What follows belongs to an exercise in optimizing a design on an open flow for small area; a production flow would make more cautious choices.
Only simulation tests tie the RTL to the original design; equivalence was not proved.
The series may have gaps, and a smaller design here may also do less where the tests do not look.
Power and IR-drop figures of this design are not reliable: the tool's default activity estimate is inflated in some of its runs.

**Run 1: selected gate families**

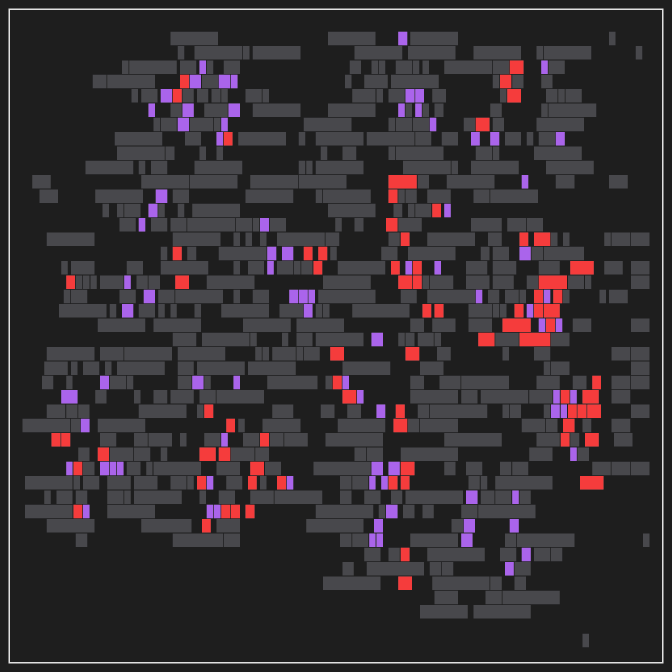
**Run 1: IR drop map**

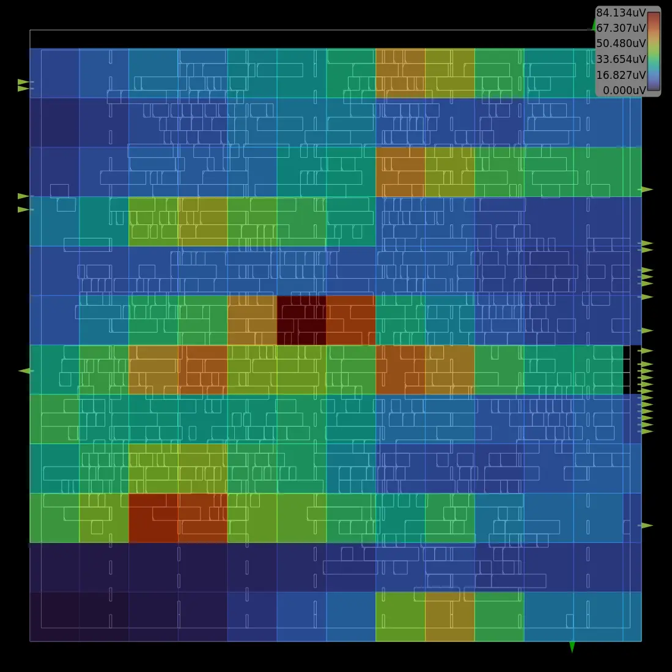
**Run 1: clock distribution**

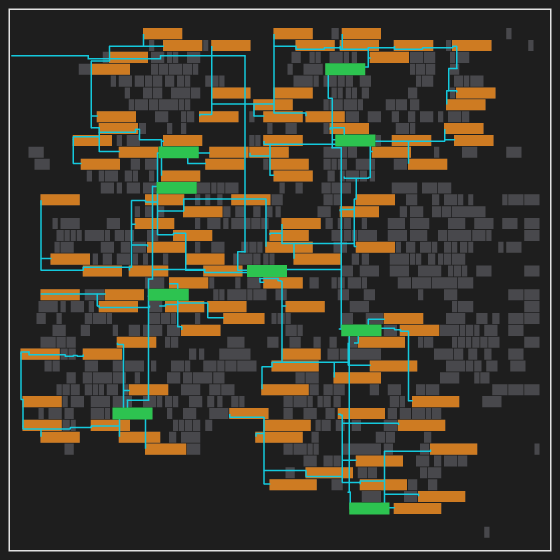
==> flow/design.v <==
module Bin_to_Display #(parameter INLEN = 4)(
	input [INLEN-1:0] b_num,
	output reg [6:0] seg
);
	always @(*) begin
		case (b_num)
			4'd0: seg = 7'b1000000;
			4'd1: seg = 7'b1111001;
			4'd2: seg = 7'b0100100;
			4'd3: seg = 7'b0110000;
			4'd4: seg = 7'b0011001;
			4'd5: seg = 7'b0010010;
			4'd6: seg = 7'b0000010;
			4'd7: seg = 7'b1111000;
			4'd8: seg = 7'b0000000;
			4'd9: seg = 7'b0010000;
			default: seg = 7'b1111111;
		endcase
	end
endmodule
module ServoController (
	input clk,
	input reset,
	input gate_trigger,
	output pwm,
	output reg done_moving
);
	reg [9:0] counter;
	reg [6:0] current_threshold;
	reg [15:0] step_timer;
	assign pwm = (counter < current_threshold);
	always @(posedge clk or negedge reset) begin
		if (!reset) begin
			counter <= 0;
			current_threshold <= 7'd50;
			step_timer <= 0;
			done_moving <= 1'b0;
		end else begin
		if (counter == 10'd1000)
			counter <= 0;
		else
			counter <= counter + 1;
		if ((gate_trigger && current_threshold < 100) || (!gate_trigger && current_threshold > 50)) begin
			done_moving <= 1'b0;
		end
		step_timer <= step_timer + 1;
		if (step_timer >= 16'd1000) begin
			step_timer <= 0;
			if (gate_trigger && current_threshold < 7'd100) begin
				current_threshold <= current_threshold + 1;
				done_moving <= 0;
			end else if (!gate_trigger && current_threshold > 7'd50) begin
				current_threshold <= current_threshold - 1;
				done_moving <= 0;
			end else begin
				done_moving <= 1;
			end
		end
		end
	end
endmodule
module CarParking (
    input clk,
    input InSig,
    input OutSig,
    input reset,
    output [6:0] HEX0,
    output [6:0] HEX1,
	 output [6:0] HEX4,
    output ClosedLight,
    output OpenLight,
    output reg WarningLight,
    output motor
);
    reg [3:0] tens;
    reg [3:0] ones;
    reg [6:0] CarCount;
    parameter IDLE = 1'b0;
    parameter OPEN = 1'b1;
    reg state;
    always @(*) begin
        tens = 0;
        ones = 0;
        if (CarCount >= 30) begin
            tens = 3;
            ones = CarCount - 30;
        end else if (CarCount >= 20) begin
            tens = 2;
            ones = CarCount - 20;
        end else if (CarCount >= 10) begin
            tens = 1;
            ones = CarCount - 10;
        end else begin
            tens = 0;
            ones = CarCount[3:0];
        end
    end
    assign ClosedLight = (CarCount >= 35);
    assign OpenLight   = !ClosedLight;
    Bin_to_Display Display0 (.b_num(ones), .seg(HEX0));
    Bin_to_Display Display1 (.b_num(tens), .seg(HEX1));
	 Bin_to_Display #(.INLEN(1)) Display4 (.b_num(state), .seg(HEX4));
	 wire done_moving;
    reg gate_trigger;
    ServoController Motor1 (
        .clk(clk),
        .reset(reset),
        .gate_trigger(gate_trigger),
        .pwm(motor),
        .done_moving(done_moving)
    );
    reg [9:0] in_db, out_db;
    reg In_Button, Out_Button;
    reg In_Prev, Out_Prev;
    always @(posedge clk or negedge reset) begin
        if (!reset) begin
            in_db <= 0;
            out_db <= 0;
            In_Button <= 0;
            Out_Button <= 0;
        end else begin
            if (!InSig)
                in_db <= (in_db < 10'd1_000) ? in_db + 1 : in_db;
            else
                in_db <= 0;
				if (!OutSig)
                out_db <= (out_db < 10'd1_000) ? out_db + 1 : out_db;
            else
                out_db <= 0;
            In_Button <= (in_db >= 10'd1_000);
				Out_Button <= (out_db >= 10'd1_000);
        end
    end
    reg [14:0] blink_count;
    always @(posedge clk or negedge reset) begin
        if (!reset) begin
            blink_count <= 0;
            WarningLight <= 0;
        end else begin
            blink_count <= blink_count + 1;
            if (blink_count >= 15'd25_000) begin
                blink_count <= 0;
                if (CarCount > 30 && CarCount < 35)
                    WarningLight <= ~WarningLight;
                else
                    WarningLight <= 0;
            end
        end
    end
	 reg [16:0] open_timer;
    always @(posedge clk or negedge reset) begin
        if (!reset) begin
            state <= IDLE;
            CarCount <= 0;
				gate_trigger <= 0;
        end else begin
            case (state)
               IDLE: begin
						gate_trigger <= 0;
						if ((In_Button && !In_Prev && CarCount < 35) || (Out_Button && !Out_Prev && CarCount > 0)) begin
							if (In_Button) CarCount <= CarCount + 1;
							else CarCount <= CarCount - 1;
							gate_trigger <= 1;
							open_timer   <= 0;  
							state        <= OPEN;
						end
					end
                OPEN: begin
						if (open_timer < 100000)    
							open_timer <= open_timer + 1;
						else if (!In_Button && !Out_Button) begin
							gate_trigger <= 0;
							state <= IDLE;
						end
					 end
            endcase
            In_Prev  <= In_Button;
            Out_Prev <= Out_Button;
        end
    end
endmodule
==> flow/run.sh <==
#!/bin/bash
# synth_recipe.tcl (not shown) runs the flow's synth.tcl, then flattens the netlist and writes it again
# the make line also repeats each setting of config.mk as NAME=value (left out here)
make -C /OpenROAD-flow-scripts/flow DESIGN_CONFIG=/design/flow/config.mk WORK_HOME=/design/flow/orfs CLKGATE_MAP_FILE= SYNTH_SCRIPT=/design/flow/synth_recipe.tcl finish
==> flow/config.mk <==
export PLATFORM = sky130hd
export DESIGN_NAME = CarParking
export DESIGN_NICKNAME = CarParking
export VERILOG_FILES = /design/flow/design.v
export SDC_FILE = /design/flow/constraint.sdc
export NUM_CORES = 4
export LEC_CHECK = 0
export CAP_MARGIN = 20
export CORE_MARGIN = 2
export CORE_UTILIZATION = 40
export SLEW_MARGIN = 20
==> flow/constraint.sdc <==
create_clock -name core_clock -period 10.0 [get_ports {clk}]
set_input_delay 2.0000 -clock core_clock [delete_from_list [all_inputs] [get_ports {clk}]]
set_output_delay 2.0000 -clock core_clock [all_outputs]
set_load 0.01 [all_outputs]
==> results.json, run 1 <==
{
  "grt_use_met1_pct": 19.2,
  "grt_usage_pct": 14.2,
  "ys_warn_count": 4,
  "nets": 646,
  "io_buffers": 24,
  "syn_to_final_growth_pct": 11.8,
  "tap_cells": 180,
  "synth_seq_area_share_pct": 44.9,
  "cp.depth": 13,
  "synthSimpleGateAreaFrac_pct": 18.7,
  "cts_root_buf": "clkbuf_16",
  "place_congestion": 0.837,
  "cts_tree": "built",
  "layout.nonclk_buf_share_pct": 4.18,
  "final_hold_viol_count": 0,
  "grt_max_degree": 64,
  "multi_input_cells": 430,
  "dp_hpwl_um": 6850,
  "grt_pass1_wl_um": 17600,
  "clk_pin_slew_ns": 0.07,
  "worst_slew_pin_slew_ns": 0.949,
  "num-fill-cells": 1312,
  "largestClassByArea": "multi-input gates",
  "muxShareOfSynthArea_pct": 0.916,
  "worstSetupEndpointType": "primary output",
  "cpMaxStageDelayCell": "clkdlybuf4s50_1",
  "h-tree-depth": 3,
  "wl_met1_um": 4960,
  "syn_area_per_cell_um2": 9.89,
  "yosys_register_bits": 99,
  "largest_register": "open_timer",
  "nClkBuffers": 11,
  "cts_resized": 0,
  "synthFlopType": "dfrtp_1",
  "status": "no timing/DRC/antenna violations",
  "max_freq_ghz": 0.170,
  "n_all_inverters": 35,
  "reg2reg_slack_ns": 7.37,
  "wirelength_um": 9940,
  "grt.busiest_layer": "met2",
  "hold_path_end": "WarningLight",
  "synth-xor-area-share_pct": 10.2,
  "synth_most_common_cell": "dfrtp_1",
  "syn_area_um2": 5730,
  "dpl-instance-area_um2": 6120,
  "period_share_pct": 58.8,
  "layout-drive-gt1-share_pct": 6.58,
  "cts_buffers": 9,
  "critPathKind": "reg2out",
  "num_rows": 43,
  "multi_input_area_um2": 2920,
  "yosysUniqueCellTypes": 61,
  "fp.dieH_um": 124,
  "design.seq.count": 99,
  "synth_compound_area_share_pct": 11.7,
  "rsz0062_at_grt": "no",
  "synthTopCellsByArea": "dfrtp_1, edfxtp_1, ha_1",
  "async_flop_share_pct": 80.8,
  "rr_worst_depth": 8,
  "n_antenna_cell": 0,
  "crit_end": "HEX0[5]",
  "period_minus_slack_ns": 5.88,
  "holdPathStages": 1,
  "cp_max_fo": 13,
  "gr-total-overflow": 0,
  "timing.rr.start": "CarCount[2]",
  "required_ns": 8.00,
  "use_met3_pct": 2.34,
  "post-cts-setup-buffer-count": 0,
  "min_path_type": "reg2reg",
  "die_w_um": 124
}
About 'selected gate families':
Key: purple = nand cells [cells 84, where widely spread]; red = aoi and oai cells [cells 76]
commonest non-fill, non-tap cell in the layout: dfrtp_1
Finished Layout Cells: 788
multi-input combinational area share: 45.6%

About 'IR drop map':

About 'clock distribution':
Key: orange = flip-flops [count 99]; green = clock-net drivers [count 9]; cyan = clock wires [length 1240 um]
There are 10 routed clock nets.
clk latency of the worst-skew pair: 0.35 ns
Worst Skew: 0.0118 ns

==> run 1: placed cells by master, fill, tap and decap left out, types with 10 or more instances in the layout <==
| cell type | synthesis | final |
|---|---|---|
| dfrtp_1 | 77 | 77 |
| nor2_1 | 61 | 61 |
| nand2_1 | 43 | 43 |
| ha_1 | 37 | 37 |
| xor2_1 | 35 | 35 |
| inv_1 | 34 | 34 |
| xnor2_1 | 32 | 32 |
| o21ai_0 | 25 | 25 |
| clkdlybuf4s50_1 | 0 | 23 |
| nand3_1 | 21 | 21 |
| a21oi_1 | 21 | 21 |
| edfxtp_1 | 19 | 19 |
| nand4_1 | 16 | 16 |
| and2_1 | 16 | 16 |
| and3_1 | 13 | 13 |
| conb_1 | 2 | 10 |
| a21o_1 | 10 | 10 |
| clkbuf_16 | 0 | 10 |
==> run 1: per-stage QoR <==
stage / utilization [%] / worst slack [ns] / cells
after floorplan: - / 5.13 / 588
after global placement: 43.9 / 4.61 / 772
after detailed placement: 43.9 / 4.49 / 772
after CTS: 46.0 / 4.10 / 788
after global routing: 46.0 / 3.77 / 788
final: 46.0 / 4.12 / 788
**Run 1: ports around the boundary**

The bar under the picture is 20 um long. Pins as bars across the die edge, other pins in gray.
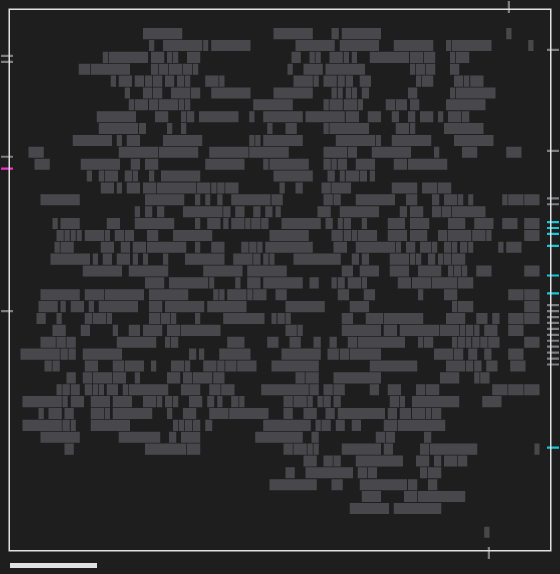

## Run 2: what changed since run 1
==> flow/design.v (replaced) <==
module Bin_to_Display #(parameter INLEN = 4)(
	input [INLEN-1:0] b_num,
	output reg [6:0] seg
);
	always @(*) begin
		case (b_num)
			4'd0: seg = 7'b1000000;
			4'd1: seg = 7'b1111001;
			4'd2: seg = 7'b0100100;
			4'd3: seg = 7'b0110000;
			4'd4: seg = 7'b0011001;
			4'd5: seg = 7'b0010010;
			4'd6: seg = 7'b0000010;
			4'd7: seg = 7'b1111000;
			4'd8: seg = 7'b0000000;
			4'd9: seg = 7'b0010000;
			default: seg = 7'b1111111;
		endcase
	end
endmodule
module ServoController (
	input clk,
	input reset,
	input gate_trigger,
	output pwm
);
	reg [9:0] counter;
	reg [6:0] current_threshold;
	wire wrap = counter[9] & counter[8] & counter[7] & counter[6] & counter[5] & counter[3];
	assign pwm = !reset || (counter < current_threshold);
	always @(posedge clk)
		counter <= (wrap || !reset) ? 10'd0 : counter + 10'd1;
	always @(posedge clk or negedge reset) begin
		if (!reset) begin
			current_threshold <= 7'd50;
		end else if (wrap) begin
			if (gate_trigger && current_threshold < 7'd100)
				current_threshold <= current_threshold + 7'd1;
			else if (!gate_trigger && current_threshold > 7'd50)
				current_threshold <= current_threshold - 7'd1;
		end
	end
endmodule
module CarParking (
    input clk,
    input InSig,
    input OutSig,
    input reset,
    output [6:0] HEX0,
    output [6:0] HEX1,
    output [6:0] HEX4,
    output ClosedLight,
    output OpenLight,
    output reg WarningLight,
    output motor
);
    reg [3:0] tens;
    reg [3:0] ones;
    reg [6:0] CarCount;
    reg state;
    always @(*) begin
        if (CarCount >= 30) begin
            tens = 3;
            ones = CarCount - 30;
        end else if (CarCount >= 20) begin
            tens = 2;
            ones = CarCount - 20;
        end else if (CarCount >= 10) begin
            tens = 1;
            ones = CarCount - 10;
        end else begin
            tens = 0;
            ones = CarCount[3:0];
        end
    end
    assign ClosedLight = (CarCount >= 35);
    assign OpenLight   = !ClosedLight;
    Bin_to_Display Display0 (.b_num(ones), .seg(HEX0));
    Bin_to_Display Display1 (.b_num(tens), .seg(HEX1));
    Bin_to_Display #(.INLEN(1)) Display4 (.b_num(state), .seg(HEX4));
    ServoController Motor1 (
        .clk(clk),
        .reset(reset),
        .gate_trigger(state),
        .pwm(motor)
    );
    reg [9:0] in_lfsr, out_lfsr;
    reg in_full, out_full;
    reg In_Button, Out_Button;
    reg In_Prev, Out_Prev;
    wire in_clr  = InSig  || !reset;
    wire out_clr = OutSig || !reset;
    always @(posedge clk) begin
        in_lfsr  <= in_clr  ? 10'd0 : {in_lfsr[8:0],  ~(in_lfsr[9]  ^ in_lfsr[6])};
        out_lfsr <= out_clr ? 10'd0 : {out_lfsr[8:0], ~(out_lfsr[9] ^ out_lfsr[6])};
        in_full  <= !in_clr  && (in_full  || in_lfsr  == 10'h2b2);
        out_full <= !out_clr && (out_full || out_lfsr == 10'h2b2);
        In_Button  <= reset && in_full;
        Out_Button <= reset && out_full;
        In_Prev  <= reset && In_Button;
        Out_Prev <= reset && Out_Button;
    end
    reg [14:0] blink_lfsr;
    wire blink_end = (blink_lfsr == 15'h6f73);
    always @(posedge clk)
        blink_lfsr <= (blink_end || !reset) ? 15'd0 :
                      {blink_lfsr[13:0], ~(blink_lfsr[14] ^ blink_lfsr[13])};
    always @(posedge clk or negedge reset) begin
        if (!reset)
            WarningLight <= 0;
        else if (blink_end)
            WarningLight <= (CarCount > 30 && CarCount < 35) ? ~WarningLight : 1'b0;
    end
    reg [16:0] open_lfsr;
    reg timer_seen;
    wire timer_end = timer_seen || (open_lfsr == 17'ha8d7);
    wire accept = !state && ((In_Button && !In_Prev && CarCount < 35) ||
                             (Out_Button && !Out_Prev && CarCount != 0));
    always @(posedge clk) begin
        open_lfsr  <= accept ? 17'd0 : {open_lfsr[15:0], ~(open_lfsr[16] ^ open_lfsr[13])};
        timer_seen <= !accept && timer_end;
    end
    always @(posedge clk or negedge reset) begin
        if (!reset) begin
            state <= 1'b0;
            CarCount <= 0;
        end else begin
            if (accept) begin
                CarCount <= In_Button ? CarCount + 7'd1 : CarCount - 7'd1;
                state <= 1'b1;
            end else if (state && timer_end && !In_Button && !Out_Button)
                state <= 1'b0;
        end
    end
endmodule
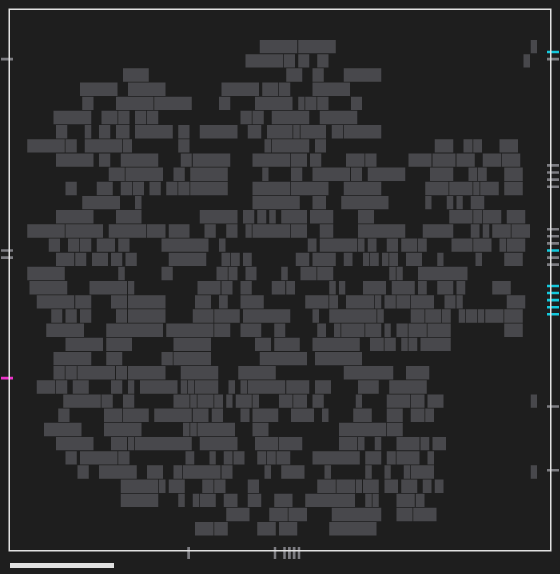
**Above:** run 2 (ports around the boundary).
The bar under the picture is 20 um long. Pins as bars across the die edge, other pins in gray.
Key: magenta = InSig [pins 1, direction input, edge left]; cyan = HEX1 [pins 7, direction output, edge right]
All pins by edge: 19 right, 6 bottom, 4 left.
Die Width: 104 um
die height: 104 um
port bufs: 24

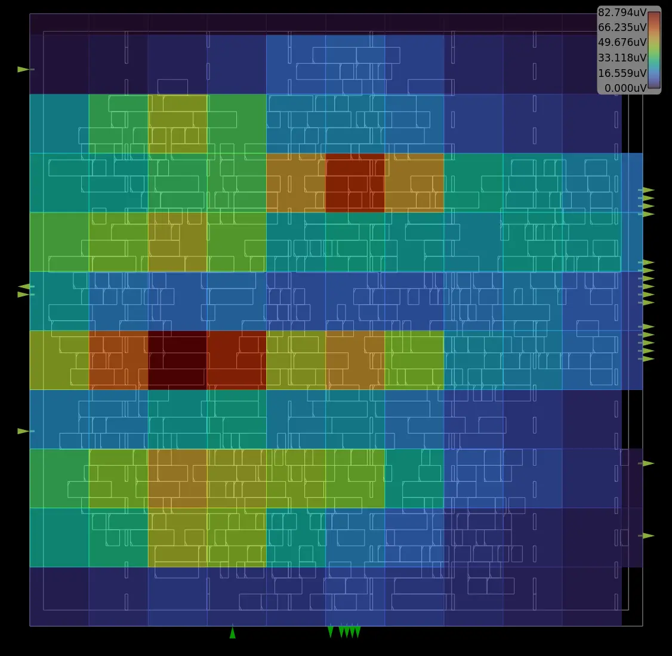
**Above:** run 2 (IR drop map).

==> results.json, run 2 <==
{
  "status": "no timing/DRC/antenna violations",
  "grt_max_degree": 29,
  "min_path_type": "reg2reg",
  "syn_to_final_growth_pct": 13.8,
  "layout_common_cells": "dfxtp_1, and2_1, nor2_1",
  "critPathKind": "reg2out",
  "wl_met1_um": 3570,
  "layout-drive-gt1-share_pct": 7.58,
  "async_flop_share_pct": 18.8,
  "synth-xor-area-share_pct": 5.71,
  "cts_tree": "built",
  "syn_area_per_cell_um2": 10.0,
  "post-cts-setup-buffer-count": 0,
  "cts_buffers": 9,
  "timing.rr.start": "Motor1.current_threshold[3]",
  "grt_pass1_wl_um": 12000,
  "h-tree-depth": 3,
  "ys_warn_count": 4,
  "largest_register": "open_lfsr",
  "use_met3_pct": 3.90,
  "final_hold_viol_count": 0,
  "n_all_inverters": 19,
  "multi_input_area_um2": 2020,
  "synthFlopType": "dfxtp_1",
  "largestClassByArea": "multi-input gates",
  "syn_area_um2": 3970,
  "rr_worst_depth": 9,
  "yosys_register_bits": 85,
  "synth_compound_area_share_pct": 9.49,
  "layout.nonclk_buf_share_pct": 5.49,
  "clk_pin_slew_ns": 0.08,
  "nClkBuffers": 9,
  "period_share_pct": 55.8,
  "cp.depth": 11,
  "required_ns": 8.00,
  "cts_resized": 0,
  "grt_usage_pct": 13.6,
  "max_freq_ghz": 0.179,
  "muxShareOfSynthArea_pct": 4.19,
  "dpl-instance-area_um2": 4290,
  "holdPathStages": 1,
  "num-fill-cells": 924,
  "cts_root_buf": "clkbuf_8",
  "hold_path_end": "blink_lfsr[3]",
  "synth_most_common_cell": "dfxtp_1",
  "worstSetupEndpointType": "primary output",
  "clk_latency_ns": 0.35,
  "setup_ws_ns": 4.42,
  "n_antenna_cell": 0,
  "pre_cts_ws_ns": 4.57,
  "grt_use_met1_pct": 19.1,
  "mostFrequentLayoutCell": "dfxtp_1",
  "reg2reg_slack_ns": 7.39,
  "synth_seq_area_share_pct": 45.0
}
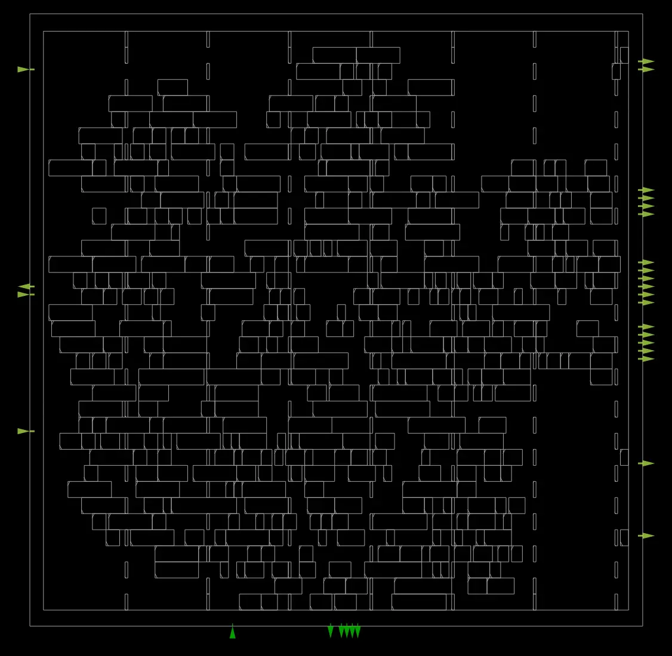
**Above:** run 2 (cell outlines without signal wires).
# Taps: 133
core outline area: 9680 um^2
seq_cells: 85
Seq area share: 39.6%

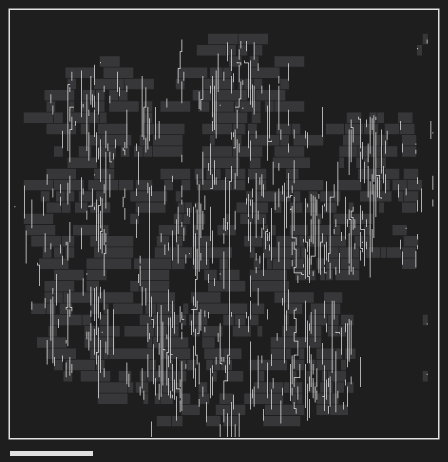
**Above:** run 2 (met2 routing).
The bar under the picture is 20 um long. Cells faint in the background.
The wires run mostly vertical. The longest straight run is 43.5 um.
routed vias: 2630
Post-Route WL: 6570 um
grt met2 use: 19.2%

-- run 2: cell count changes after synthesis, moves of 23 or more --
cell     before  now
and2_1       16   39
dfrtp_1      77   13
dfxtp_1       0   69
nand2_1      43   15
nor2_1       61   30
xor2_1       35    9
-- run 2: metrics by stage --
step	hold slack [ns]	util, %	instances
2_1_floorplan	0.420	-	398
3_3_place_gp	0.432	44.3	539
3_5_place_dp	0.434	44.3	539
4_1_cts	0.457	46.6	555
5_1_grt	0.472	46.6	555
6_report	0.454	46.6	555
-- run 2: how the worst max path moves through the flow --
stage / endpoint / start / slack (ns)
after floorplan: HEX0[5] / CarCount[1] / 5.59
after global placement: motor / reset / 4.59
after detailed placement: motor / reset / 4.57
after CTS: HEX0[5] / CarCount[1] / 4.41
after global routing: HEX0[5] / CarCount[1] / 4.08
final: HEX0[5] / CarCount[1] / 4.42
**Run 2: selected gate families**

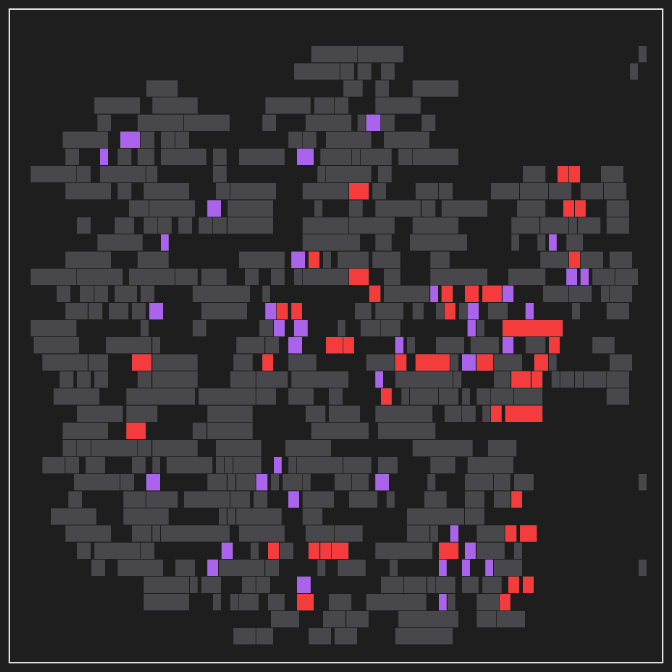

## Run 3: what changed since run 2
--- a/flow/design.v
+++ b/flow/design.v
@@ -27,17 +27,19 @@
 	reg [9:0] counter;
 	reg [6:0] current_threshold;
 	wire wrap = counter[9] & counter[8] & counter[7] & counter[6] & counter[5] & counter[3];
-	assign pwm = !reset || (counter < current_threshold);
-	always @(posedge clk)
-		counter <= (wrap || !reset) ? 10'd0 : counter + 10'd1;
+	assign pwm = (counter < current_threshold);
 	always @(posedge clk or negedge reset) begin
 		if (!reset) begin
+			counter <= 0;
 			current_threshold <= 7'd50;
-		end else if (wrap) begin
-			if (gate_trigger && current_threshold < 7'd100)
-				current_threshold <= current_threshold + 7'd1;
-			else if (!gate_trigger && current_threshold > 7'd50)
-				current_threshold <= current_threshold - 7'd1;
+		end else begin
+			counter <= wrap ? 10'd0 : counter + 10'd1;
+			if (wrap) begin
+				if (gate_trigger && current_threshold < 7'd100)
+					current_threshold <= current_threshold + 7'd1;
+				else if (!gate_trigger && current_threshold > 7'd50)
+					current_threshold <= current_threshold - 7'd1;
+			end
 		end
 	end
 endmodule
@@ -84,42 +86,48 @@
         .gate_trigger(state),
         .pwm(motor)
     );
-    reg [9:0] in_lfsr, out_lfsr;
-    reg in_full, out_full;
+    reg [9:0] in_db, out_db;
     reg In_Button, Out_Button;
     reg In_Prev, Out_Prev;
-    wire in_clr  = InSig  || !reset;
-    wire out_clr = OutSig || !reset;
-    always @(posedge clk) begin
-        in_lfsr  <= in_clr  ? 10'd0 : {in_lfsr[8:0],  ~(in_lfsr[9]  ^ in_lfsr[6])};
-        out_lfsr <= out_clr ? 10'd0 : {out_lfsr[8:0], ~(out_lfsr[9] ^ out_lfsr[6])};
-        in_full  <= !in_clr  && (in_full  || in_lfsr  == 10'h2b2);
-        out_full <= !out_clr && (out_full || out_lfsr == 10'h2b2);
-        In_Button  <= reset && in_full;
-        Out_Button <= reset && out_full;
-        In_Prev  <= reset && In_Button;
-        Out_Prev <= reset && Out_Button;
+    wire in_full  = in_db[9] & in_db[8] & in_db[7] & in_db[6] & in_db[5] & in_db[3];
+    wire out_full = out_db[9] & out_db[8] & out_db[7] & out_db[6] & out_db[5] & out_db[3];
+    always @(posedge clk or negedge reset) begin
+        if (!reset) begin
+            in_db <= 0;
+            out_db <= 0;
+            In_Button <= 0;
+            Out_Button <= 0;
+            In_Prev <= 0;
+            Out_Prev <= 0;
+        end else begin
+            in_db  <= InSig  ? 10'd0 : in_db + {9'd0, !in_full};
+            out_db <= OutSig ? 10'd0 : out_db + {9'd0, !out_full};
+            In_Button  <= in_full;
+            Out_Button <= out_full;
+            In_Prev  <= In_Button;
+            Out_Prev <= Out_Button;
+        end
     end
-    reg [14:0] blink_lfsr;
-    wire blink_end = (blink_lfsr == 15'h6f73);
-    always @(posedge clk)
-        blink_lfsr <= (blink_end || !reset) ? 15'd0 :
-                      {blink_lfsr[13:0], ~(blink_lfsr[14] ^ blink_lfsr[13])};
+    reg [14:0] blink_count;
+    wire blink_end = blink_count[14] & blink_count[13] & blink_count[8] &
+                     blink_count[7] & blink_count[5] & blink_count[3];
     always @(posedge clk or negedge reset) begin
-        if (!reset)
+        if (!reset) begin
+            blink_count <= 0;
             WarningLight <= 0;
-        else if (blink_end)
-            WarningLight <= (CarCount > 30 && CarCount < 35) ? ~WarningLight : 1'b0;
+        end else begin
+            blink_count <= blink_end ? 15'd0 : blink_count + 15'd1;
+            if (blink_end)
+                WarningLight <= (CarCount > 30 && CarCount < 35) ? ~WarningLight : 1'b0;
+        end
     end
-    reg [16:0] open_lfsr;
-    reg timer_seen;
-    wire timer_end = timer_seen || (open_lfsr == 17'ha8d7);
+    reg [16:0] open_timer;
+    wire timer_end = open_timer[16] & open_timer[15] & open_timer[10] &
+                     open_timer[9] & open_timer[7] & open_timer[5];
     wire accept = !state && ((In_Button && !In_Prev && CarCount < 35) ||
                              (Out_Button && !Out_Prev && CarCount != 0));
-    always @(posedge clk) begin
-        open_lfsr  <= accept ? 17'd0 : {open_lfsr[15:0], ~(open_lfsr[16] ^ open_lfsr[13])};
-        timer_seen <= !accept && timer_end;
-    end
+    always @(posedge clk)
+        open_timer <= accept ? 17'd0 : open_timer + {16'd0, !timer_end};
     always @(posedge clk or negedge reset) begin
         if (!reset) begin
             state <= 1'b0;
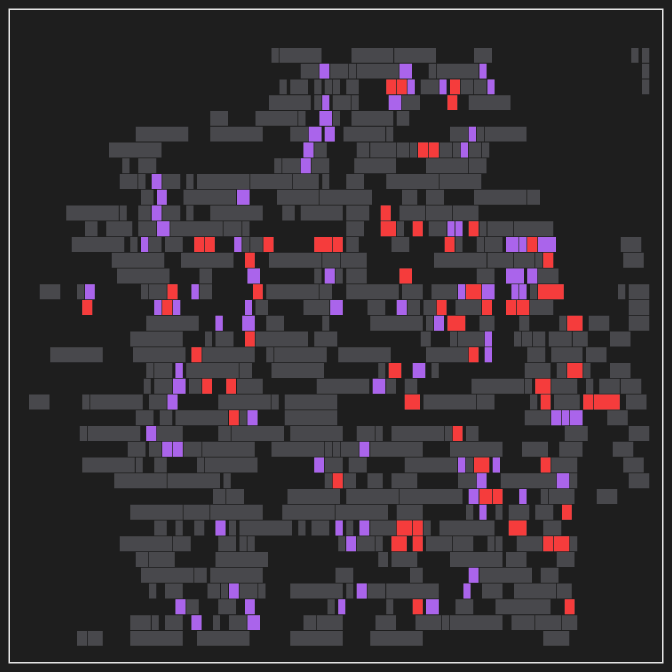
**Above:** run 3 (selected gate families).
Key: purple = nand cells [cells 82]; red = aoi and oai cells [cells 61]
multi-input combinational area share: 47.5%
commonest non-fill, non-tap cell in the layout: nor2_1
Finished Layout Cells: 665

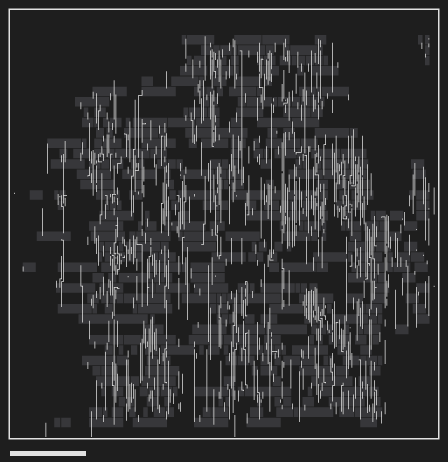
**Above:** run 3 (met2 routing).
The bar under the picture is 20 um long. Cells faint in the background.
The layer carries 3790 um of wire. The wires run mostly vertical. The layer holds 45% of the routed length. 449 nets have wire on it.
routed vias: 3436
grt met2 use: 23.0%
Post-Route WL: 8440 um

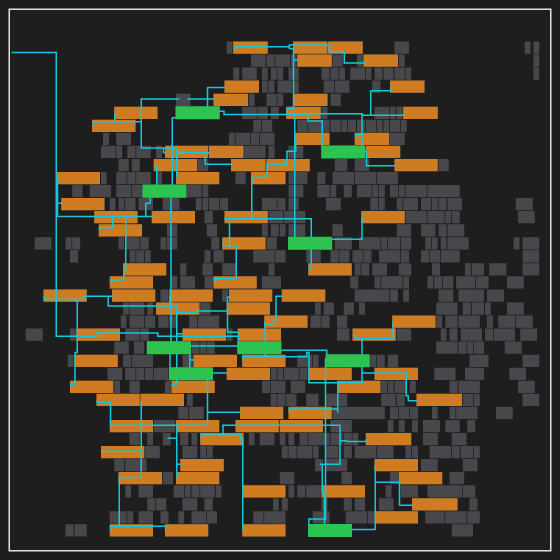
**Above:** run 3 (clock distribution).
Key: cyan = clock wires [length 1100 um]; green = clock-net drivers [count 9]; orange = flip-flops [count 82]
There are 10 routed clock nets.
Worst Skew: 0.00615 ns
clk latency of the worst-skew pair: 0.34 ns

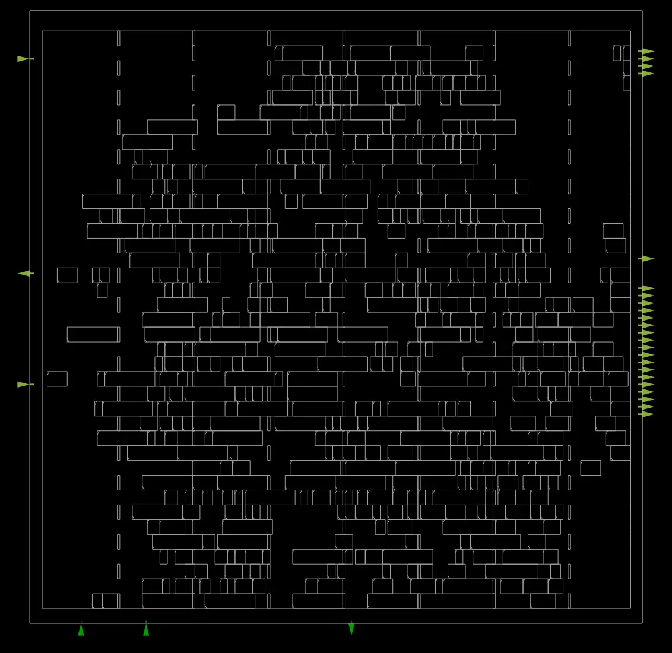
**Above:** run 3 (cell outlines without signal wires).
Fill cells: 1049
Layout Utilization: 46.1%
core outline area: 11500 um^2
seq_cells: 82
Seq area share: 37.2%

==> results.json, run 3 <==
{
  "synth-xor-area-share_pct": 10.0,
  "rsz0062_at_grt": "no",
  "drc": 0,
  "wl_per_cell_um": 12.7,
  "hold_path_end": "Out_Prev",
  "critPathKind": "reg2out",
  "top_regs": "open_timer: 17 flops, blink_count: 15 flops",
  "muxShareOfSynthArea_pct": 2.55,
  "worstSetupEndpointType": "primary output",
  "nClkBuffers": 9,
  "synth_seq_area_share_pct": 41.8,
  "largestClassByArea": "multi-input gates",
  "place_congestion": 0.832,
  "n_antenna_cell": 0,
  "cts_buffers": 9,
  "grt_pass1_wl_um": 14900,
  "ys_warn_count": 4,
  "fin_tns_setup_ns": 0,
  "synth_most_common_cell": "nor2_1",
  "reg2reg_slack_ns": 7.40,
  "async_flop_share_pct": 79.3,
  "num_rows": 39,
  "dp_hpwl_um": 5920,
  "final_hold_viol_count": 0,
  "nets": 557,
  "slew_headroom_pct": 31.4,
  "syn_to_final_growth_pct": 12.3,
  "grt_max_degree": 66,
  "cp_max_fo": 8,
  "syn_area_per_cell_um2": 9.41,
  "layout-drive-gt1-share_pct": 7.09,
  "period_share_pct": 54.2,
  "status": "no timing/DRC/antenna violations",
  "path_cells": "inv_1 -> ha_1 -> nor3b_4 -> nor3_2 -> o22ai_1 -> xnor2_1 -> inv_1 -> ha_1 -> mux2_4 -> a22oi_2 -> clkdlybuf4s50_1",
  "cts_resized": 0,
  "period_minus_slack_ns": 5.42,
  "synthFlopType": "dfrtp_1",
  "grt_usage_pct": 14.3,
  "die_w_um": 113,
  "largest_register_ffs": 17,
  "rr_worst_depth": 9,
  "cpMaxStageDelayCell": "clkdlybuf4s50_1",
  "multi_input_cells": 375,
  "regArea_um2": 1970,
  "timing.rr.start": "Motor1.current_threshold[2]",
  "h-tree-depth": 3,
  "antenna_found_initial": 0,
  "yosys_register_bits": 82,
  "multi_input_area_um2": 2510,
  "fp.dieH_um": 113,
  "vias_per_cell": 5.17,
  "synth_top_cell_by_area": "dfrtp_1",
  "cts_root_buf": "clkbuf_16",
  "largest_register": "open_timer",
  "clock-sinks": 82,
  "n_all_inverters": 24,
  "post-cts-setup-buffer-count": 0,
  "clk_pin_slew_ns": 0.06,
  "tap_cells": 143,
  "grt_pass1_vias": 3365,
  "slew_violations": 0,
  "io_buffers": 24,
  "clock_cell_area_share_pct": 5.58,
  "max_freq_ghz": 0.184,
  "syn_area_um2": 4710,
  "holdPathStages": 0,
  "worst_slew_pin_slew_ns": 1.02,
  "layout_common_cells": "nor2_1, dfrtp_1, ha_1",
  "max_stage_delay_ns": 0.55,
  "start_kind": "flip-flop",
  "yosysUniqueCellTypes": 56,
  "synth_top_cell_area_share_pct": 32.9,
  "synthTopCellsByArea": "dfrtp_1, ha_1, dfxtp_1",
  "gr-total-overflow": 0,
  "layout.nonclk_buf_share_pct": 4.59,
  "required_ns": 8.00,
  "synth_compound_area_share_pct": 9.53,
  "cts_tree": "built",
  "synthSimpleGateAreaFrac_pct": 21.0,
  "drt_first_pass_iters": 4,
  "min_path_type": "reg2reg"
}
## run 3: per-stage QoR
step	hold slack, ns	utilization [%]	setup slack [ns]	std cells	area (um^2)
global placement	0.390	43.6	5.03	649	5000
detailed placement	0.404	43.6	4.92	649	5000
CTS	0.418	46.1	4.55	665	5290
floorplan	0.375	-	5.75	503	4720
finish	0.415	46.1	4.58	665	5290
global route	0.434	46.1	4.31	665	5290
## run 3: per-layer routing
metal  vias to the layer above  GRT usage, %  share of wire [%]
met3                         8          3.19                3.5
met1                      1626          18.9                 50
met4                         0          5.61                1.8
li1                       1740             -                  -
met2                        62          23.0                 45
met5                         -             0                  0
## run 3: worst max path at each step
stage / startpoint / endpoint / slack, ns / cells after the start
after CTS: CarCount[3] / HEX0[4] / 4.55 / 11
after global routing: CarCount[3] / HEX0[4] / 4.31 / 11
final: CarCount[3] / HEX0[4] / 4.58 / 11
after global placement: CarCount[3] / HEX0[4] / 5.03 / 11
after detailed placement: CarCount[3] / HEX0[4] / 4.92 / 11
after floorplan: CarCount[3] / HEX0[4] / 5.75 / 11
**Run 3: ports around the boundary**

The bar under the picture is 20 um long. Pins as bars across the die edge, other pins in gray.
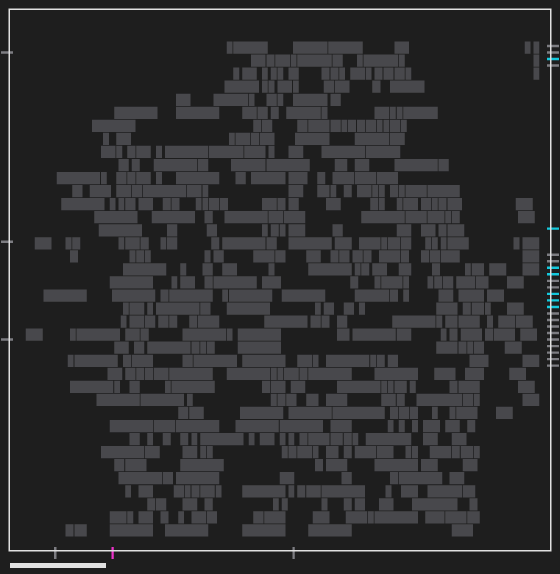

## Run 4: what changed since run 3
==> flow/design.v (replaced) <==
module Bin_to_Display #(parameter INLEN = 4)(
	input [INLEN-1:0] b_num,
	output reg [6:0] seg
);
	always @(*) begin
		case (b_num)
			4'd0: seg = 7'b1000000;
			4'd1: seg = 7'b1111001;
			4'd2: seg = 7'b0100100;
			4'd3: seg = 7'b0110000;
			4'd4: seg = 7'b0011001;
			4'd5: seg = 7'b0010010;
			4'd6: seg = 7'b0000010;
			4'd7: seg = 7'b1111000;
			4'd8: seg = 7'b0000000;
			4'd9: seg = 7'b0010000;
			default: seg = 7'b1111111;
		endcase
	end
endmodule
module ServoController (
	input clk,
	input reset,
	input gate_trigger,
	output pwm
);
	reg [9:0] counter;
	reg [6:0] thr;
	wire wrap = counter[9] & counter[8] & counter[7] & counter[6] & counter[5] & counter[3];
	assign pwm = !reset || (counter[9:7] == 3'd0 && counter[6:0] < thr);
	always @(posedge clk)
		counter <= (wrap || !reset) ? 10'd0 : counter + 10'd1;
	wire at100 = thr[6] & thr[5] & thr[2];
	wire at50  = !thr[6] & thr[5] & thr[4] & thr[1] & !thr[3] & !thr[2] & !thr[0];
	wire up = gate_trigger;
	wire en = wrap & (up ? !at100 : !at50);
	wire [6:0] cu, cd;
	assign cu[0] = 1'b1; assign cd[0] = 1'b1;
	genvar i;
	generate for (i = 1; i < 7; i = i + 1) begin : g
		assign cu[i] = cu[i-1] & thr[i-1];
		assign cd[i] = cd[i-1] & !thr[i-1];
	end endgenerate
	wire [6:0] tg = up ? cu : cd;
	always @(posedge clk or negedge reset)
		if (!reset) thr <= 7'd50;
		else if (en) thr <= thr ^ tg;
endmodule
module CarParking (
    input clk,
    input InSig,
    input OutSig,
    input reset,
    output [6:0] HEX0,
    output [6:0] HEX1,
    output [6:0] HEX4,
    output ClosedLight,
    output OpenLight,
    output reg WarningLight,
    output motor
);
    reg cf;
    reg [6:0] cb;
    reg state;
    wire ge35   = cf && (cb >= 7'd5);           
    wire warn   = cf && cb != 0 && cb < 7'd5;   
    wire nonzero = cf || cb != 0;
    assign ClosedLight = ge35;
    assign OpenLight   = !ge35;
    Bin_to_Display Display0 (.b_num(cb[3:0]), .seg(HEX0));
    Bin_to_Display #(.INLEN(2)) Display1 (.b_num(cf ? 2'd3 : cb[5:4]), .seg(HEX1));
    Bin_to_Display #(.INLEN(1)) Display4 (.b_num(state), .seg(HEX4));
    ServoController Motor1 (
        .clk(clk),
        .reset(reset),
        .gate_trigger(state),
        .pwm(motor)
    );
    reg [9:0] in_q, out_q;
    reg In_Button, Out_Button;
    reg In_Prev, Out_Prev;
    wire in_clr  = InSig  || !reset;
    wire out_clr = OutSig || !reset;
    wire in_m    = (in_q[8:0]  == 9'h0aa);
    wire out_m   = (out_q[8:0] == 9'h0aa);
    wire in_fb   = !in_m  && !(in_q[9]  ^ in_q[6]);
    wire out_fb  = !out_m && !(out_q[9] ^ out_q[6]);
    always @(posedge clk) begin
        in_q  <= in_clr  ? 10'h0a6 : {~in_q[8:0],  in_fb};
        out_q <= out_clr ? 10'h0a6 : {~out_q[8:0], out_fb};
        In_Button  <= reset && in_m  && in_q[9];
        Out_Button <= reset && out_m && out_q[9];
        In_Prev  <= In_Button;
        Out_Prev <= Out_Button;
    end
    reg [14:0] blink_q;
    wire blink_end = (blink_q == 15'h252e);
    always @(posedge clk)
        blink_q <= (blink_end || !reset) ? 15'd0 : {~blink_q[13:0], !(blink_q[14] ^ blink_q[13])};
    always @(posedge clk or negedge reset) begin
        if (!reset)
            WarningLight <= 0;
        else if (blink_end)
            WarningLight <= warn ? ~WarningLight : 1'b0;
    end
    reg [16:0] open_q;
    wire open_m = (open_q[15:0] == 16'haaaa);
    wire timer_end = open_m && !open_q[16];
    wire accept = !state && ((In_Button && !In_Prev && !ge35) ||
                             (Out_Button && !Out_Prev && nonzero));
    always @(posedge clk)
        open_q <= accept ? 17'h1a35c : {~open_q[15:0], !open_m && !(open_q[16] ^ open_q[13])};
    always @(posedge clk or negedge reset) begin
        if (!reset) begin
            state <= 1'b0;
            cf <= 1'b0;
            cb <= 7'd0;
        end else begin
            if (accept) begin
                state <= 1'b1;
                if (In_Button) begin
                    if (!cf && cb[3:0] == 4'd9) begin
                        if (cb[5:4] == 2'd2) begin
                            cf <= 1'b1;
                            cb <= 7'd0;
                        end else
                            cb <= cb + 7'd7;
                    end else if (cf && cb == 7'd97) begin
                        cf <= 1'b0;
                        cb <= 7'd0;
                    end else
                        cb <= cb + 7'd1;
                end else begin
                    if (!cf && cb[3:0] == 4'd0)
                        cb <= cb - 7'd7;
                    else if (cf && cb == 7'd0) begin
                        cf <= 1'b0;
                        cb <= 7'd41;
                    end else
                        cb <= cb - 7'd1;
                end
            end else if (state && timer_end && !In_Button && !Out_Button)
                state <= 1'b0;
        end
    end
endmodule
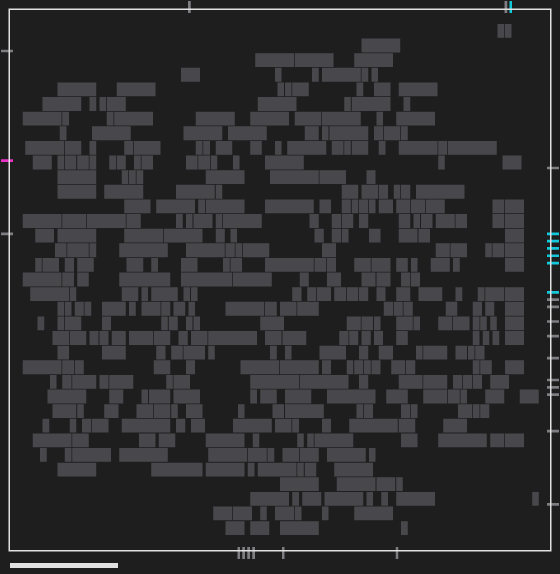
**Above:** run 4 (ports around the boundary).
The bar under the picture is 20 um long. Pins as bars across the die edge, other pins in gray.
Key: magenta = InSig [pins 1, direction input, edge left]; cyan = HEX1 [pins 7, direction output, edge 6 right, 1 top]
die height: 100 um
Die Width: 100 um

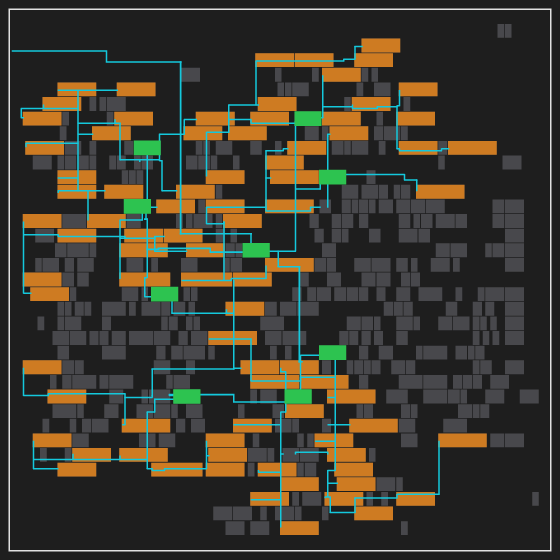
**Above:** run 4 (clock distribution).
Key: green = clock-net drivers [count 9]; orange = flip-flops [count 83]; cyan = clock wires [length 991 um]
There are 10 routed clock nets.
clk latency of the worst-skew pair: 0.35 ns
Worst Skew: 0.0137 ns

==> results.json, run 4 <==
{
  "status": "no timing/DRC/antenna violations",
  "vias": 2801,
  "fin_tns_setup_ns": 0,
  "use_met3_pct": 3.40,
  "grt.busiest_layer": "met2",
  "h-tree-depth": 3,
  "slew_violations": 0,
  "vias_per_cell": 5.22,
  "gr-total-overflow": 0,
  "multi_input_area_um2": 1740,
  "muxShareOfSynthArea_pct": 0.303,
  "worst_slew_pin_slew_ns": 0.965,
  "grt_usage_pct": 14.9,
  "wl_met2_um": 3230,
  "synthTopCellsByArea": "dfxtp_1, dfrtp_1, nor2_1",
  "place_inst": 521,
  "regArea_um2": 1750,
  "place_congestion": 0.850,
  "synth_top_cell_by_area": "dfxtp_1",
  "pre_cts_ws_ns": 4.43,
  "num-fill-cells": 887,
  "slew_headroom_pct": 35.3,
  "cp_max_fo": 29,
  "yosysUniqueCellTypes": 66,
  "synthCells": 414,
  "syn_to_final_growth_pct": 10.4,
  "grt_pass1_wl_um": 12200,
  "critPathKind": "in2out",
  "synth-xor-area-share_pct": 4.47,
  "antenna_found_initial": 0,
  "cts_buffers": 9,
  "core_um2": 9150,
  "layout_common_cells": "dfxtp_1, nor2_1, nand2_1",
  "cts_tree": "built",
  "clock_path_buffers": 2,
  "syn_area_um2": 3720,
  "grt_max_degree": 30,
  "top_regs": "open_q: 17 flops, blink_q: 15 flops",
  "layout-drive-gt1-share_pct": 7.75,
  "synthFlopType": "dfxtp_1",
  "drc": 0,
  "n_antenna_cell": 0,
  "met3_length_um": 265,
  "cpMaxStageDelayCell": "clkdlybuf4s50_1",
  "fin_area_um2": 4110,
  "final_hold_viol_count": 0,
  "start_kind": "primary input",
  "hold_ws_ns": 0.380,
  "wirelength_um": 7060,
  "clock-sinks": 83,
  "yosys_register_bits": 83,
  "grt_use_met1_pct": 19.4,
  "path_cells": "clkdlybuf4s50_1 -> buf_4 -> o41a_1 -> a31oi_1 -> clkdlybuf4s50_1",
  "required_ns": 8.00,
  "worstSetupEndpointType": "primary output",
  "period_share_pct": 55.5,
  "top_layer": "met4",
  "drt_first_pass_iters": 5,
  "dpl-instance-area_um2": 3930,
  "synth_compound_area_share_pct": 14.0,
  "period_minus_slack_ns": 5.55,
  "io_buffers": 24,
  "nets": 437,
  "cts_root_buf": "clkbuf_8",
  "wl_per_cell_um": 13.1,
  "grt_use_met2_pct": 24.4,
  "syn_area_per_cell_um2": 8.99,
  "async_flop_share_pct": 20.5,
  "synth_top_cell_area_share_pct": 35.5,
  "largest_register": "open_q",
  "min_path_type": "reg2reg",
  "max_stage_delay_ns": 0.50,
  "wl_met1_um": 3520,
  "setup_ws_ns": 4.45,
  "synth_seq_area_share_pct": 47.0,
  "max_freq_ghz": 0.180,
  "largest_register_ffs": 17,
  "cts_resized": 0,
  "post-cts-setup-buffer-count": 0
}
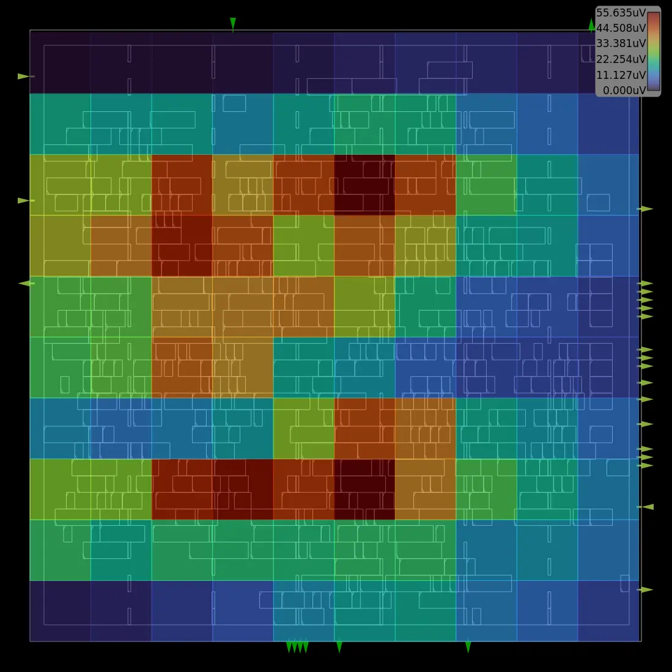
**Above:** run 4 (IR drop map).

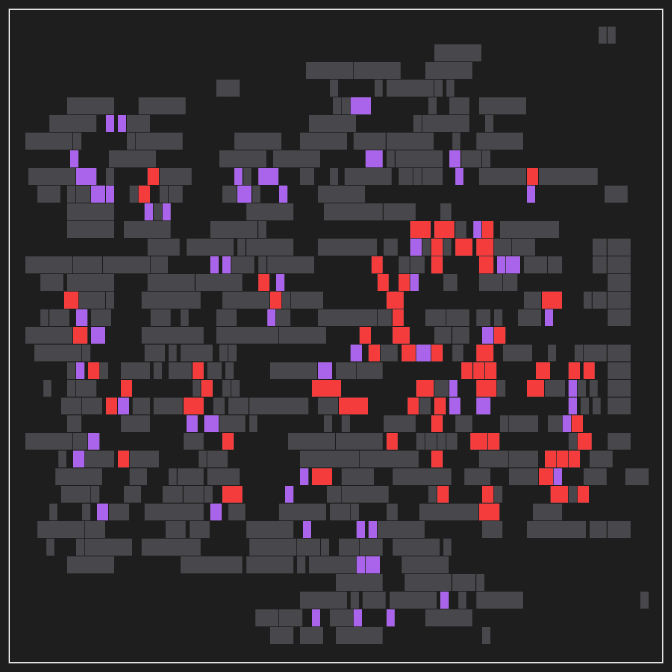
**Above:** run 4 (selected gate families).
Key: red = aoi and oai cells [cells 67]; purple = nand cells [cells 59]
commonest non-fill, non-tap cell in the layout: dfxtp_1
Finished Layout Cells: 537
multi-input combinational area share: 42.3%

==> run 4: final timing paths <==
path | startpoint | end | slack (ns) | depth (start not counted)
max | reset | motor | 4.45 | 5
min | open_q[7] | open_q[8] | 0.38 | 1
max reg2reg | cb[1] | cb[4] | 7.03 | 7
min in group asynchronous | reset | cb[2] | 2.03 | 2
max in group asynchronous | reset | Motor1.thr[5] | 7.65 | 2
min reg2reg | open_q[7] | open_q[8] | 0.38 | 1
==> run 4: critical path: cells and delay by family <==
kind	cells	cell delay [ns]
buffers and inverters	3	1.28
AO/OA/AOI/OAI	2	0.25
==> run 4: layout make-up <==
class,instances,share of cell area [%]
flip-flops and latches,83,42.6
multi-input cells,287,42.3
repair buffers,25,6.03
well taps,111,3.38
clock buffers,10,3.11
inverters,15,1.37
clock inverters,6,1.16
**Run 4: cell outlines without signal wires**

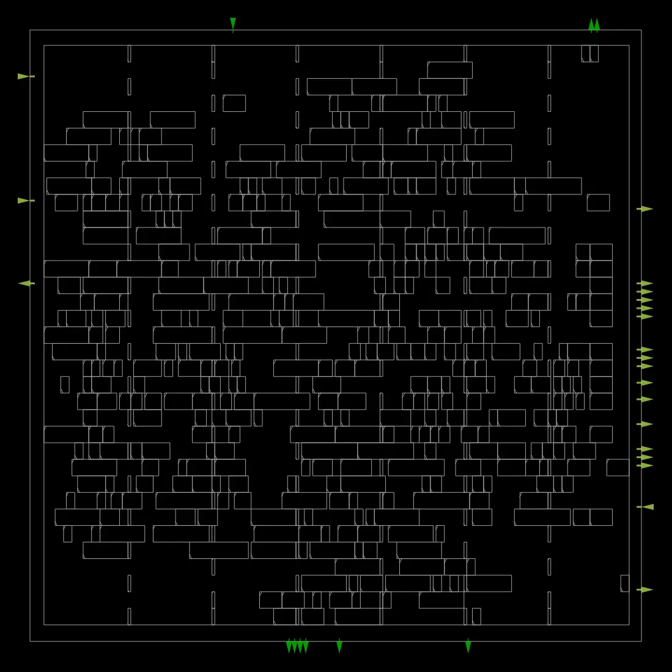

## Run 5: what changed since run 4
==> flow/flow/run.sh (new file) <==
#!/bin/bash
set -e
export CTS_ARGS="-sink_clustering_enable -repair_clock_nets -dont_use_dummy_load"
bash standard.sh > standard.log 2>&1
==> flow/standard.sh (new file) <==
#!/bin/bash
# synth_recipe.tcl (not shown) runs the flow's synth.tcl, then flattens the netlist and writes it again
# the make line also repeats each setting of config.mk as NAME=value (left out here)
make -C /OpenROAD-flow-scripts/flow DESIGN_CONFIG=/design/flow/config.mk WORK_HOME=/design/flow/orfs CLKGATE_MAP_FILE= SYNTH_SCRIPT=/design/flow/synth_recipe.tcl "${@:-finish}"
removed: flow/run.sh
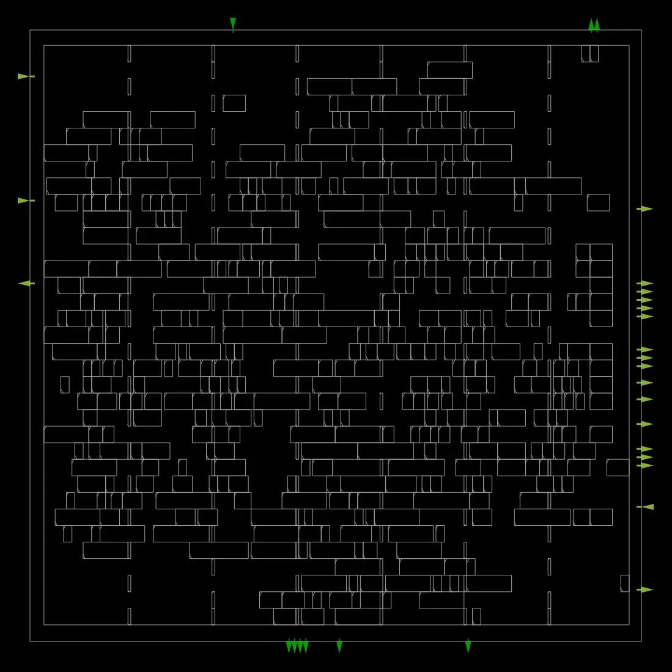
**Above:** run 5 (cell outlines without signal wires).
Finished Layout Cells: 530
Layout Utilization: 44.3%
row count: 35

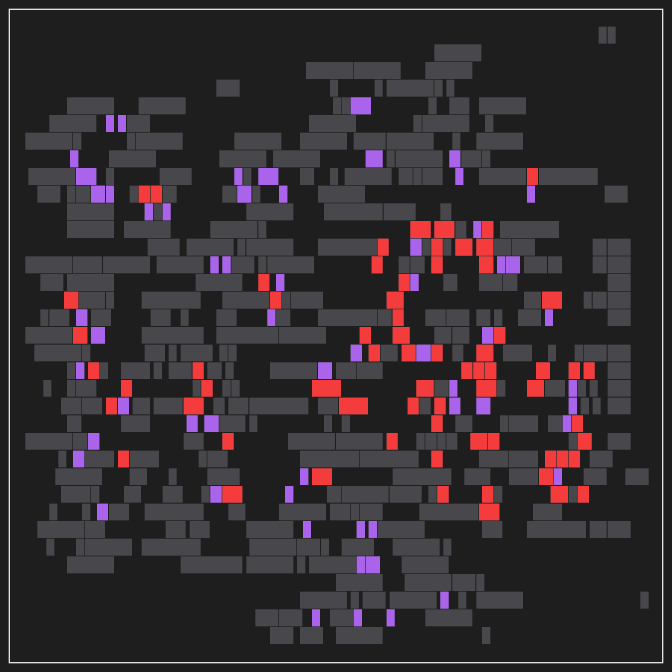
**Above:** run 5 (selected gate families).
Key: red = aoi and oai cells [cells 67]; purple = nand cells [cells 59]
multi-input combinational area share: 42.9%

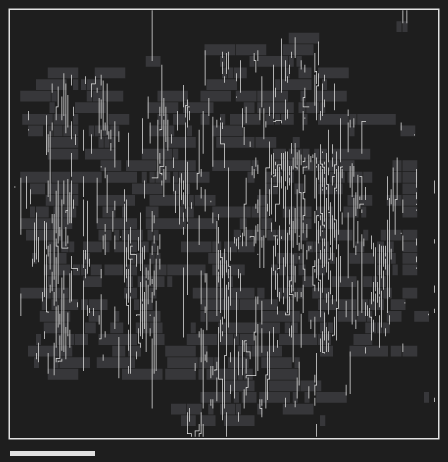
**Above:** run 5 (met2 routing).
The bar under the picture is 20 um long. Cells faint in the background.
The layer carries 3160 um of wire. 356 nets have wire on it. The layer holds 45% of the routed length.
grt met2 use: 24.4%
Post-Route WL: 7040 um
routed vias: 2792

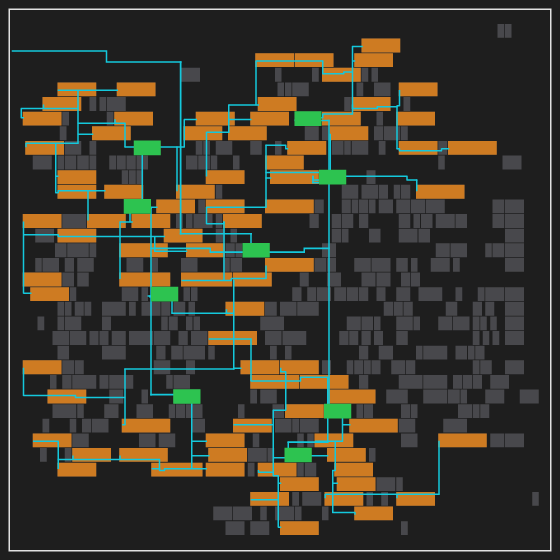
**Above:** run 5 (clock distribution).
Key: green = clock-net drivers [count 9]; orange = flip-flops [count 83]; cyan = clock wires [length 973 um]
There are 10 routed clock nets.
Worst Skew: 0.0257 ns

==> results.json, run 5 <==
{
  "synth_top_cell_area_share_pct": 35.5,
  "largest_register": "open_q",
  "largestClassByArea": "flip-flops and latches",
  "wl_met2_um": 3160,
  "mostFrequentLayoutCell": "dfxtp_1",
  "grt.busiest_layer": "met2",
  "multi_input_area_um2": 1740,
  "status": "no timing/DRC/antenna violations",
  "io_buffers": 24,
  "clock-sinks": 83,
  "synth_most_common_cell": "dfxtp_1",
  "hold_ws_ns": 0.363,
  "post-cts-setup-buffer-count": 0,
  "slew_headroom_pct": 35.1,
  "final_hold_viol_count": 0,
  "grt_usage_pct": 15.0,
  "num-fill-cells": 885,
  "rsz0062_at_grt": "no",
  "core_um2": 9150,
  "synthFlopType": "dfxtp_1",
  "use_met3_pct": 2.98,
  "antenna_found_initial": 0,
  "wl_met1_um": 3450,
  "buffers": 25,
  "clk_pin_slew_ns": 0.08,
  "yosys_register_bits": 83,
  "place_congestion": 0.850,
  "nets": 437,
  "layout.nonclk_buf_share_pct": 6.11,
  "fin_tns_setup_ns": 0,
  "worstSetupEndpointType": "primary output",
  "syn_area_um2": 3720,
  "synth_top_cell_by_area": "dfxtp_1",
  "start_kind": "primary input",
  "synth_seq_area_share_pct": 47.0,
  "dp_hpwl_um": 4870,
  "required_ns": 8.00,
  "critPathKind": "in2out"
}
run 5: kinds of logic (layout without fill, tap and decap cells):
kind of cell,Yosys count,count (layout),share of synthesized area (%)
AND/OR/NAND/NOR,172,172,23.5
flip-flops,83,83,47.0
AO/OA/AOI/OAI,79,79,14.0
buffers and inverters,46,49,6.46
XOR/XNOR,19,19,4.47
adder cells (fa/ha/maj),12,12,4.03
other,2,4,0.202
multiplexers,1,1,0.303
run 5: metrics by stage:
step / std cells / setup slack, ns
2_1_floorplan: 416 / 5.48
3_3_place_gp: 521 / 4.43
3_5_place_dp: 521 / 4.43
4_1_cts: 530 / 4.42
5_1_grt: 530 / 4.33
6_report: 530 / 4.45
run 5: path summary, 6_finish.rpt:
check                           endpoint       from  cells after the start
setup / recovery                   motor      reset                      5
hold / removal                 open_q[3]  open_q[2]                      1
setup reg to reg                   cb[4]      cb[1]                      7
hold reg to reg                open_q[3]  open_q[2]                      1
max in group asynchronous  Motor1.thr[1]      reset                      2
min in group asynchronous          cb[2]      reset                      2
**Run 5: IR drop map**

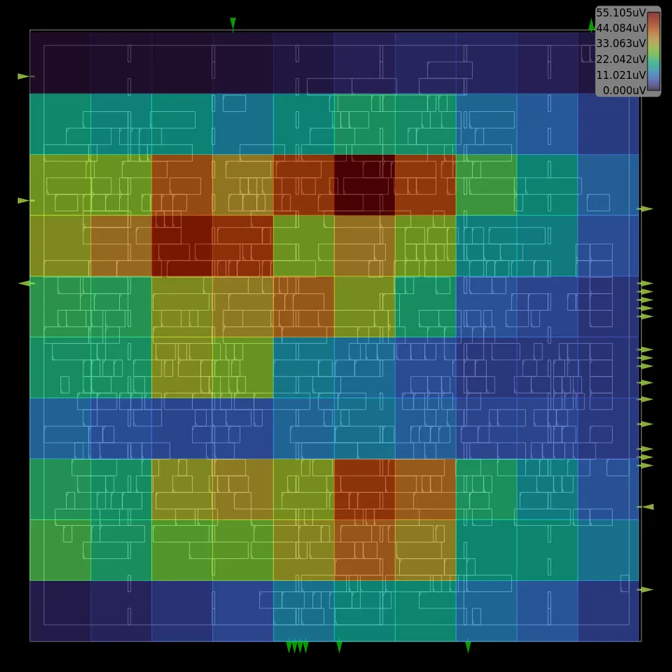

## Run 6: what changed since run 5
==> flow/flow/run.sh (replaced) <==
#!/bin/bash
set -e
export CTS_ARGS="-dont_use_dummy_load -buf_list {sky130_fd_sc_hd__clkbuf_16} -root_buf sky130_fd_sc_hd__clkbuf_16"
export BUFFER_PORTS_ARGS="-buffer_cell sky130_fd_sc_hd__buf_1"
bash standard.sh > standard.log 2>&1
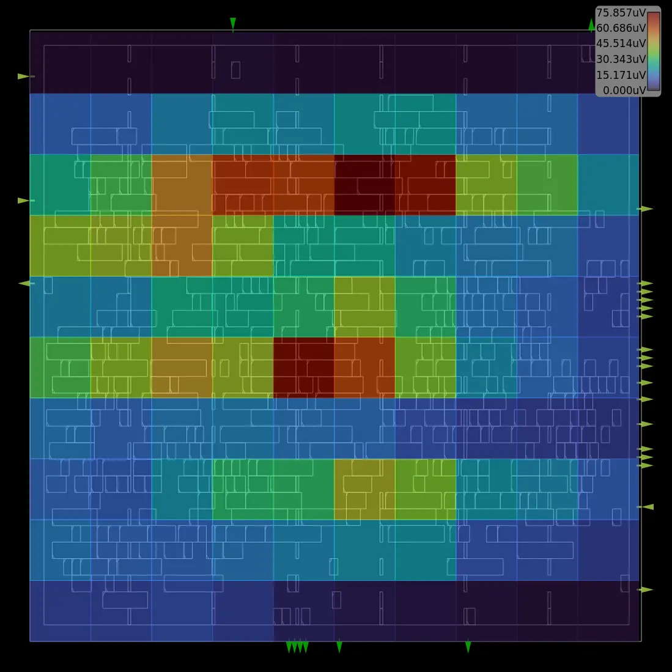
**Above:** run 6 (IR drop map).

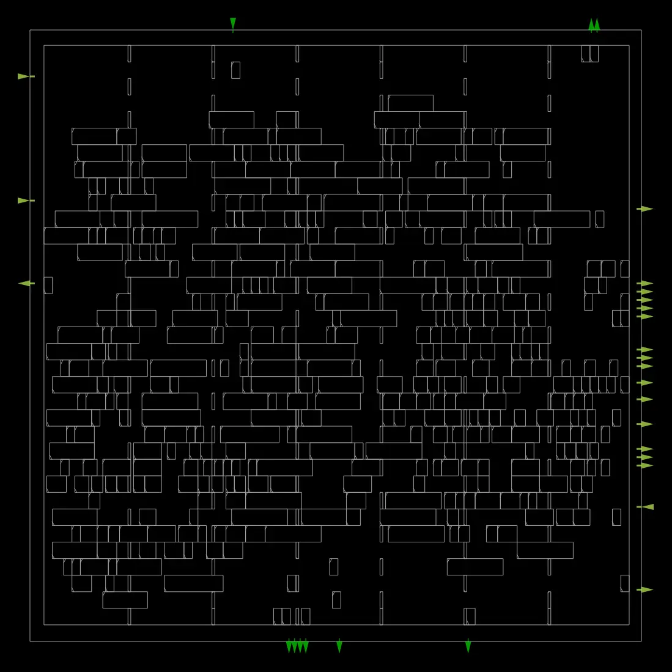
**Above:** run 6 (cell outlines without signal wires).
seq_cells: 83
Fill cells: 889
Layout Utilization: 43.8%

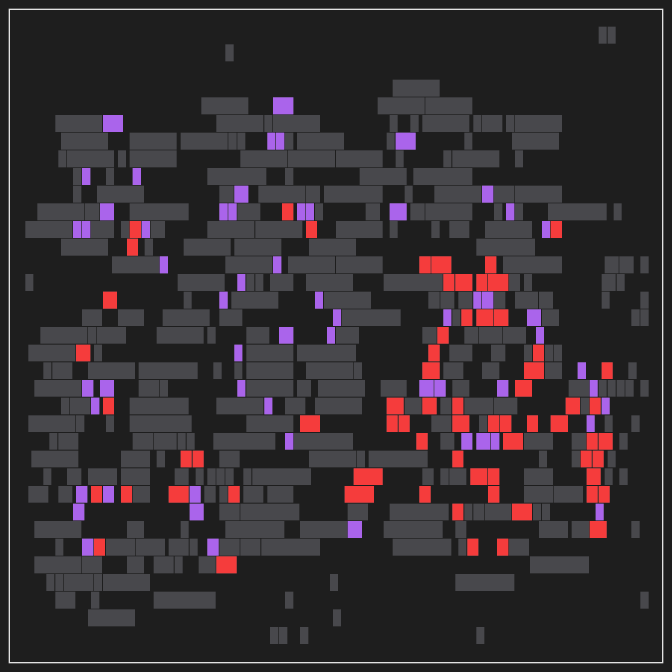
**Above:** run 6 (selected gate families).
Key: red = aoi and oai cells [cells 67]; purple = nand cells [cells 59]
multi-input combinational area share: 43.4%

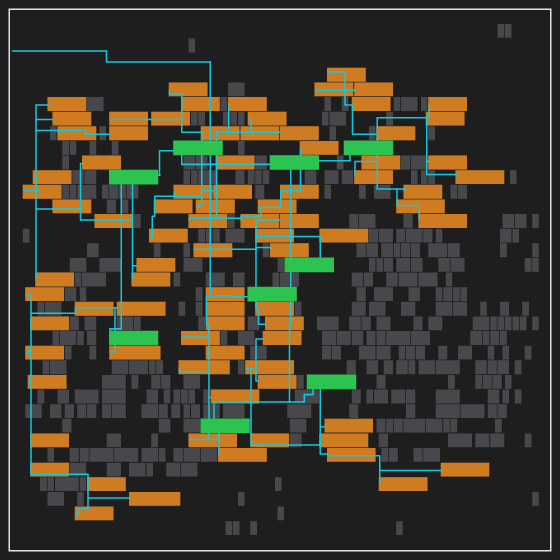
**Above:** run 6 (clock distribution).
Key: cyan = clock wires [length 880 um]; green = clock-net drivers [count 9]; orange = flip-flops [count 83]
Position of the flops: widely spread. There are 10 routed clock nets.
Worst Skew: 0.0174 ns

==> results.json, run 6 <==
{
  "wl_per_cell_um": 13.0,
  "vias": 2770,
  "async_flop_share_pct": 20.5,
  "period_minus_slack_ns": 4.82,
  "startpoint": "reset",
  "gr-total-overflow": 0,
  "path_cells": "buf_1 -> buf_4 -> o41a_1 -> a31oi_1 -> buf_1",
  "cts_root_buf": "clkbuf_16",
  "grt_use_met2_pct": 24.5,
  "fin_tns_setup_ns": 0,
  "synth_top_cell_area_share_pct": 35.5,
  "dp_hpwl_um": 4840,
  "synthFlopType": "dfxtp_1",
  "vias_per_cell": 5.23,
  "grt_use_met1_pct": 18.7,
  "ys_warn_count": 5,
  "drt_first_pass_iters": 4,
  "io_buffers": 24,
  "mostFrequentLayoutCell": "dfxtp_1",
  "num_rows": 35,
  "worstSetupEndpointType": "primary output",
  "muxShareOfSynthArea_pct": 0.303,
  "wl_met2_um": 3190,
  "top_regs": "open_q: 17 flops, blink_q: 15 flops",
  "max_stage_delay_ns": 0.32,
  "wirelength_um": 6870,
  "syn_area_per_cell_um2": 8.99,
  "synth_most_common_cell": "dfxtp_1",
  "slew_headroom_pct": 30.7,
  "synthSimpleGateAreaFrac_pct": 23.5,
  "required_ns": 8.00,
  "cpMaxStageDelayCell": "buf_4",
  "critPathKind": "in2out",
  "rsz0062_at_grt": "no",
  "period_share_pct": 48.2,
  "critPathTopFamily": "buffers and inverters",
  "place_congestion": 0.824,
  "max_freq_ghz": 0.208,
  "grt_usage_pct": 15.1,
  "status": "no timing/DRC/antenna violations",
  "antenna_found_initial": 0,
  "top_layer": "met4",
  "cts_resized": 0,
  "wl_met1_um": 3330,
  "use_met3_pct": 3.95,
  "core_um2": 9150,
  "final_hold_viol_count": 0,
  "post-cts-setup-buffer-count": 0,
  "grt.busiest_layer": "met2",
  "n_antenna_cell": 0,
  "clock_path_buffers": 2,
  "largest_register": "open_q",
  "layout_common_cells": "dfxtp_1, nor2_1, nand2_1",
  "clk_pin_slew_ns": 0.05,
  "largest_register_ffs": 17,
  "clock-sinks": 83,
  "grt_pass1_wl_um": 12200,
  "dpl-instance-area_um2": 3780,
  "cp_max_fo": 29,
  "yosys_register_bits": 83,
  "start_kind": "primary input",
  "grt_max_degree": 30,
  "layout-drive-gt1-share_pct": 6.44,
  "min_path_type": "reg2reg",
  "synth_top_family_by_area": "simple AND/OR/NAND/NOR gates",
  "cts_buffers": 9,
  "synth_seq_area_share_pct": 47.0,
  "fin_area_um2": 4010
}
run 6: changes by cell type in the layout (fill, tap and decap cells not counted), sizes merged:
cell and change:
clkdlybuf4s50 -24, buf +24
run 6: cell type report:
type                    count  area (um^2)  area share (%)
inverters                  15         56.3            1.41
repair buffers             25         97.6            2.44
well taps                 111          139            3.47
clock buffers               9          225            5.62
multi-input cells         287         1740            43.4
flip-flops and latches     83         1750            43.7
run 6: final timing paths:
| kind | slack (ns) | cells past startpoint | to |
|---|---|---|---|
| max | 5.18 | 5 | motor |
| min | 0.37 | 1 | open_q[2] |
| max reg2reg | 7.04 | 7 | cb[2] |
| min reg2reg | 0.37 | 1 | open_q[2] |
| max in group asynchronous | 8.01 | 2 | Motor1.thr[4] |
| min in group asynchronous | 1.68 | 2 | cb[2] |
run 6: per-stage QoR:
stage	setup slack [ns]	hold WS (ns)	utilization (%)	instances
floorplan	5.48	0.329	-	416
global placement	5.16	0.359	41.3	521
detailed placement	5.14	0.366	41.3	521
CTS	5.14	0.378	43.8	530
global route	5.05	0.392	43.8	530
finish	5.18	0.371	43.8	530
**Run 6: met2 routing**

The bar under the picture is 20 um long. Cells faint in the background.
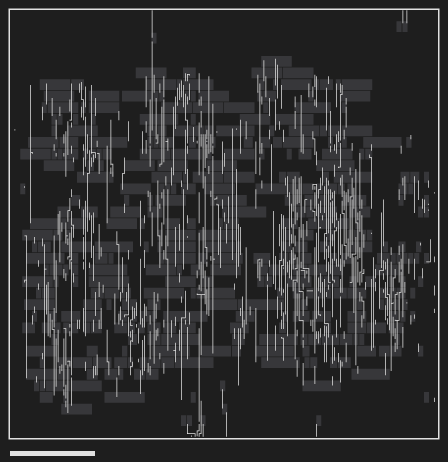

## Run 7: what changed since run 6
==> flow/flow/run.sh (replaced) <==
#!/bin/bash
set -e
export CTS_ARGS="-repair_clock_nets -dont_use_dummy_load -buf_list {sky130_fd_sc_hd__clkbuf_8 sky130_fd_sc_hd__clkbuf_16} -root_buf sky130_fd_sc_hd__clkbuf_8 -sink_clustering_enable -sink_clustering_size 40 -sink_clustering_max_diameter 500 -sink_clustering_levels 1"
export BUFFER_PORTS_ARGS="-buffer_cell sky130_fd_sc_hd__buf_1"
bash standard.sh > standard.log 2>&1
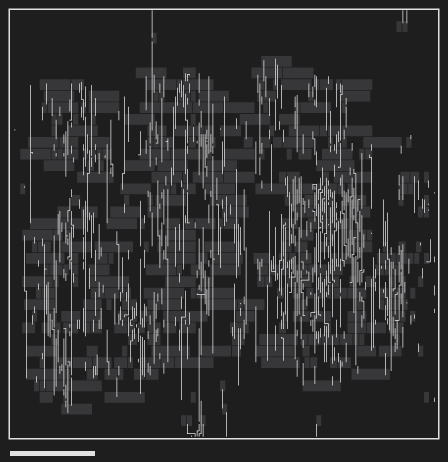
**Above:** run 7 (met2 routing).
The bar under the picture is 20 um long. Cells faint in the background.
The layer carries 3170 um of wire. The layer holds 46% of the routed length. The wires run mostly vertical. The longest straight run is 46.2 um.
Post-Route WL: 6870 um
routed vias: 2776

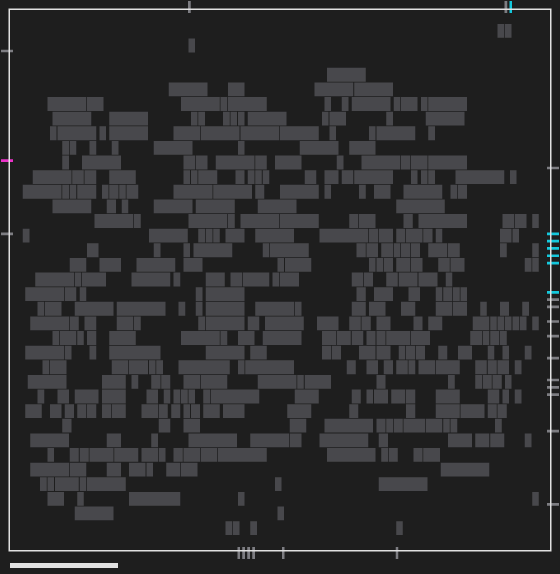
**Above:** run 7 (ports around the boundary).
The bar under the picture is 20 um long. Pins as bars across the die edge, other pins in gray.
Key: cyan = HEX1 [pins 7, direction output, edge 6 right, 1 top]; magenta = InSig [pins 1, direction input, edge left]
All pins by edge: 17 right, 6 bottom, 3 top, 3 left.

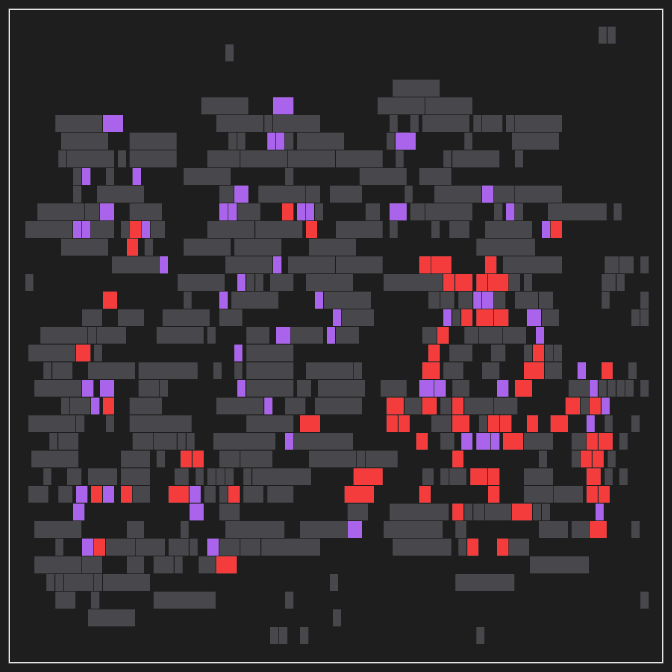
**Above:** run 7 (selected gate families).
Key: red = aoi and oai cells [cells 67]; purple = nand cells [cells 59]
multi-input combinational area share: 44.5%

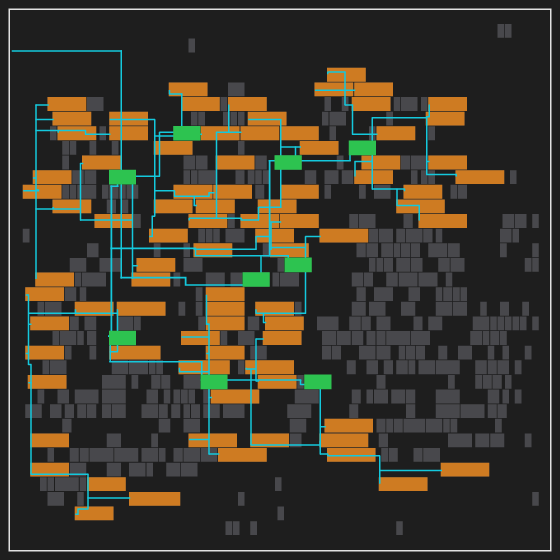
**Above:** run 7 (clock distribution).
Key: green = clock-net drivers [count 9]; orange = flip-flops [count 83]; cyan = clock wires [length 886 um]
There are 10 routed clock nets.
Worst Skew: 0.0217 ns

==> results.json, run 7 <==
{
  "largest_register": "open_q",
  "clk_pin_slew_ns": 0.06,
  "io_buffers": 24,
  "critPathTopFamily": "buffers and inverters",
  "gr-total-overflow": 0,
  "wl_per_cell_um": 13.0,
  "syn_area_per_cell_um2": 8.99,
  "period_minus_slack_ns": 4.82,
  "num_rows": 35,
  "cp_max_fo": 29,
  "async_flop_share_pct": 20.5,
  "buffers": 25,
  "synthFlopType": "dfxtp_1",
  "vias_per_cell": 5.24,
  "syn_to_final_growth_pct": 4.94,
  "holdPathStages": 1,
  "place_inst": 521,
  "drc": 0,
  "max_stage_delay_ns": 0.32,
  "layout_common_cells": "dfxtp_1, nor2_1, nand2_1",
  "multi_input_cells": 287,
  "worstSetupEndpointType": "primary output",
  "rsz0062_at_grt": "no",
  "rr_worst_depth": 7,
  "tap_cells": 111,
  "cts_resized": 0,
  "grt_pass1_vias": 2656,
  "antenna_found_initial": 0,
  "yosysUniqueCellTypes": 66,
  "regArea_um2": 1750,
  "yosys_register_bits": 83,
  "grt_max_degree": 30,
  "cp_num_buf_inv": 3,
  "fp.dieH_um": 100,
  "dpl-instance-area_um2": 3780,
  "cts_root_buf": "clkbuf_8",
  "period_share_pct": 48.2,
  "setup_ws_ns": 5.18,
  "cts_tree": "built",
  "max_freq_ghz": 0.208,
  "syn_area_um2": 3720,
  "clock-sinks": 83,
  "design.seq.count": 83,
  "start_kind": "primary input",
  "dp_hpwl_um": 4840,
  "h-tree-depth": 3,
  "die_w_um": 100,
  "layout-drive-gt1-share_pct": 6.44,
  "nets": 437,
  "grt_usage_pct": 15.0,
  "sh_seq_area_pct": 44.8,
  "synth_most_common_cell": "dfxtp_1",
  "synthCells": 414,
  "status": "no timing/DRC/antenna violations",
  "clock_cell_area_share_pct": 3.17,
  "slew_headroom_pct": 30.7,
  "grt_pass1_wl_um": 12100,
  "synth_seq_area_share_pct": 47.0,
  "top_regs": "open_q: 17 flops, blink_q: 15 flops",
  "cpMaxStageDelayCell": "buf_4",
  "largest_register_ffs": 17,
  "fin_tns_setup_ns": 0,
  "hold_ws_ns": 0.372,
  "critPathKind": "in2out",
  "final_hold_viol_count": 0,
  "synth_top_cell_by_area": "dfxtp_1",
  "n_all_inverters": 15,
  "cp.depth": 5,
  "n_antenna_cell": 0,
  "clk_latency_ns": 0.34,
  "worst_slew_pin_slew_ns": 1.03,
  "place_congestion": 0.824,
  "min_path_type": "reg2reg",
  "num-fill-cells": 904,
  "core_um2": 9150,
  "fin_cells": 530,
  "path_cells": "buf_1 -> buf_4 -> o41a_1 -> a31oi_1 -> buf_1",
  "final_util_pct": 42.7,
  "layout.nonclk_buf_share_pct": 2.50,
  "multi_input_area_um2": 1740,
  "synth_top_cell_area_share_pct": 35.5,
  "required_ns": 8.00,
  "clock_path_buffers": 2,
  "synthTopCellsByArea": "dfxtp_1, dfrtp_1, nor2_1",
  "slew_violations": 0,
  "fin_area_um2": 3910,
  "post-cts-setup-buffer-count": 0,
  "detail-route-antenna-nets": 0,
  "pre_cts_ws_ns": 5.14,
  "ys_warn_count": 5,
  "nClkBuffers": 9
}
-- run 7: changes by cell type in the layout (fill, tap and decap cells not counted) --
cell,delta
clkbuf_8,+9
clkbuf_16,-9
-- run 7: metal layers --
metal  part of all wire (%)  GRT usage, %
met5                      0             0
met3                    4.1          4.16
met4                    1.9          6.85
met2                     46          24.4
met1                     48          18.6
-- run 7: cell families (layout without fill, tap and decap cells) --
family	count (synthesis)	in the layout	share of synthesized area, %
AO/OA/AOI/OAI	79	79	14.0
multiplexers	1	1	0.303
flip-flops	83	83	47.0
adder cells (fa/ha/maj)	12	12	4.03
AND/OR/NAND/NOR	172	172	23.5
other	2	4	0.202
buffers and inverters	46	49	6.46
XOR/XNOR	19	19	4.47
-- run 7: final timing paths --
| kind | to | slack (ns) | startpoint |
|---|---|---|---|
| min | open_q[2] | 0.37 | open_q[1] |
| max | motor | 5.18 | reset |
| max reg2reg | cb[2] | 7.03 | cb[1] |
| max in group asynchronous | Motor1.thr[4] | 8.02 | reset |
| min reg2reg | open_q[2] | 0.37 | open_q[1] |
| min in group asynchronous | cb[2] | 1.66 | reset |
## Run 8: what changed since run 7
==> flow/flow/run.sh (replaced) <==
#!/bin/bash
# Standard ORFS layout with a leaner clock tree (no dummy loads, larger
# clusters) and the smallest buffer on each port. Each tool's output is in
# orfs/logs; standard.sh's own output is in standard.log.
set -e
export CTS_ARGS="-sink_clustering_enable -repair_clock_nets -dont_use_dummy_load -sink_clustering_size 30 -sink_clustering_max_diameter 200 -buf_list {sky130_fd_sc_hd__clkbuf_4 sky130_fd_sc_hd__clkbuf_8}"
export BUFFER_PORTS_ARGS="-buffer_cell sky130_fd_sc_hd__buf_1"
bash standard.sh > standard.log 2>&1
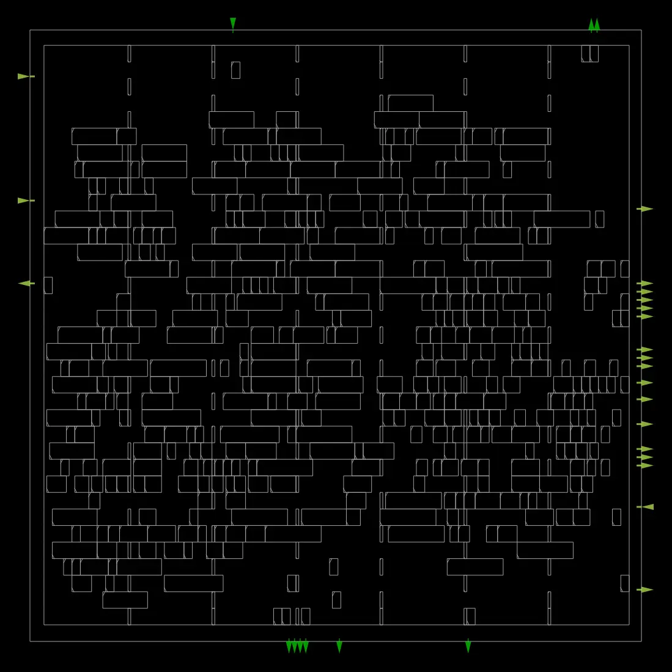
**Above:** run 8 (cell outlines without signal wires).
core outline area: 9150 um^2
Fill cells: 904
# Taps: 111
Seq area share: 44.8%
Layout Utilization: 42.7%

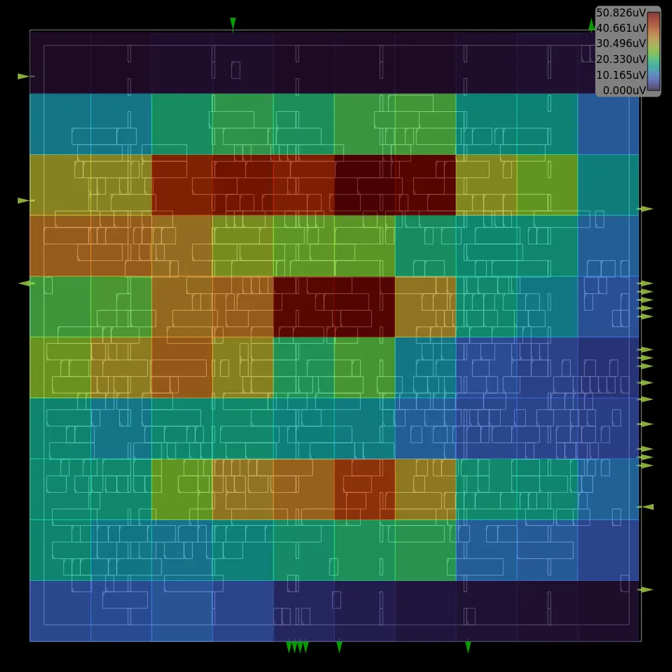
**Above:** run 8 (IR drop map).

==> results.json, run 8 <==
{
  "status": "no timing/DRC/antenna violations",
  "cts_tree": "built",
  "muxShareOfSynthArea_pct": 0.303,
  "fp.dieH_um": 100,
  "cp_max_fo": 29,
  "place_inst": 521,
  "min_path_type": "reg2reg",
  "grt_use_met1_pct": 18.6,
  "nets": 437,
  "required_ns": 8.00,
  "syn_area_um2": 3720,
  "synthAdderAreaFrac_pct": 4.03,
  "syn_to_final_growth_pct": 4.94,
  "cts_root_buf": "clkbuf_8",
  "critPathKind": "in2out",
  "synthCells": 414,
  "ys_warn_count": 5,
  "synthFlopType": "dfxtp_1",
  "worstSetupEndpointType": "primary output",
  "drc": 0,
  "io_buffers": 24,
  "synth-xor-area-share_pct": 4.47,
  "wl_per_cell_um": 13.0,
  "synthSimpleGateAreaFrac_pct": 23.5,
  "wl_met1_um": 3290,
  "largest_register": "open_q",
  "rsz0062_at_grt": "no",
  "grt_pass1_vias": 2656,
  "die_w_um": 100,
  "yosys_register_bits": 83,
  "synth_top_family_by_area": "simple AND/OR/NAND/NOR gates",
  "num_rows": 35,
  "fin_tns_setup_ns": 0,
  "vias": 2776,
  "clock_path_buffers": 2,
  "detail-route-antenna-nets": 0,
  "clock-sinks": 83,
  "pre_cts_ws_ns": 5.14,
  "synth_top_cell_by_area": "dfxtp_1",
  "yosysUniqueCellTypes": 66,
  "grt_max_degree": 30,
  "grt_pass1_wl_um": 12100,
  "max_freq_ghz": 0.208,
  "top_layer": "met4",
  "clk_pin_slew_ns": 0.06,
  "antenna_found_initial": 0,
  "synth_compound_area_share_pct": 14.0,
  "wl_met2_um": 3170,
  "worst_slew_pin_slew_ns": 1.03,
  "dp_hpwl_um": 4840,
  "period_share_pct": 48.2,
  "synth_most_common_cell": "dfxtp_1",
  "fin_cells": 530,
  "place_congestion": 0.824,
  "layout_common_cells": "dfxtp_1, nor2_1, nand2_1",
  "largest_register_ffs": 17,
  "clk_latency_ns": 0.34,
  "grt.busiest_layer": "met2",
  "gr-total-overflow": 0,
  "post-cts-setup-buffer-count": 0,
  "period_minus_slack_ns": 4.82,
  "grt_use_met2_pct": 24.4,
  "final_hold_viol_count": 0,
  "synth_seq_area_share_pct": 47.0,
  "met3_length_um": 281,
  "vias_per_cell": 5.24,
  "syn_area_per_cell_um2": 8.99,
  "mostFrequentLayoutCell": "dfxtp_1",
  "slew_violations": 0,
  "async_flop_share_pct": 20.5,
  "wirelength_um": 6870,
  "cts_resized": 0,
  "grt_usage_pct": 15.0,
  "use_met3_pct": 4.16,
  "synthTopCellsByArea": "dfxtp_1, dfrtp_1, nor2_1",
  "fin_skew_ns": 0.0217,
  "drt_first_pass_iters": 5,
  "n_antenna_cell": 0,
  "h-tree-depth": 3,
  "synth_top_cell_area_share_pct": 35.5,
  "setup_ws_ns": 5.18,
  "layout-drive-gt1-share_pct": 6.44,
  "start_kind": "primary input"
}
run 8: worst max-delay path, cell delays in order:
cell and delay, ns:
buf_1 0.08, buf_4 0.32, o41a_1 0.21, a31oi_1 0.04, buf_1 0.15
run 8: area by class of cell:
type                       count  area, um^2
sequential                    83        1750
multi-input combinational    287        1740
fill                         904        5250
timing repair buffer          25        97.6
tap                          111         139
inverter                      15        56.3
clock buffer                   9         124
run 8: worst paths after layout:
check	from	end	slack (ns)	depth (start not counted)
worst max-delay path	reset	motor	5.18	5
worst min-delay path	open_q[1]	open_q[2]	0.37	1
worst min register to register	open_q[1]	open_q[2]	0.37	1
max in group asynchronous	reset	Motor1.thr[4]	8.02	2
worst max register to register	cb[1]	cb[2]	7.03	7
min in group asynchronous	reset	cb[2]	1.66	2
run 8: through the flow:
| stage | utilization, % | hold slack, ns | area (um^2) |
|---|---|---|---|
| floorplan | - | 0.329 | 3730 |
| global placement | 41.3 | 0.359 | 3780 |
| detailed placement | 41.3 | 0.366 | 3780 |
| CTS | 42.7 | 0.379 | 3910 |
| global route | 42.7 | 0.398 | 3910 |
| finish | 42.7 | 0.372 | 3910 |
## Run 9: files that changed since run 8, shown whole
==> flow/design.v <==
module Bin_to_Display #(parameter INLEN = 4)(
	input [INLEN-1:0] b_num,
	output reg [6:0] seg
);
	always @(*) begin
		case (b_num)
			4'd0: seg = 7'b1000000;
			4'd1: seg = 7'b1111001;
			4'd2: seg = 7'b0100100;
			4'd3: seg = 7'b0110000;
			4'd4: seg = 7'b0011001;
			4'd5: seg = 7'b0010010;
			4'd6: seg = 7'b0000010;
			4'd7: seg = 7'b1111000;
			4'd8: seg = 7'b0000000;
			4'd9: seg = 7'b0010000;
			default: seg = 7'b1111111;
		endcase
	end
endmodule
module ServoController (
	input clk,
	input reset,
	input gate_trigger,
	output pwm
);
	reg [9:0] k;
	reg [5:0] u;
	wire wrap = k[9] & k[8] & k[7] & !k[6] & k[5] & k[4] & k[2] & k[1];
	assign pwm = !reset || (&k[9:6]) || (k[9:6] == 4'd0 && k[5:0] < u);
	always @(posedge clk)
		k <= (wrap || !reset) ? 10'd974 : k + 10'd1;
	wire at50 = u[5] & u[4] & u[1];     
	wire at0  = (u == 6'd0);
	wire up = gate_trigger;
	wire en = wrap & (up ? !at50 : !at0);
	wire [5:0] cu, cd;
	assign cu[0] = 1'b1;
	assign cd[0] = 1'b1;
	genvar i;
	generate for (i = 1; i < 6; i = i + 1) begin : g
		assign cu[i] = cu[i-1] & u[i-1];
		assign cd[i] = cd[i-1] & !u[i-1];
	end endgenerate
	wire [5:0] tg = up ? cu : cd;
	always @(posedge clk or negedge reset)
		if (!reset) u <= 6'd0;
		else if (en) u <= u ^ tg;
endmodule
module CarParking (
    input clk,
    input InSig,
    input OutSig,
    input reset,
    output [6:0] HEX0,
    output [6:0] HEX1,
    output [6:0] HEX4,
    output ClosedLight,
    output OpenLight,
    output reg WarningLight,
    output motor
);
    reg [3:0] tens;
    reg [3:0] ones;
    reg [6:0] CarCount;
    reg state;
    always @(*) begin
        if (CarCount >= 30) begin
            tens = 3;
            ones = CarCount - 30;
        end else if (CarCount >= 20) begin
            tens = 2;
            ones = CarCount - 20;
        end else if (CarCount >= 10) begin
            tens = 1;
            ones = CarCount - 10;
        end else begin
            tens = 0;
            ones = CarCount[3:0];
        end
    end
    assign ClosedLight = (CarCount >= 35);
    assign OpenLight   = !ClosedLight;
    Bin_to_Display Display0 (.b_num(ones), .seg(HEX0));
    Bin_to_Display Display1 (.b_num(tens), .seg(HEX1));
    Bin_to_Display #(.INLEN(1)) Display4 (.b_num(state), .seg(HEX4));
    ServoController Motor1 (
        .clk(clk),
        .reset(reset),
        .gate_trigger(state),
        .pwm(motor)
    );
    reg [9:0] in_q, out_q;
    reg In_Button, Out_Button;
    reg In_Prev, Out_Prev;
    wire in_clr  = InSig  || !reset;
    wire out_clr = OutSig || !reset;
    wire in_m    = (in_q[8:0]  == 9'h0aa);
    wire out_m   = (out_q[8:0] == 9'h0aa);
    wire in_fb   = !in_m  && !(in_q[9]  ^ in_q[6]);
    wire out_fb  = !out_m && !(out_q[9] ^ out_q[6]);
    always @(posedge clk) begin
        in_q  <= in_clr  ? 10'h0a6 : {~in_q[8:0],  in_fb};
        out_q <= out_clr ? 10'h0a6 : {~out_q[8:0], out_fb};
        In_Button  <= reset && in_m  && in_q[9];
        Out_Button <= reset && out_m && out_q[9];
        In_Prev  <= In_Button;
        Out_Prev <= Out_Button;
    end
    reg [14:0] blink_q;
    wire blink_end = (blink_q == 15'h252e);
    always @(posedge clk)
        blink_q <= (blink_end || !reset) ? 15'd0 : {~blink_q[13:0], !(blink_q[14] ^ blink_q[13])};
    always @(posedge clk or negedge reset) begin
        if (!reset)
            WarningLight <= 0;
        else if (blink_end)
            WarningLight <= (CarCount > 30 && CarCount < 35) ? ~WarningLight : 1'b0;
    end
    reg [16:0] open_q;
    wire open_m = (open_q[15:0] == 16'haaaa);
    wire timer_end = open_m && !open_q[16];
    wire accept = !state && ((In_Button && !In_Prev && CarCount < 35) ||
                             (Out_Button && !Out_Prev && CarCount != 0));
    always @(posedge clk)
        open_q <= accept ? 17'h1a35c : {~open_q[15:0], !open_m && !(open_q[16] ^ open_q[13])};
    wire [6:0] cnt_up, cnt_dn;
    assign cnt_up[0] = 1'b1;
    assign cnt_dn[0] = 1'b1;
    genvar i;
    generate for (i = 1; i < 7; i = i + 1) begin : g_cnt
        assign cnt_up[i] = cnt_up[i-1] & CarCount[i-1];
        assign cnt_dn[i] = cnt_dn[i-1] & !CarCount[i-1];
    end endgenerate
    always @(posedge clk or negedge reset) begin
        if (!reset) begin
            state <= 1'b0;
            CarCount <= 0;
        end else begin
            if (accept) begin
                CarCount <= CarCount ^ (In_Button ? cnt_up : cnt_dn);
                state <= 1'b1;
            end else if (state && timer_end && !In_Button && !Out_Button)
                state <= 1'b0;
        end
    end
endmodule
==> flow/flow/run.sh <==
#!/bin/bash
# Layout flow: the standard ORFS flow (standard.sh) with these changes:
#  - synthesis: synth_recipe.tcl unchanged except that ABC maps with an
#    area-oriented script (abc_area.script) and adders are left to ABC
#    instead of being mapped to ha/fa cells first (ADDER_MAP_FILE empty);
#  - each port gets the smallest buffer (buf_1);
#  - clock tree without dummy load cells.
# Each tool's log is in orfs/logs/; make's output is in flow_standard.log.
set -euo pipefail
here=$PWD
export FLOW_ABC_SCRIPT=$here/flow/abc_area.script
cat $here/flow/abc_override.tcl $here/synth_recipe.tcl > $here/flow_synth.tcl
sed -e "s#SYNTH_SCRIPT=[^ ]*#SYNTH_SCRIPT=$here/flow_synth.tcl ADDER_MAP_FILE=#" $here/standard.sh > $here/flow_standard.sh
export CTS_ARGS="${FLOW_CTS_ARGS:--sink_clustering_enable -repair_clock_nets -dont_use_dummy_load -buf_list {sky130_fd_sc_hd__clkbuf_8}}"
export BUFFER_PORTS_ARGS="-buffer_cell sky130_fd_sc_hd__buf_1"
bash $here/flow_standard.sh > $here/flow_standard.log 2>&1
==> flow/flow/abc_area.script <==
strash
&get -n
&fraig -x
&put
scorr
dc2
strash
&get -n
&dch -f
&nf -R 1000
&put
mfs2
strash
&get -n
&dch -f
&nf -a -R 1000
&put
==> flow/flow/abc_override.tcl <==
# Map the logic with an area-oriented ABC script (flow/abc_area.script)
# instead of ORFS's delay-oriented one; registers are untouched.
proc abc {args} {
  set i [lsearch -exact $args -script]
  if {$i >= 0} { lset args [expr {$i + 1}] $::env(FLOW_ABC_SCRIPT) }
  yosys abc {*}$args
}
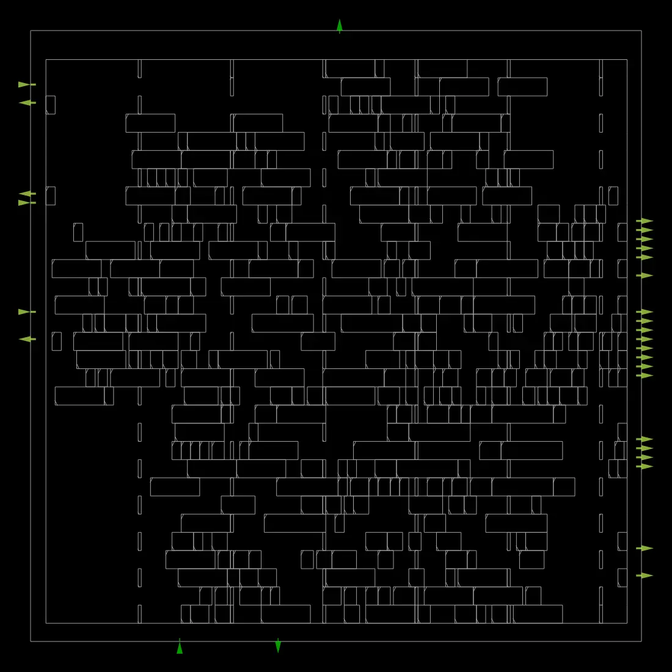
**Above:** run 9 (cell outlines without signal wires).
seq_cells: 81
core outline area: 7330 um^2

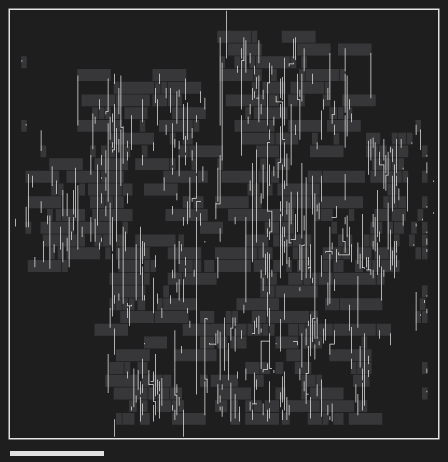
**Above:** run 9 (met2 routing).
The bar under the picture is 20 um long. Cells faint in the background.
The layer carries 2070 um of wire. The longest straight run is 37.7 um. The wires run mostly vertical. The layer holds 41% of the routed length. 293 nets have wire on it.
routed vias: 2178
grt met2 use: 20.3%
Post-Route WL: 5080 um

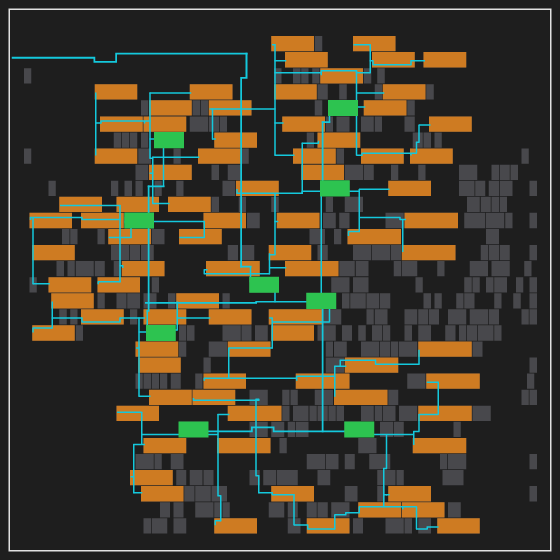
**Above:** run 9 (clock distribution).
Key: cyan = clock wires [length 900 um]; green = clock-net drivers [count 9]; orange = flip-flops [count 81]
There are 10 routed clock nets.
Worst Skew: 0.0267 ns

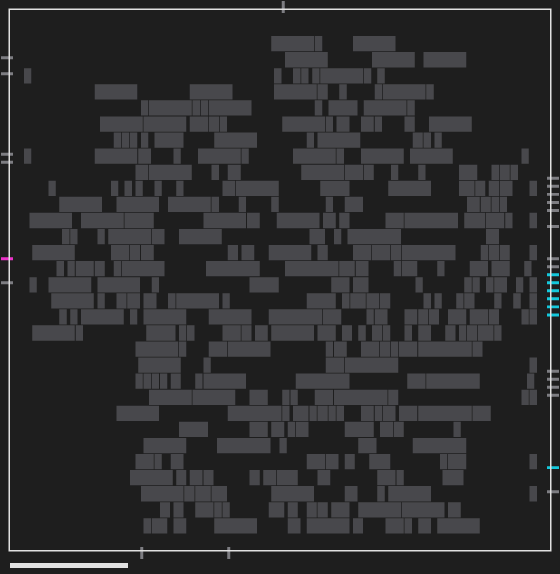
**Above:** run 9 (ports around the boundary).
The bar under the picture is 20 um long. Pins as bars across the die edge, other pins in gray.
Key: magenta = InSig [pins 1, direction input, edge left]; cyan = HEX1 [pins 7, direction output, edge right]
All pins by edge: 20 right, 6 left, 2 bottom, 1 top.
die height: 91.4 um
Die Width: 91.4 um

==> results.json, run 9 <==
{
  "min_path_type": "reg2reg",
  "nets": 360,
  "synth_compound_area_share_pct": 8.52,
  "cp_max_fo": 13,
  "h-tree-depth": 3,
  "dpl-instance-area_um2": 3220,
  "worst_slew_pin_slew_ns": 0.610,
  "syn_area_um2": 3050,
  "rsz0062_at_grt": "no",
  "top_regs": "open_q: 17 flops, blink_q: 15 flops",
  "met3_length_um": 166,
  "slew_headroom_pct": 59.0,
  "ctsHoldBuffers": 0,
  "synth_seq_area_share_pct": 55.6,
  "vias_per_cell": 4.81,
  "grt_use_met1_pct": 18.4,
  "grt.busiest_layer": "met2",
  "maxCapViolCount": 0,
  "fin_tns_setup_ns": 0,
  "yosys_register_bits": 81,
  "muxShareOfSynthArea_pct": 0,
  "grt_pass1_vias": 2093,
  "status": "no timing/DRC/antenna violations",
  "cts_tree": "built",
  "period_share_pct": 50.5,
  "synthAdderAreaFrac_pct": 0.983,
  "use_met3_pct": 3.49,
  "dp_hpwl_um": 3550,
  "synthCells": 327,
  "grt_pass1_wl_um": 9260,
  "syn_area_per_cell_um2": 9.34,
  "cts_resized": 0,
  "start_util_pct": 41.7,
  "wl_per_cell_um": 11.2,
  "critPathKind": "reg2out",
  "mostFrequentLayoutCell": "dfxtp_1",
  "critPathArrivalTime_ns": 3.05,
  "synthFlopType": "dfxtp_1",
  "detail-route-antenna-nets": 0,
  "slew_violations": 0,
  "syn_to_final_growth_pct": 9.34,
  "period_minus_slack_ns": 5.05,
  "drt_iter0_drc": 66,
  "final_util_pct": 45.6,
  "largest_register_ffs": 17,
  "worstSetupEndpointType": "primary output",
  "place_congestion": 0.793,
  "final_hold_viol_count": 0,
  "synth_most_common_cell": "dfxtp_1",
  "synth-xor-area-share_pct": 8.03,
  "top_layer": "met4",
  "gr-total-overflow": 0,
  "cts_buffers": 9,
  "yosysUniqueCellTypes": 40,
  "layout-drive-gt1-share_pct": 2.82,
  "grt_max_degree": 26,
  "start_kind": "flip-flop",
  "layout_common_cells": "dfxtp_1, nor2_1, nand2_1",
  "drt_first_pass_iters": 5,
  "num_rows": 31,
  "pre_cts_ws_ns": 5.34,
  "wl_met1_um": 2750,
  "synthSimpleGateAreaFrac_pct": 23.2,
  "clock_path_buffers": 2,
  "place_inst": 444,
  "synth_top_family_by_area": "simple AND/OR/NAND/NOR gates",
  "fin_cells": 453,
  "drc": 0,
  "fin_area_um2": 3340,
  "post-cts-setup-buffer-count": 0,
  "synth_commonest_cells": "dfxtp_1, nor2_1, nand2_1, xnor2_1, dfrtp_1",
  "largest_register": "open_q",
  "dieArea_um2": 8350,
  "cts_root_buf": "clkbuf_8",
  "required_ns": 8.00,
  "grt_usage_pct": 13.7,
  "synth_top_cell_by_area": "dfxtp_1",
  "clock-sinks": 81,
  "ys_warn_count": 4,
  "max_freq_ghz": 0.198,
  "n_antenna_cell": 0,
  "wl_met2_um": 2070,
  "hold_ws_ns": 0.369,
  "synthTopCellsByArea": "dfxtp_1, dfrtp_1, nor2_1",
  "async_flop_share_pct": 18.5,
  "synth_top_cell_area_share_pct": 43.3,
  "synth_edf_count": 0,
  "clk_latency_ns": 0.35,
  "antenna_found_initial": 0,
  "clk_pin_slew_ns": 0.09,
  "io_buffers": 24,
  "setup_ws_ns": 4.95,
  "io_pins": 29,
  "reg2reg_slack_ns": 7.22
}
## run 9: kinds of logic (layout without fill, tap and decap cells)
group | count (synthesis) | after routing
AND/OR/NAND/NOR | 151 | 151
flip-flops | 81 | 81
AO/OA/AOI/OAI | 43 | 43
XOR/XNOR | 28 | 28
buffers and inverters | 19 | 44
adder cells (fa/ha/maj) | 3 | 3
other | 2 | 4
## run 9: cell type report
cell class,instances,area (um^2)
fillers,721,3990
well taps,99,124
multi-input cells,229,1260
repair buffers,25,97.6
inverters,10,37.5
clock buffers,9,124
flip-flops and latches,81,1700
## run 9: worst max-delay path: stages, from the launching register on
cell and delay [ns]:
dfrtp_1 0.53, o21a_1 0.26, nor3_1 0.31, nor2_1 0.13, or2_0 0.27, xor2_1 0.46
o21ai_0 0.22, xnor2_1 0.19, a41o_1 0.22, buf_1 0.12
## run 9: path summary, 6_finish.rpt
kind,start,to,cells after the start
worst max-delay path,CarCount[1],HEX0[3],9
worst min-delay path,open_q[1],open_q[2],1
worst max register to register,CarCount[2],CarCount[6],8
worst min register to register,open_q[1],open_q[2],1
max in group asynchronous,reset,Motor1.u[4],2
min in group asynchronous,reset,WarningLight,2
## Run 10: what changed since run 9
--- a/flow/flow/run.sh
+++ b/flow/flow/run.sh
@@ -11,6 +11,6 @@
 export FLOW_ABC_SCRIPT=$here/flow/abc_area.script
 cat $here/flow/abc_override.tcl $here/synth_recipe.tcl > $here/flow_synth.tcl
 sed -e "s#SYNTH_SCRIPT=[^ ]*#SYNTH_SCRIPT=$here/flow_synth.tcl ADDER_MAP_FILE=#" $here/standard.sh > $here/flow_standard.sh
-export CTS_ARGS="${FLOW_CTS_ARGS:--sink_clustering_enable -repair_clock_nets -dont_use_dummy_load -buf_list {sky130_fd_sc_hd__clkbuf_8}}"
+export CTS_ARGS="${FLOW_CTS_ARGS:--sink_clustering_enable -repair_clock_nets -dont_use_dummy_load -buf_list {sky130_fd_sc_hd__clkbuf_4} -root_buf sky130_fd_sc_hd__clkbuf_8}"
 export BUFFER_PORTS_ARGS="-buffer_cell sky130_fd_sc_hd__buf_1"
 bash $here/flow_standard.sh > $here/flow_standard.log 2>&1
==> results.json, run 10 <==
{
  "synth_top_cell_area_share_pct": 43.3,
  "ys_warn_count": 4,
  "synthFlopType": "dfxtp_1",
  "io_buffers": 24,
  "die_w_um": 91.4,
  "place_congestion": 0.793,
  "num_rows": 31,
  "async_flop_share_pct": 18.5,
  "syn_area_per_cell_um2": 9.34,
  "synthCells": 327,
  "synth_commonest_cells": "dfxtp_1, nor2_1, nand2_1, xnor2_1, dfrtp_1",
  "lastStage": "clock tree synthesis",
  "start_util_pct": 41.7,
  "tool.error": "[ERROR CTS-0126] No physical master cell found for buffer -root_buf.",
  "synth_most_common_cell": "dfxtp_1",
  "syn_area_um2": 3050,
  "dp_hpwl_um": 3550,
  "synth_top_cell_by_area": "dfxtp_1",
  "io_pins": 29,
  "fp.dieH_um": 91.4,
  "synthTopCellsByArea": "dfxtp_1, dfrtp_1, nor2_1",
  "synth_seq_area_share_pct": 55.6,
  "yosysUniqueCellTypes": 40,
  "synth_edf_count": 0,
  "status": "did not finish",
  "yosys_register_bits": 81
}
run 10: cell counts after synthesis:
Identical to the previous run, type by type.
run 10: cell families after synthesis:
kind of cell               Yosys count  synth area share (%)
xor gates and xnor gates            28                  8.03
adders and majority gates            3                 0.983
and+or+nand+nor                    151                  23.2
DFF                                 81                  55.6
other                                2                 0.246
AOI/OAI and AO/OA                   43                  8.52
buffers and inverters               19                  3.44
run 10: worst min path at each step:
stage / startpoint / end / depth (start not counted)
2_1_floorplan: Out_Button / Out_Prev / 0
3_3_place_gp: in_q[4] / in_q[5] / 1
3_5_place_dp: open_q[5] / open_q[6] / 1
run 10: per-stage QoR:
stage	setup slack (ns)	cell area [um^2]	std cells	hold slack, ns
after floorplan	5.48	3060	329	0.351
after global placement	5.35	3220	444	0.362
after detailed placement	5.34	3220	444	0.366
## Run 11: what changed since run 10
--- a/flow/flow/run.sh
+++ b/flow/flow/run.sh
@@ -11,6 +11,6 @@
 export FLOW_ABC_SCRIPT=$here/flow/abc_area.script
 cat $here/flow/abc_override.tcl $here/synth_recipe.tcl > $here/flow_synth.tcl
 sed -e "s#SYNTH_SCRIPT=[^ ]*#SYNTH_SCRIPT=$here/flow_synth.tcl ADDER_MAP_FILE=#" $here/standard.sh > $here/flow_standard.sh
-export CTS_ARGS="${FLOW_CTS_ARGS:--sink_clustering_enable -repair_clock_nets -dont_use_dummy_load -buf_list {sky130_fd_sc_hd__clkbuf_4} -root_buf sky130_fd_sc_hd__clkbuf_8}"
+export CTS_ARGS="-sink_clustering_enable -repair_clock_nets -dont_use_dummy_load -buf_list {sky130_fd_sc_hd__clkbuf_4} -root_buf sky130_fd_sc_hd__clkbuf_8"
 export BUFFER_PORTS_ARGS="-buffer_cell sky130_fd_sc_hd__buf_1"
 bash $here/flow_standard.sh > $here/flow_standard.log 2>&1
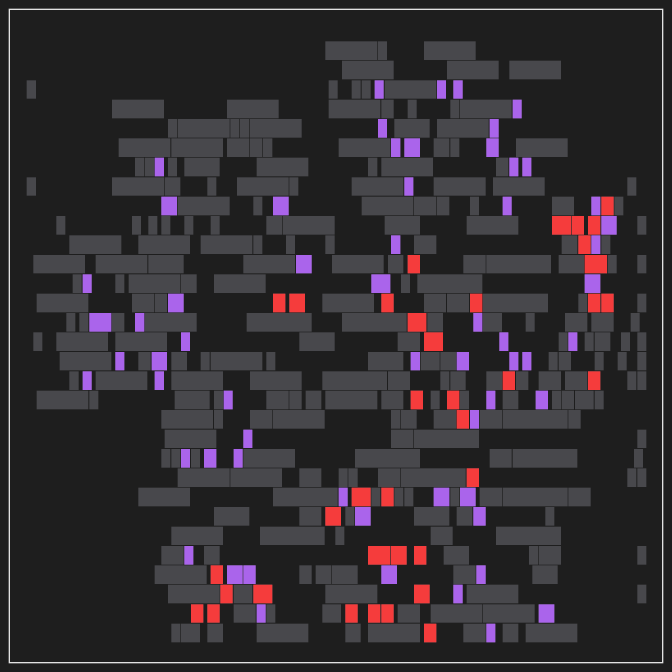
**Above:** run 11 (selected gate families).
Key: red = aoi and oai cells [cells 37]; purple = nand cells [cells 61]
Finished Layout Cells: 453
multi-input combinational area share: 37.7%

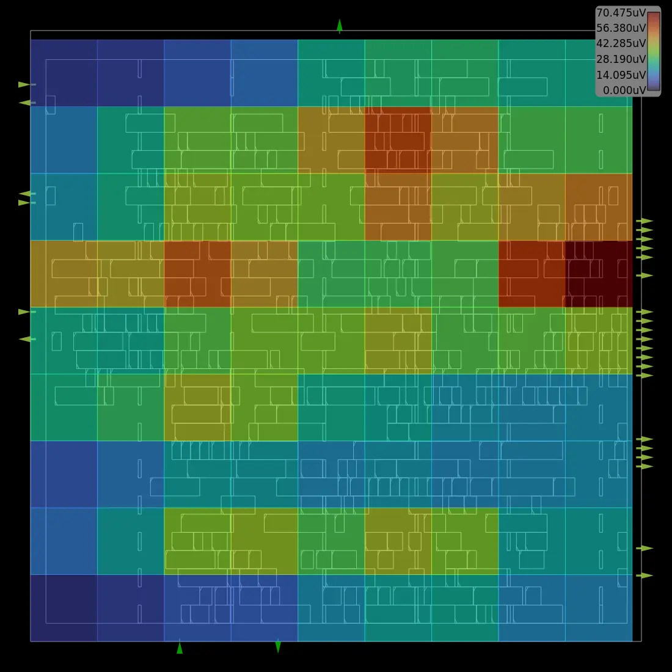
**Above:** run 11 (IR drop map).

==> results.json, run 11 <==
{
  "status": "no timing/DRC/antenna violations",
  "period_minus_slack_ns": 5.05,
  "use_met3_pct": 3.49,
  "wl_per_cell_um": 11.2,
  "slew_headroom_pct": 59.0,
  "final_hold_viol_count": 0,
  "synthCells": 327,
  "async_flop_share_pct": 18.5,
  "grt_max_degree": 26,
  "h-tree-depth": 3,
  "cpMaxStageDelayCell": "dfrtp_1",
  "start_kind": "flip-flop",
  "detail-route-antenna-nets": 0,
  "worst_slew_pin_slew_ns": 0.610,
  "clk_pin_slew_ns": 0.09,
  "synth_seq_area_share_pct": 55.6,
  "io_buffers": 24,
  "period_share_pct": 50.5,
  "fin_area_um2": 3340,
  "fp.dieH_um": 91.4,
  "die_w_um": 91.4,
  "num-fill-cells": 721,
  "layout_common_cells": "dfxtp_1, nor2_1, nand2_1",
  "post-cts-setup-buffer-count": 0,
  "grt_pass1_wl_um": 9260,
  "cts_buffers": 9,
  "cp_max_fo": 13,
  "cp_num_buf_inv": 1,
  "cts_root_buf": "clkbuf_8",
  "syn_to_final_growth_pct": 9.34,
  "layout-drive-gt1-share_pct": 2.82,
  "dp_hpwl_um": 3550,
  "grt_pass1_vias": 2093,
  "vias_per_cell": 4.81,
  "syn_area_um2": 3050,
  "top_regs": "open_q: 17 flops, blink_q: 15 flops",
  "final_util_pct": 45.6,
  "ys_warn_count": 4,
  "critPathTopFamily": "simple AND/OR/NAND/NOR gates",
  "cts_resized": 0,
  "antenna_found_initial": 0,
  "synth_top_cell_area_share_pct": 43.3,
  "dpl-instance-area_um2": 3220,
  "gr-total-overflow": 0,
  "start_util_pct": 41.7,
  "grt_use_met2_pct": 20.3,
  "ctsHoldBuffers": 0,
  "hold_ws_ns": 0.369,
  "grt_use_met1_pct": 18.4,
  "required_ns": 8.00,
  "clk_latency_ns": 0.35,
  "critPathKind": "reg2out",
  "drc": 0,
  "pre_cts_ws_ns": 5.34,
  "fin_tns_setup_ns": 0
}
run 11: path summary, 6_finish.rpt:
check | to | startpoint | cells after the start
worst max-delay path | HEX0[3] | CarCount[1] | 9
worst min-delay path | open_q[2] | open_q[1] | 1
worst max register to register | CarCount[6] | CarCount[2] | 8
worst min register to register | open_q[2] | open_q[1] | 1
max in group asynchronous | Motor1.u[4] | reset | 2
min in group asynchronous | WarningLight | reset | 2
run 11: logic make-up (layout without fill, tap and decap cells):
group                      after synthesis  after routing  share of synthesized area, %
other                                    2              4                         0.246
xor gates and xnor gates                28             28                          8.03
buffers and inverters                   19             44                          3.44
and+or+nand+nor                        151            151                          23.2
AOI/OAI and AO/OA                       43             43                          8.52
DFF                                     81             81                          55.6
adders and majority gates                3              3                         0.983
run 11: final cells by class:
| type | count | area [um^2] | share of cell area (%) |
|---|---|---|---|
| well taps | 99 | 124 | 3.71 |
| inverters | 10 | 37.5 | 1.12 |
| flip-flops and latches | 81 | 1700 | 50.8 |
| repair buffers | 25 | 97.6 | 2.92 |
| multi-input cells | 229 | 1260 | 37.7 |
| clock buffers | 9 | 124 | 3.71 |
## Run 12: what changed since run 11
--- a/flow/flow/run.sh
+++ b/flow/flow/run.sh
@@ -11,6 +11,6 @@
 export FLOW_ABC_SCRIPT=$here/flow/abc_area.script
 cat $here/flow/abc_override.tcl $here/synth_recipe.tcl > $here/flow_synth.tcl
 sed -e "s#SYNTH_SCRIPT=[^ ]*#SYNTH_SCRIPT=$here/flow_synth.tcl ADDER_MAP_FILE=#" $here/standard.sh > $here/flow_standard.sh
-export CTS_ARGS="-sink_clustering_enable -repair_clock_nets -dont_use_dummy_load -buf_list {sky130_fd_sc_hd__clkbuf_4} -root_buf sky130_fd_sc_hd__clkbuf_8"
+export CTS_ARGS="-sink_clustering_enable -repair_clock_nets -dont_use_dummy_load -buf_list {sky130_fd_sc_hd__clkbuf_8}"
 export BUFFER_PORTS_ARGS="-buffer_cell sky130_fd_sc_hd__buf_1"
 bash $here/flow_standard.sh > $here/flow_standard.log 2>&1
==> results.json, run 12 <==
{
  "status": "no timing/DRC/antenna violations",
  "synth_seq_area_share_pct": 55.6,
  "fin_skew_ns": 0.0267,
  "multi_input_cells": 229,
  "syn_to_final_growth_pct": 9.34,
  "yosys_register_bits": 81,
  "syn_area_per_cell_um2": 9.34,
  "post-cts-setup-buffer-count": 0,
  "sh_seq_area_pct": 50.8,
  "cp.depth": 9,
  "synthCells": 327,
  "worst_slew_pin_slew_ns": 0.610,
  "synth_most_common_cell": "dfxtp_1",
  "cts_root_buf": "clkbuf_8",
  "max_stage_delay_ns": 0.53,
  "vias": 2178,
  "vias_per_cell": 4.81,
  "slew_violations": 0,
  "cp_max_fo": 13,
  "cts_resized": 0,
  "synthTopCellsByArea": "dfxtp_1, dfrtp_1, nor2_1",
  "dieArea_um2": 8350,
  "grt_usage_pct": 13.7,
  "start_util_pct": 41.7,
  "largest_register_ffs": 17,
  "nets": 360,
  "n_antenna_cell": 0,
  "antenna_found_initial": 0,
  "reg2reg_slack_ns": 7.22,
  "cp_num_buf_inv": 1,
  "rr_worst_depth": 8,
  "n_all_inverters": 10,
  "synth_edf_count": 0,
  "nClkBuffers": 9,
  "dp_hpwl_um": 3550,
  "multi_input_area_um2": 1260,
  "final_util_pct": 45.6,
  "core_um2": 7330,
  "design.seq.count": 81,
  "h-tree-depth": 3,
  "die_w_um": 91.4,
  "layout.nonclk_buf_share_pct": 2.92,
  "holdPathStages": 1,
  "grt_max_degree": 26,
  "synthFlopType": "dfxtp_1",
  "path_cells": "o21a_1 -> nor3_1 -> nor2_1 -> or2_0 -> xor2_1 -> o21ai_0 -> xnor2_1 -> a41o_1 -> buf_1",
  "yosysUniqueCellTypes": 40,
  "fin_tns_setup_ns": 0,
  "num-fill-cells": 721,
  "hp-start": "open_q[1]",
  "cts_buffers": 9,
  "syn_area_um2": 3050,
  "maxCapViolCount": 0,
  "critPathTopFamily": "simple AND/OR/NAND/NOR gates",
  "regArea_um2": 1700,
  "ys_warn_count": 4,
  "drt_first_pass_iters": 5,
  "drc": 0,
  "critPathKind": "reg2out",
  "clock-sinks": 81,
  "worstSetupEndpointType": "primary output",
  "rr_endpoint": "CarCount[6]",
  "clock_cell_area_share_pct": 3.71,
  "synth_commonest_cells": "dfxtp_1, nor2_1, nand2_1, xnor2_1, dfrtp_1",
  "clk_latency_ns": 0.35,
  "grt_pass1_wl_um": 9260,
  "io_pins": 29,
  "grt_pass1_vias": 2093,
  "cts_tree": "built",
  "rsz0062_at_grt": "no",
  "detail-route-antenna-nets": 0,
  "io_buffers": 24,
  "drt_iter0_drc": 66,
  "crit_end": "HEX0[3]",
  "clk_pin_slew_ns": 0.09,
  "ctsHoldBuffers": 0,
  "layout-drive-gt1-share_pct": 2.82,
  "clock_path_buffers": 2,
  "gr-total-overflow": 0,
  "critPathArrivalTime_ns": 3.05
}
run 12: cell counts after synthesis:
No cell type changed its count.
run 12: through the flow:
stage	cell area [um^2]	std cells	hold WS (ns)	setup slack, ns
detailed placement	3220	444	0.366	5.34
global route	3340	453	0.383	4.67
finish	3340	453	0.369	4.95
global placement	3220	444	0.362	5.35
CTS	3340	453	0.368	4.96
floorplan	3060	329	0.351	5.48
run 12: metal layers:
layer	track usage [%]	up-vias	part of all wire, %	wire length (um)
li1	-	1143	-	-
met1	18.4	989	54	2750
met2	20.3	37	41	2070
met3	3.49	9	3.3	166
met4	6.82	0	1.8	89
met5	0	-	0	0
run 12: logic make-up (layout without fill, tap and decap cells):
kind of cell	count (synthesis)	in the layout	share of synthesized area, %
AO/OA/AOI/OAI	43	43	8.52
XOR/XNOR	28	28	8.03
adder cells (fa/ha/maj)	3	3	0.983
buffers and inverters	19	44	3.44
flip-flops	81	81	55.6
other	2	4	0.246
AND/OR/NAND/NOR	151	151	23.2

==> separate check: timing with driven ports <==
Ports are ideal in the flow. The routed layouts listed here were re-timed in OpenROAD. Step 1, drivers: a clkbuf_16 drives clk and a buf_2 each remaining input, both assumed. Step 2, shift: input delay + t, output delay - t, t = (earliest + latest rising clock arrival at the registers) / 2. This alone moves slack from input paths to output paths. Three values: no drivers, after step 1, after step 2; two values: the first two.
run	shift t [ns]	setup WS [ns]	worst setup path at the end	worst slew at a driven data input, ns	pins driven straight from the clock port
run 1	0.380	4.116 / 4.076 / 4.455	register to output	0.03	1
run 2	0.377	4.425 / 4.395 / 4.587	input to output	0.03	1
run 3	0.370	4.577 / 4.539 / 4.910	register to output	0.03	1
run 4	0.371	4.450 / 4.423 / 4.423	input to output	0.03	1
run 5	0.372	4.454 / 4.427 / 4.427	input to output	0.03	1
run 6	0.352	5.182 / 5.158 / 5.158	input to output	0.03	1
run 7	0.364	5.182 / 5.158 / 5.158	input to output	0.03	1
run 8	0.364	5.182 / 5.158 / 5.158	input to output	0.03	1
run 9	0.362	4.950 / 4.921 / 5.283	register to output	0.03	1
run 11	0.362	4.950 / 4.921 / 5.283	register to output	0.03	1
run 12	0.362	4.950 / 4.921 / 5.283	register to output	0.03	1
After both steps every run listed still meets setup and hold.
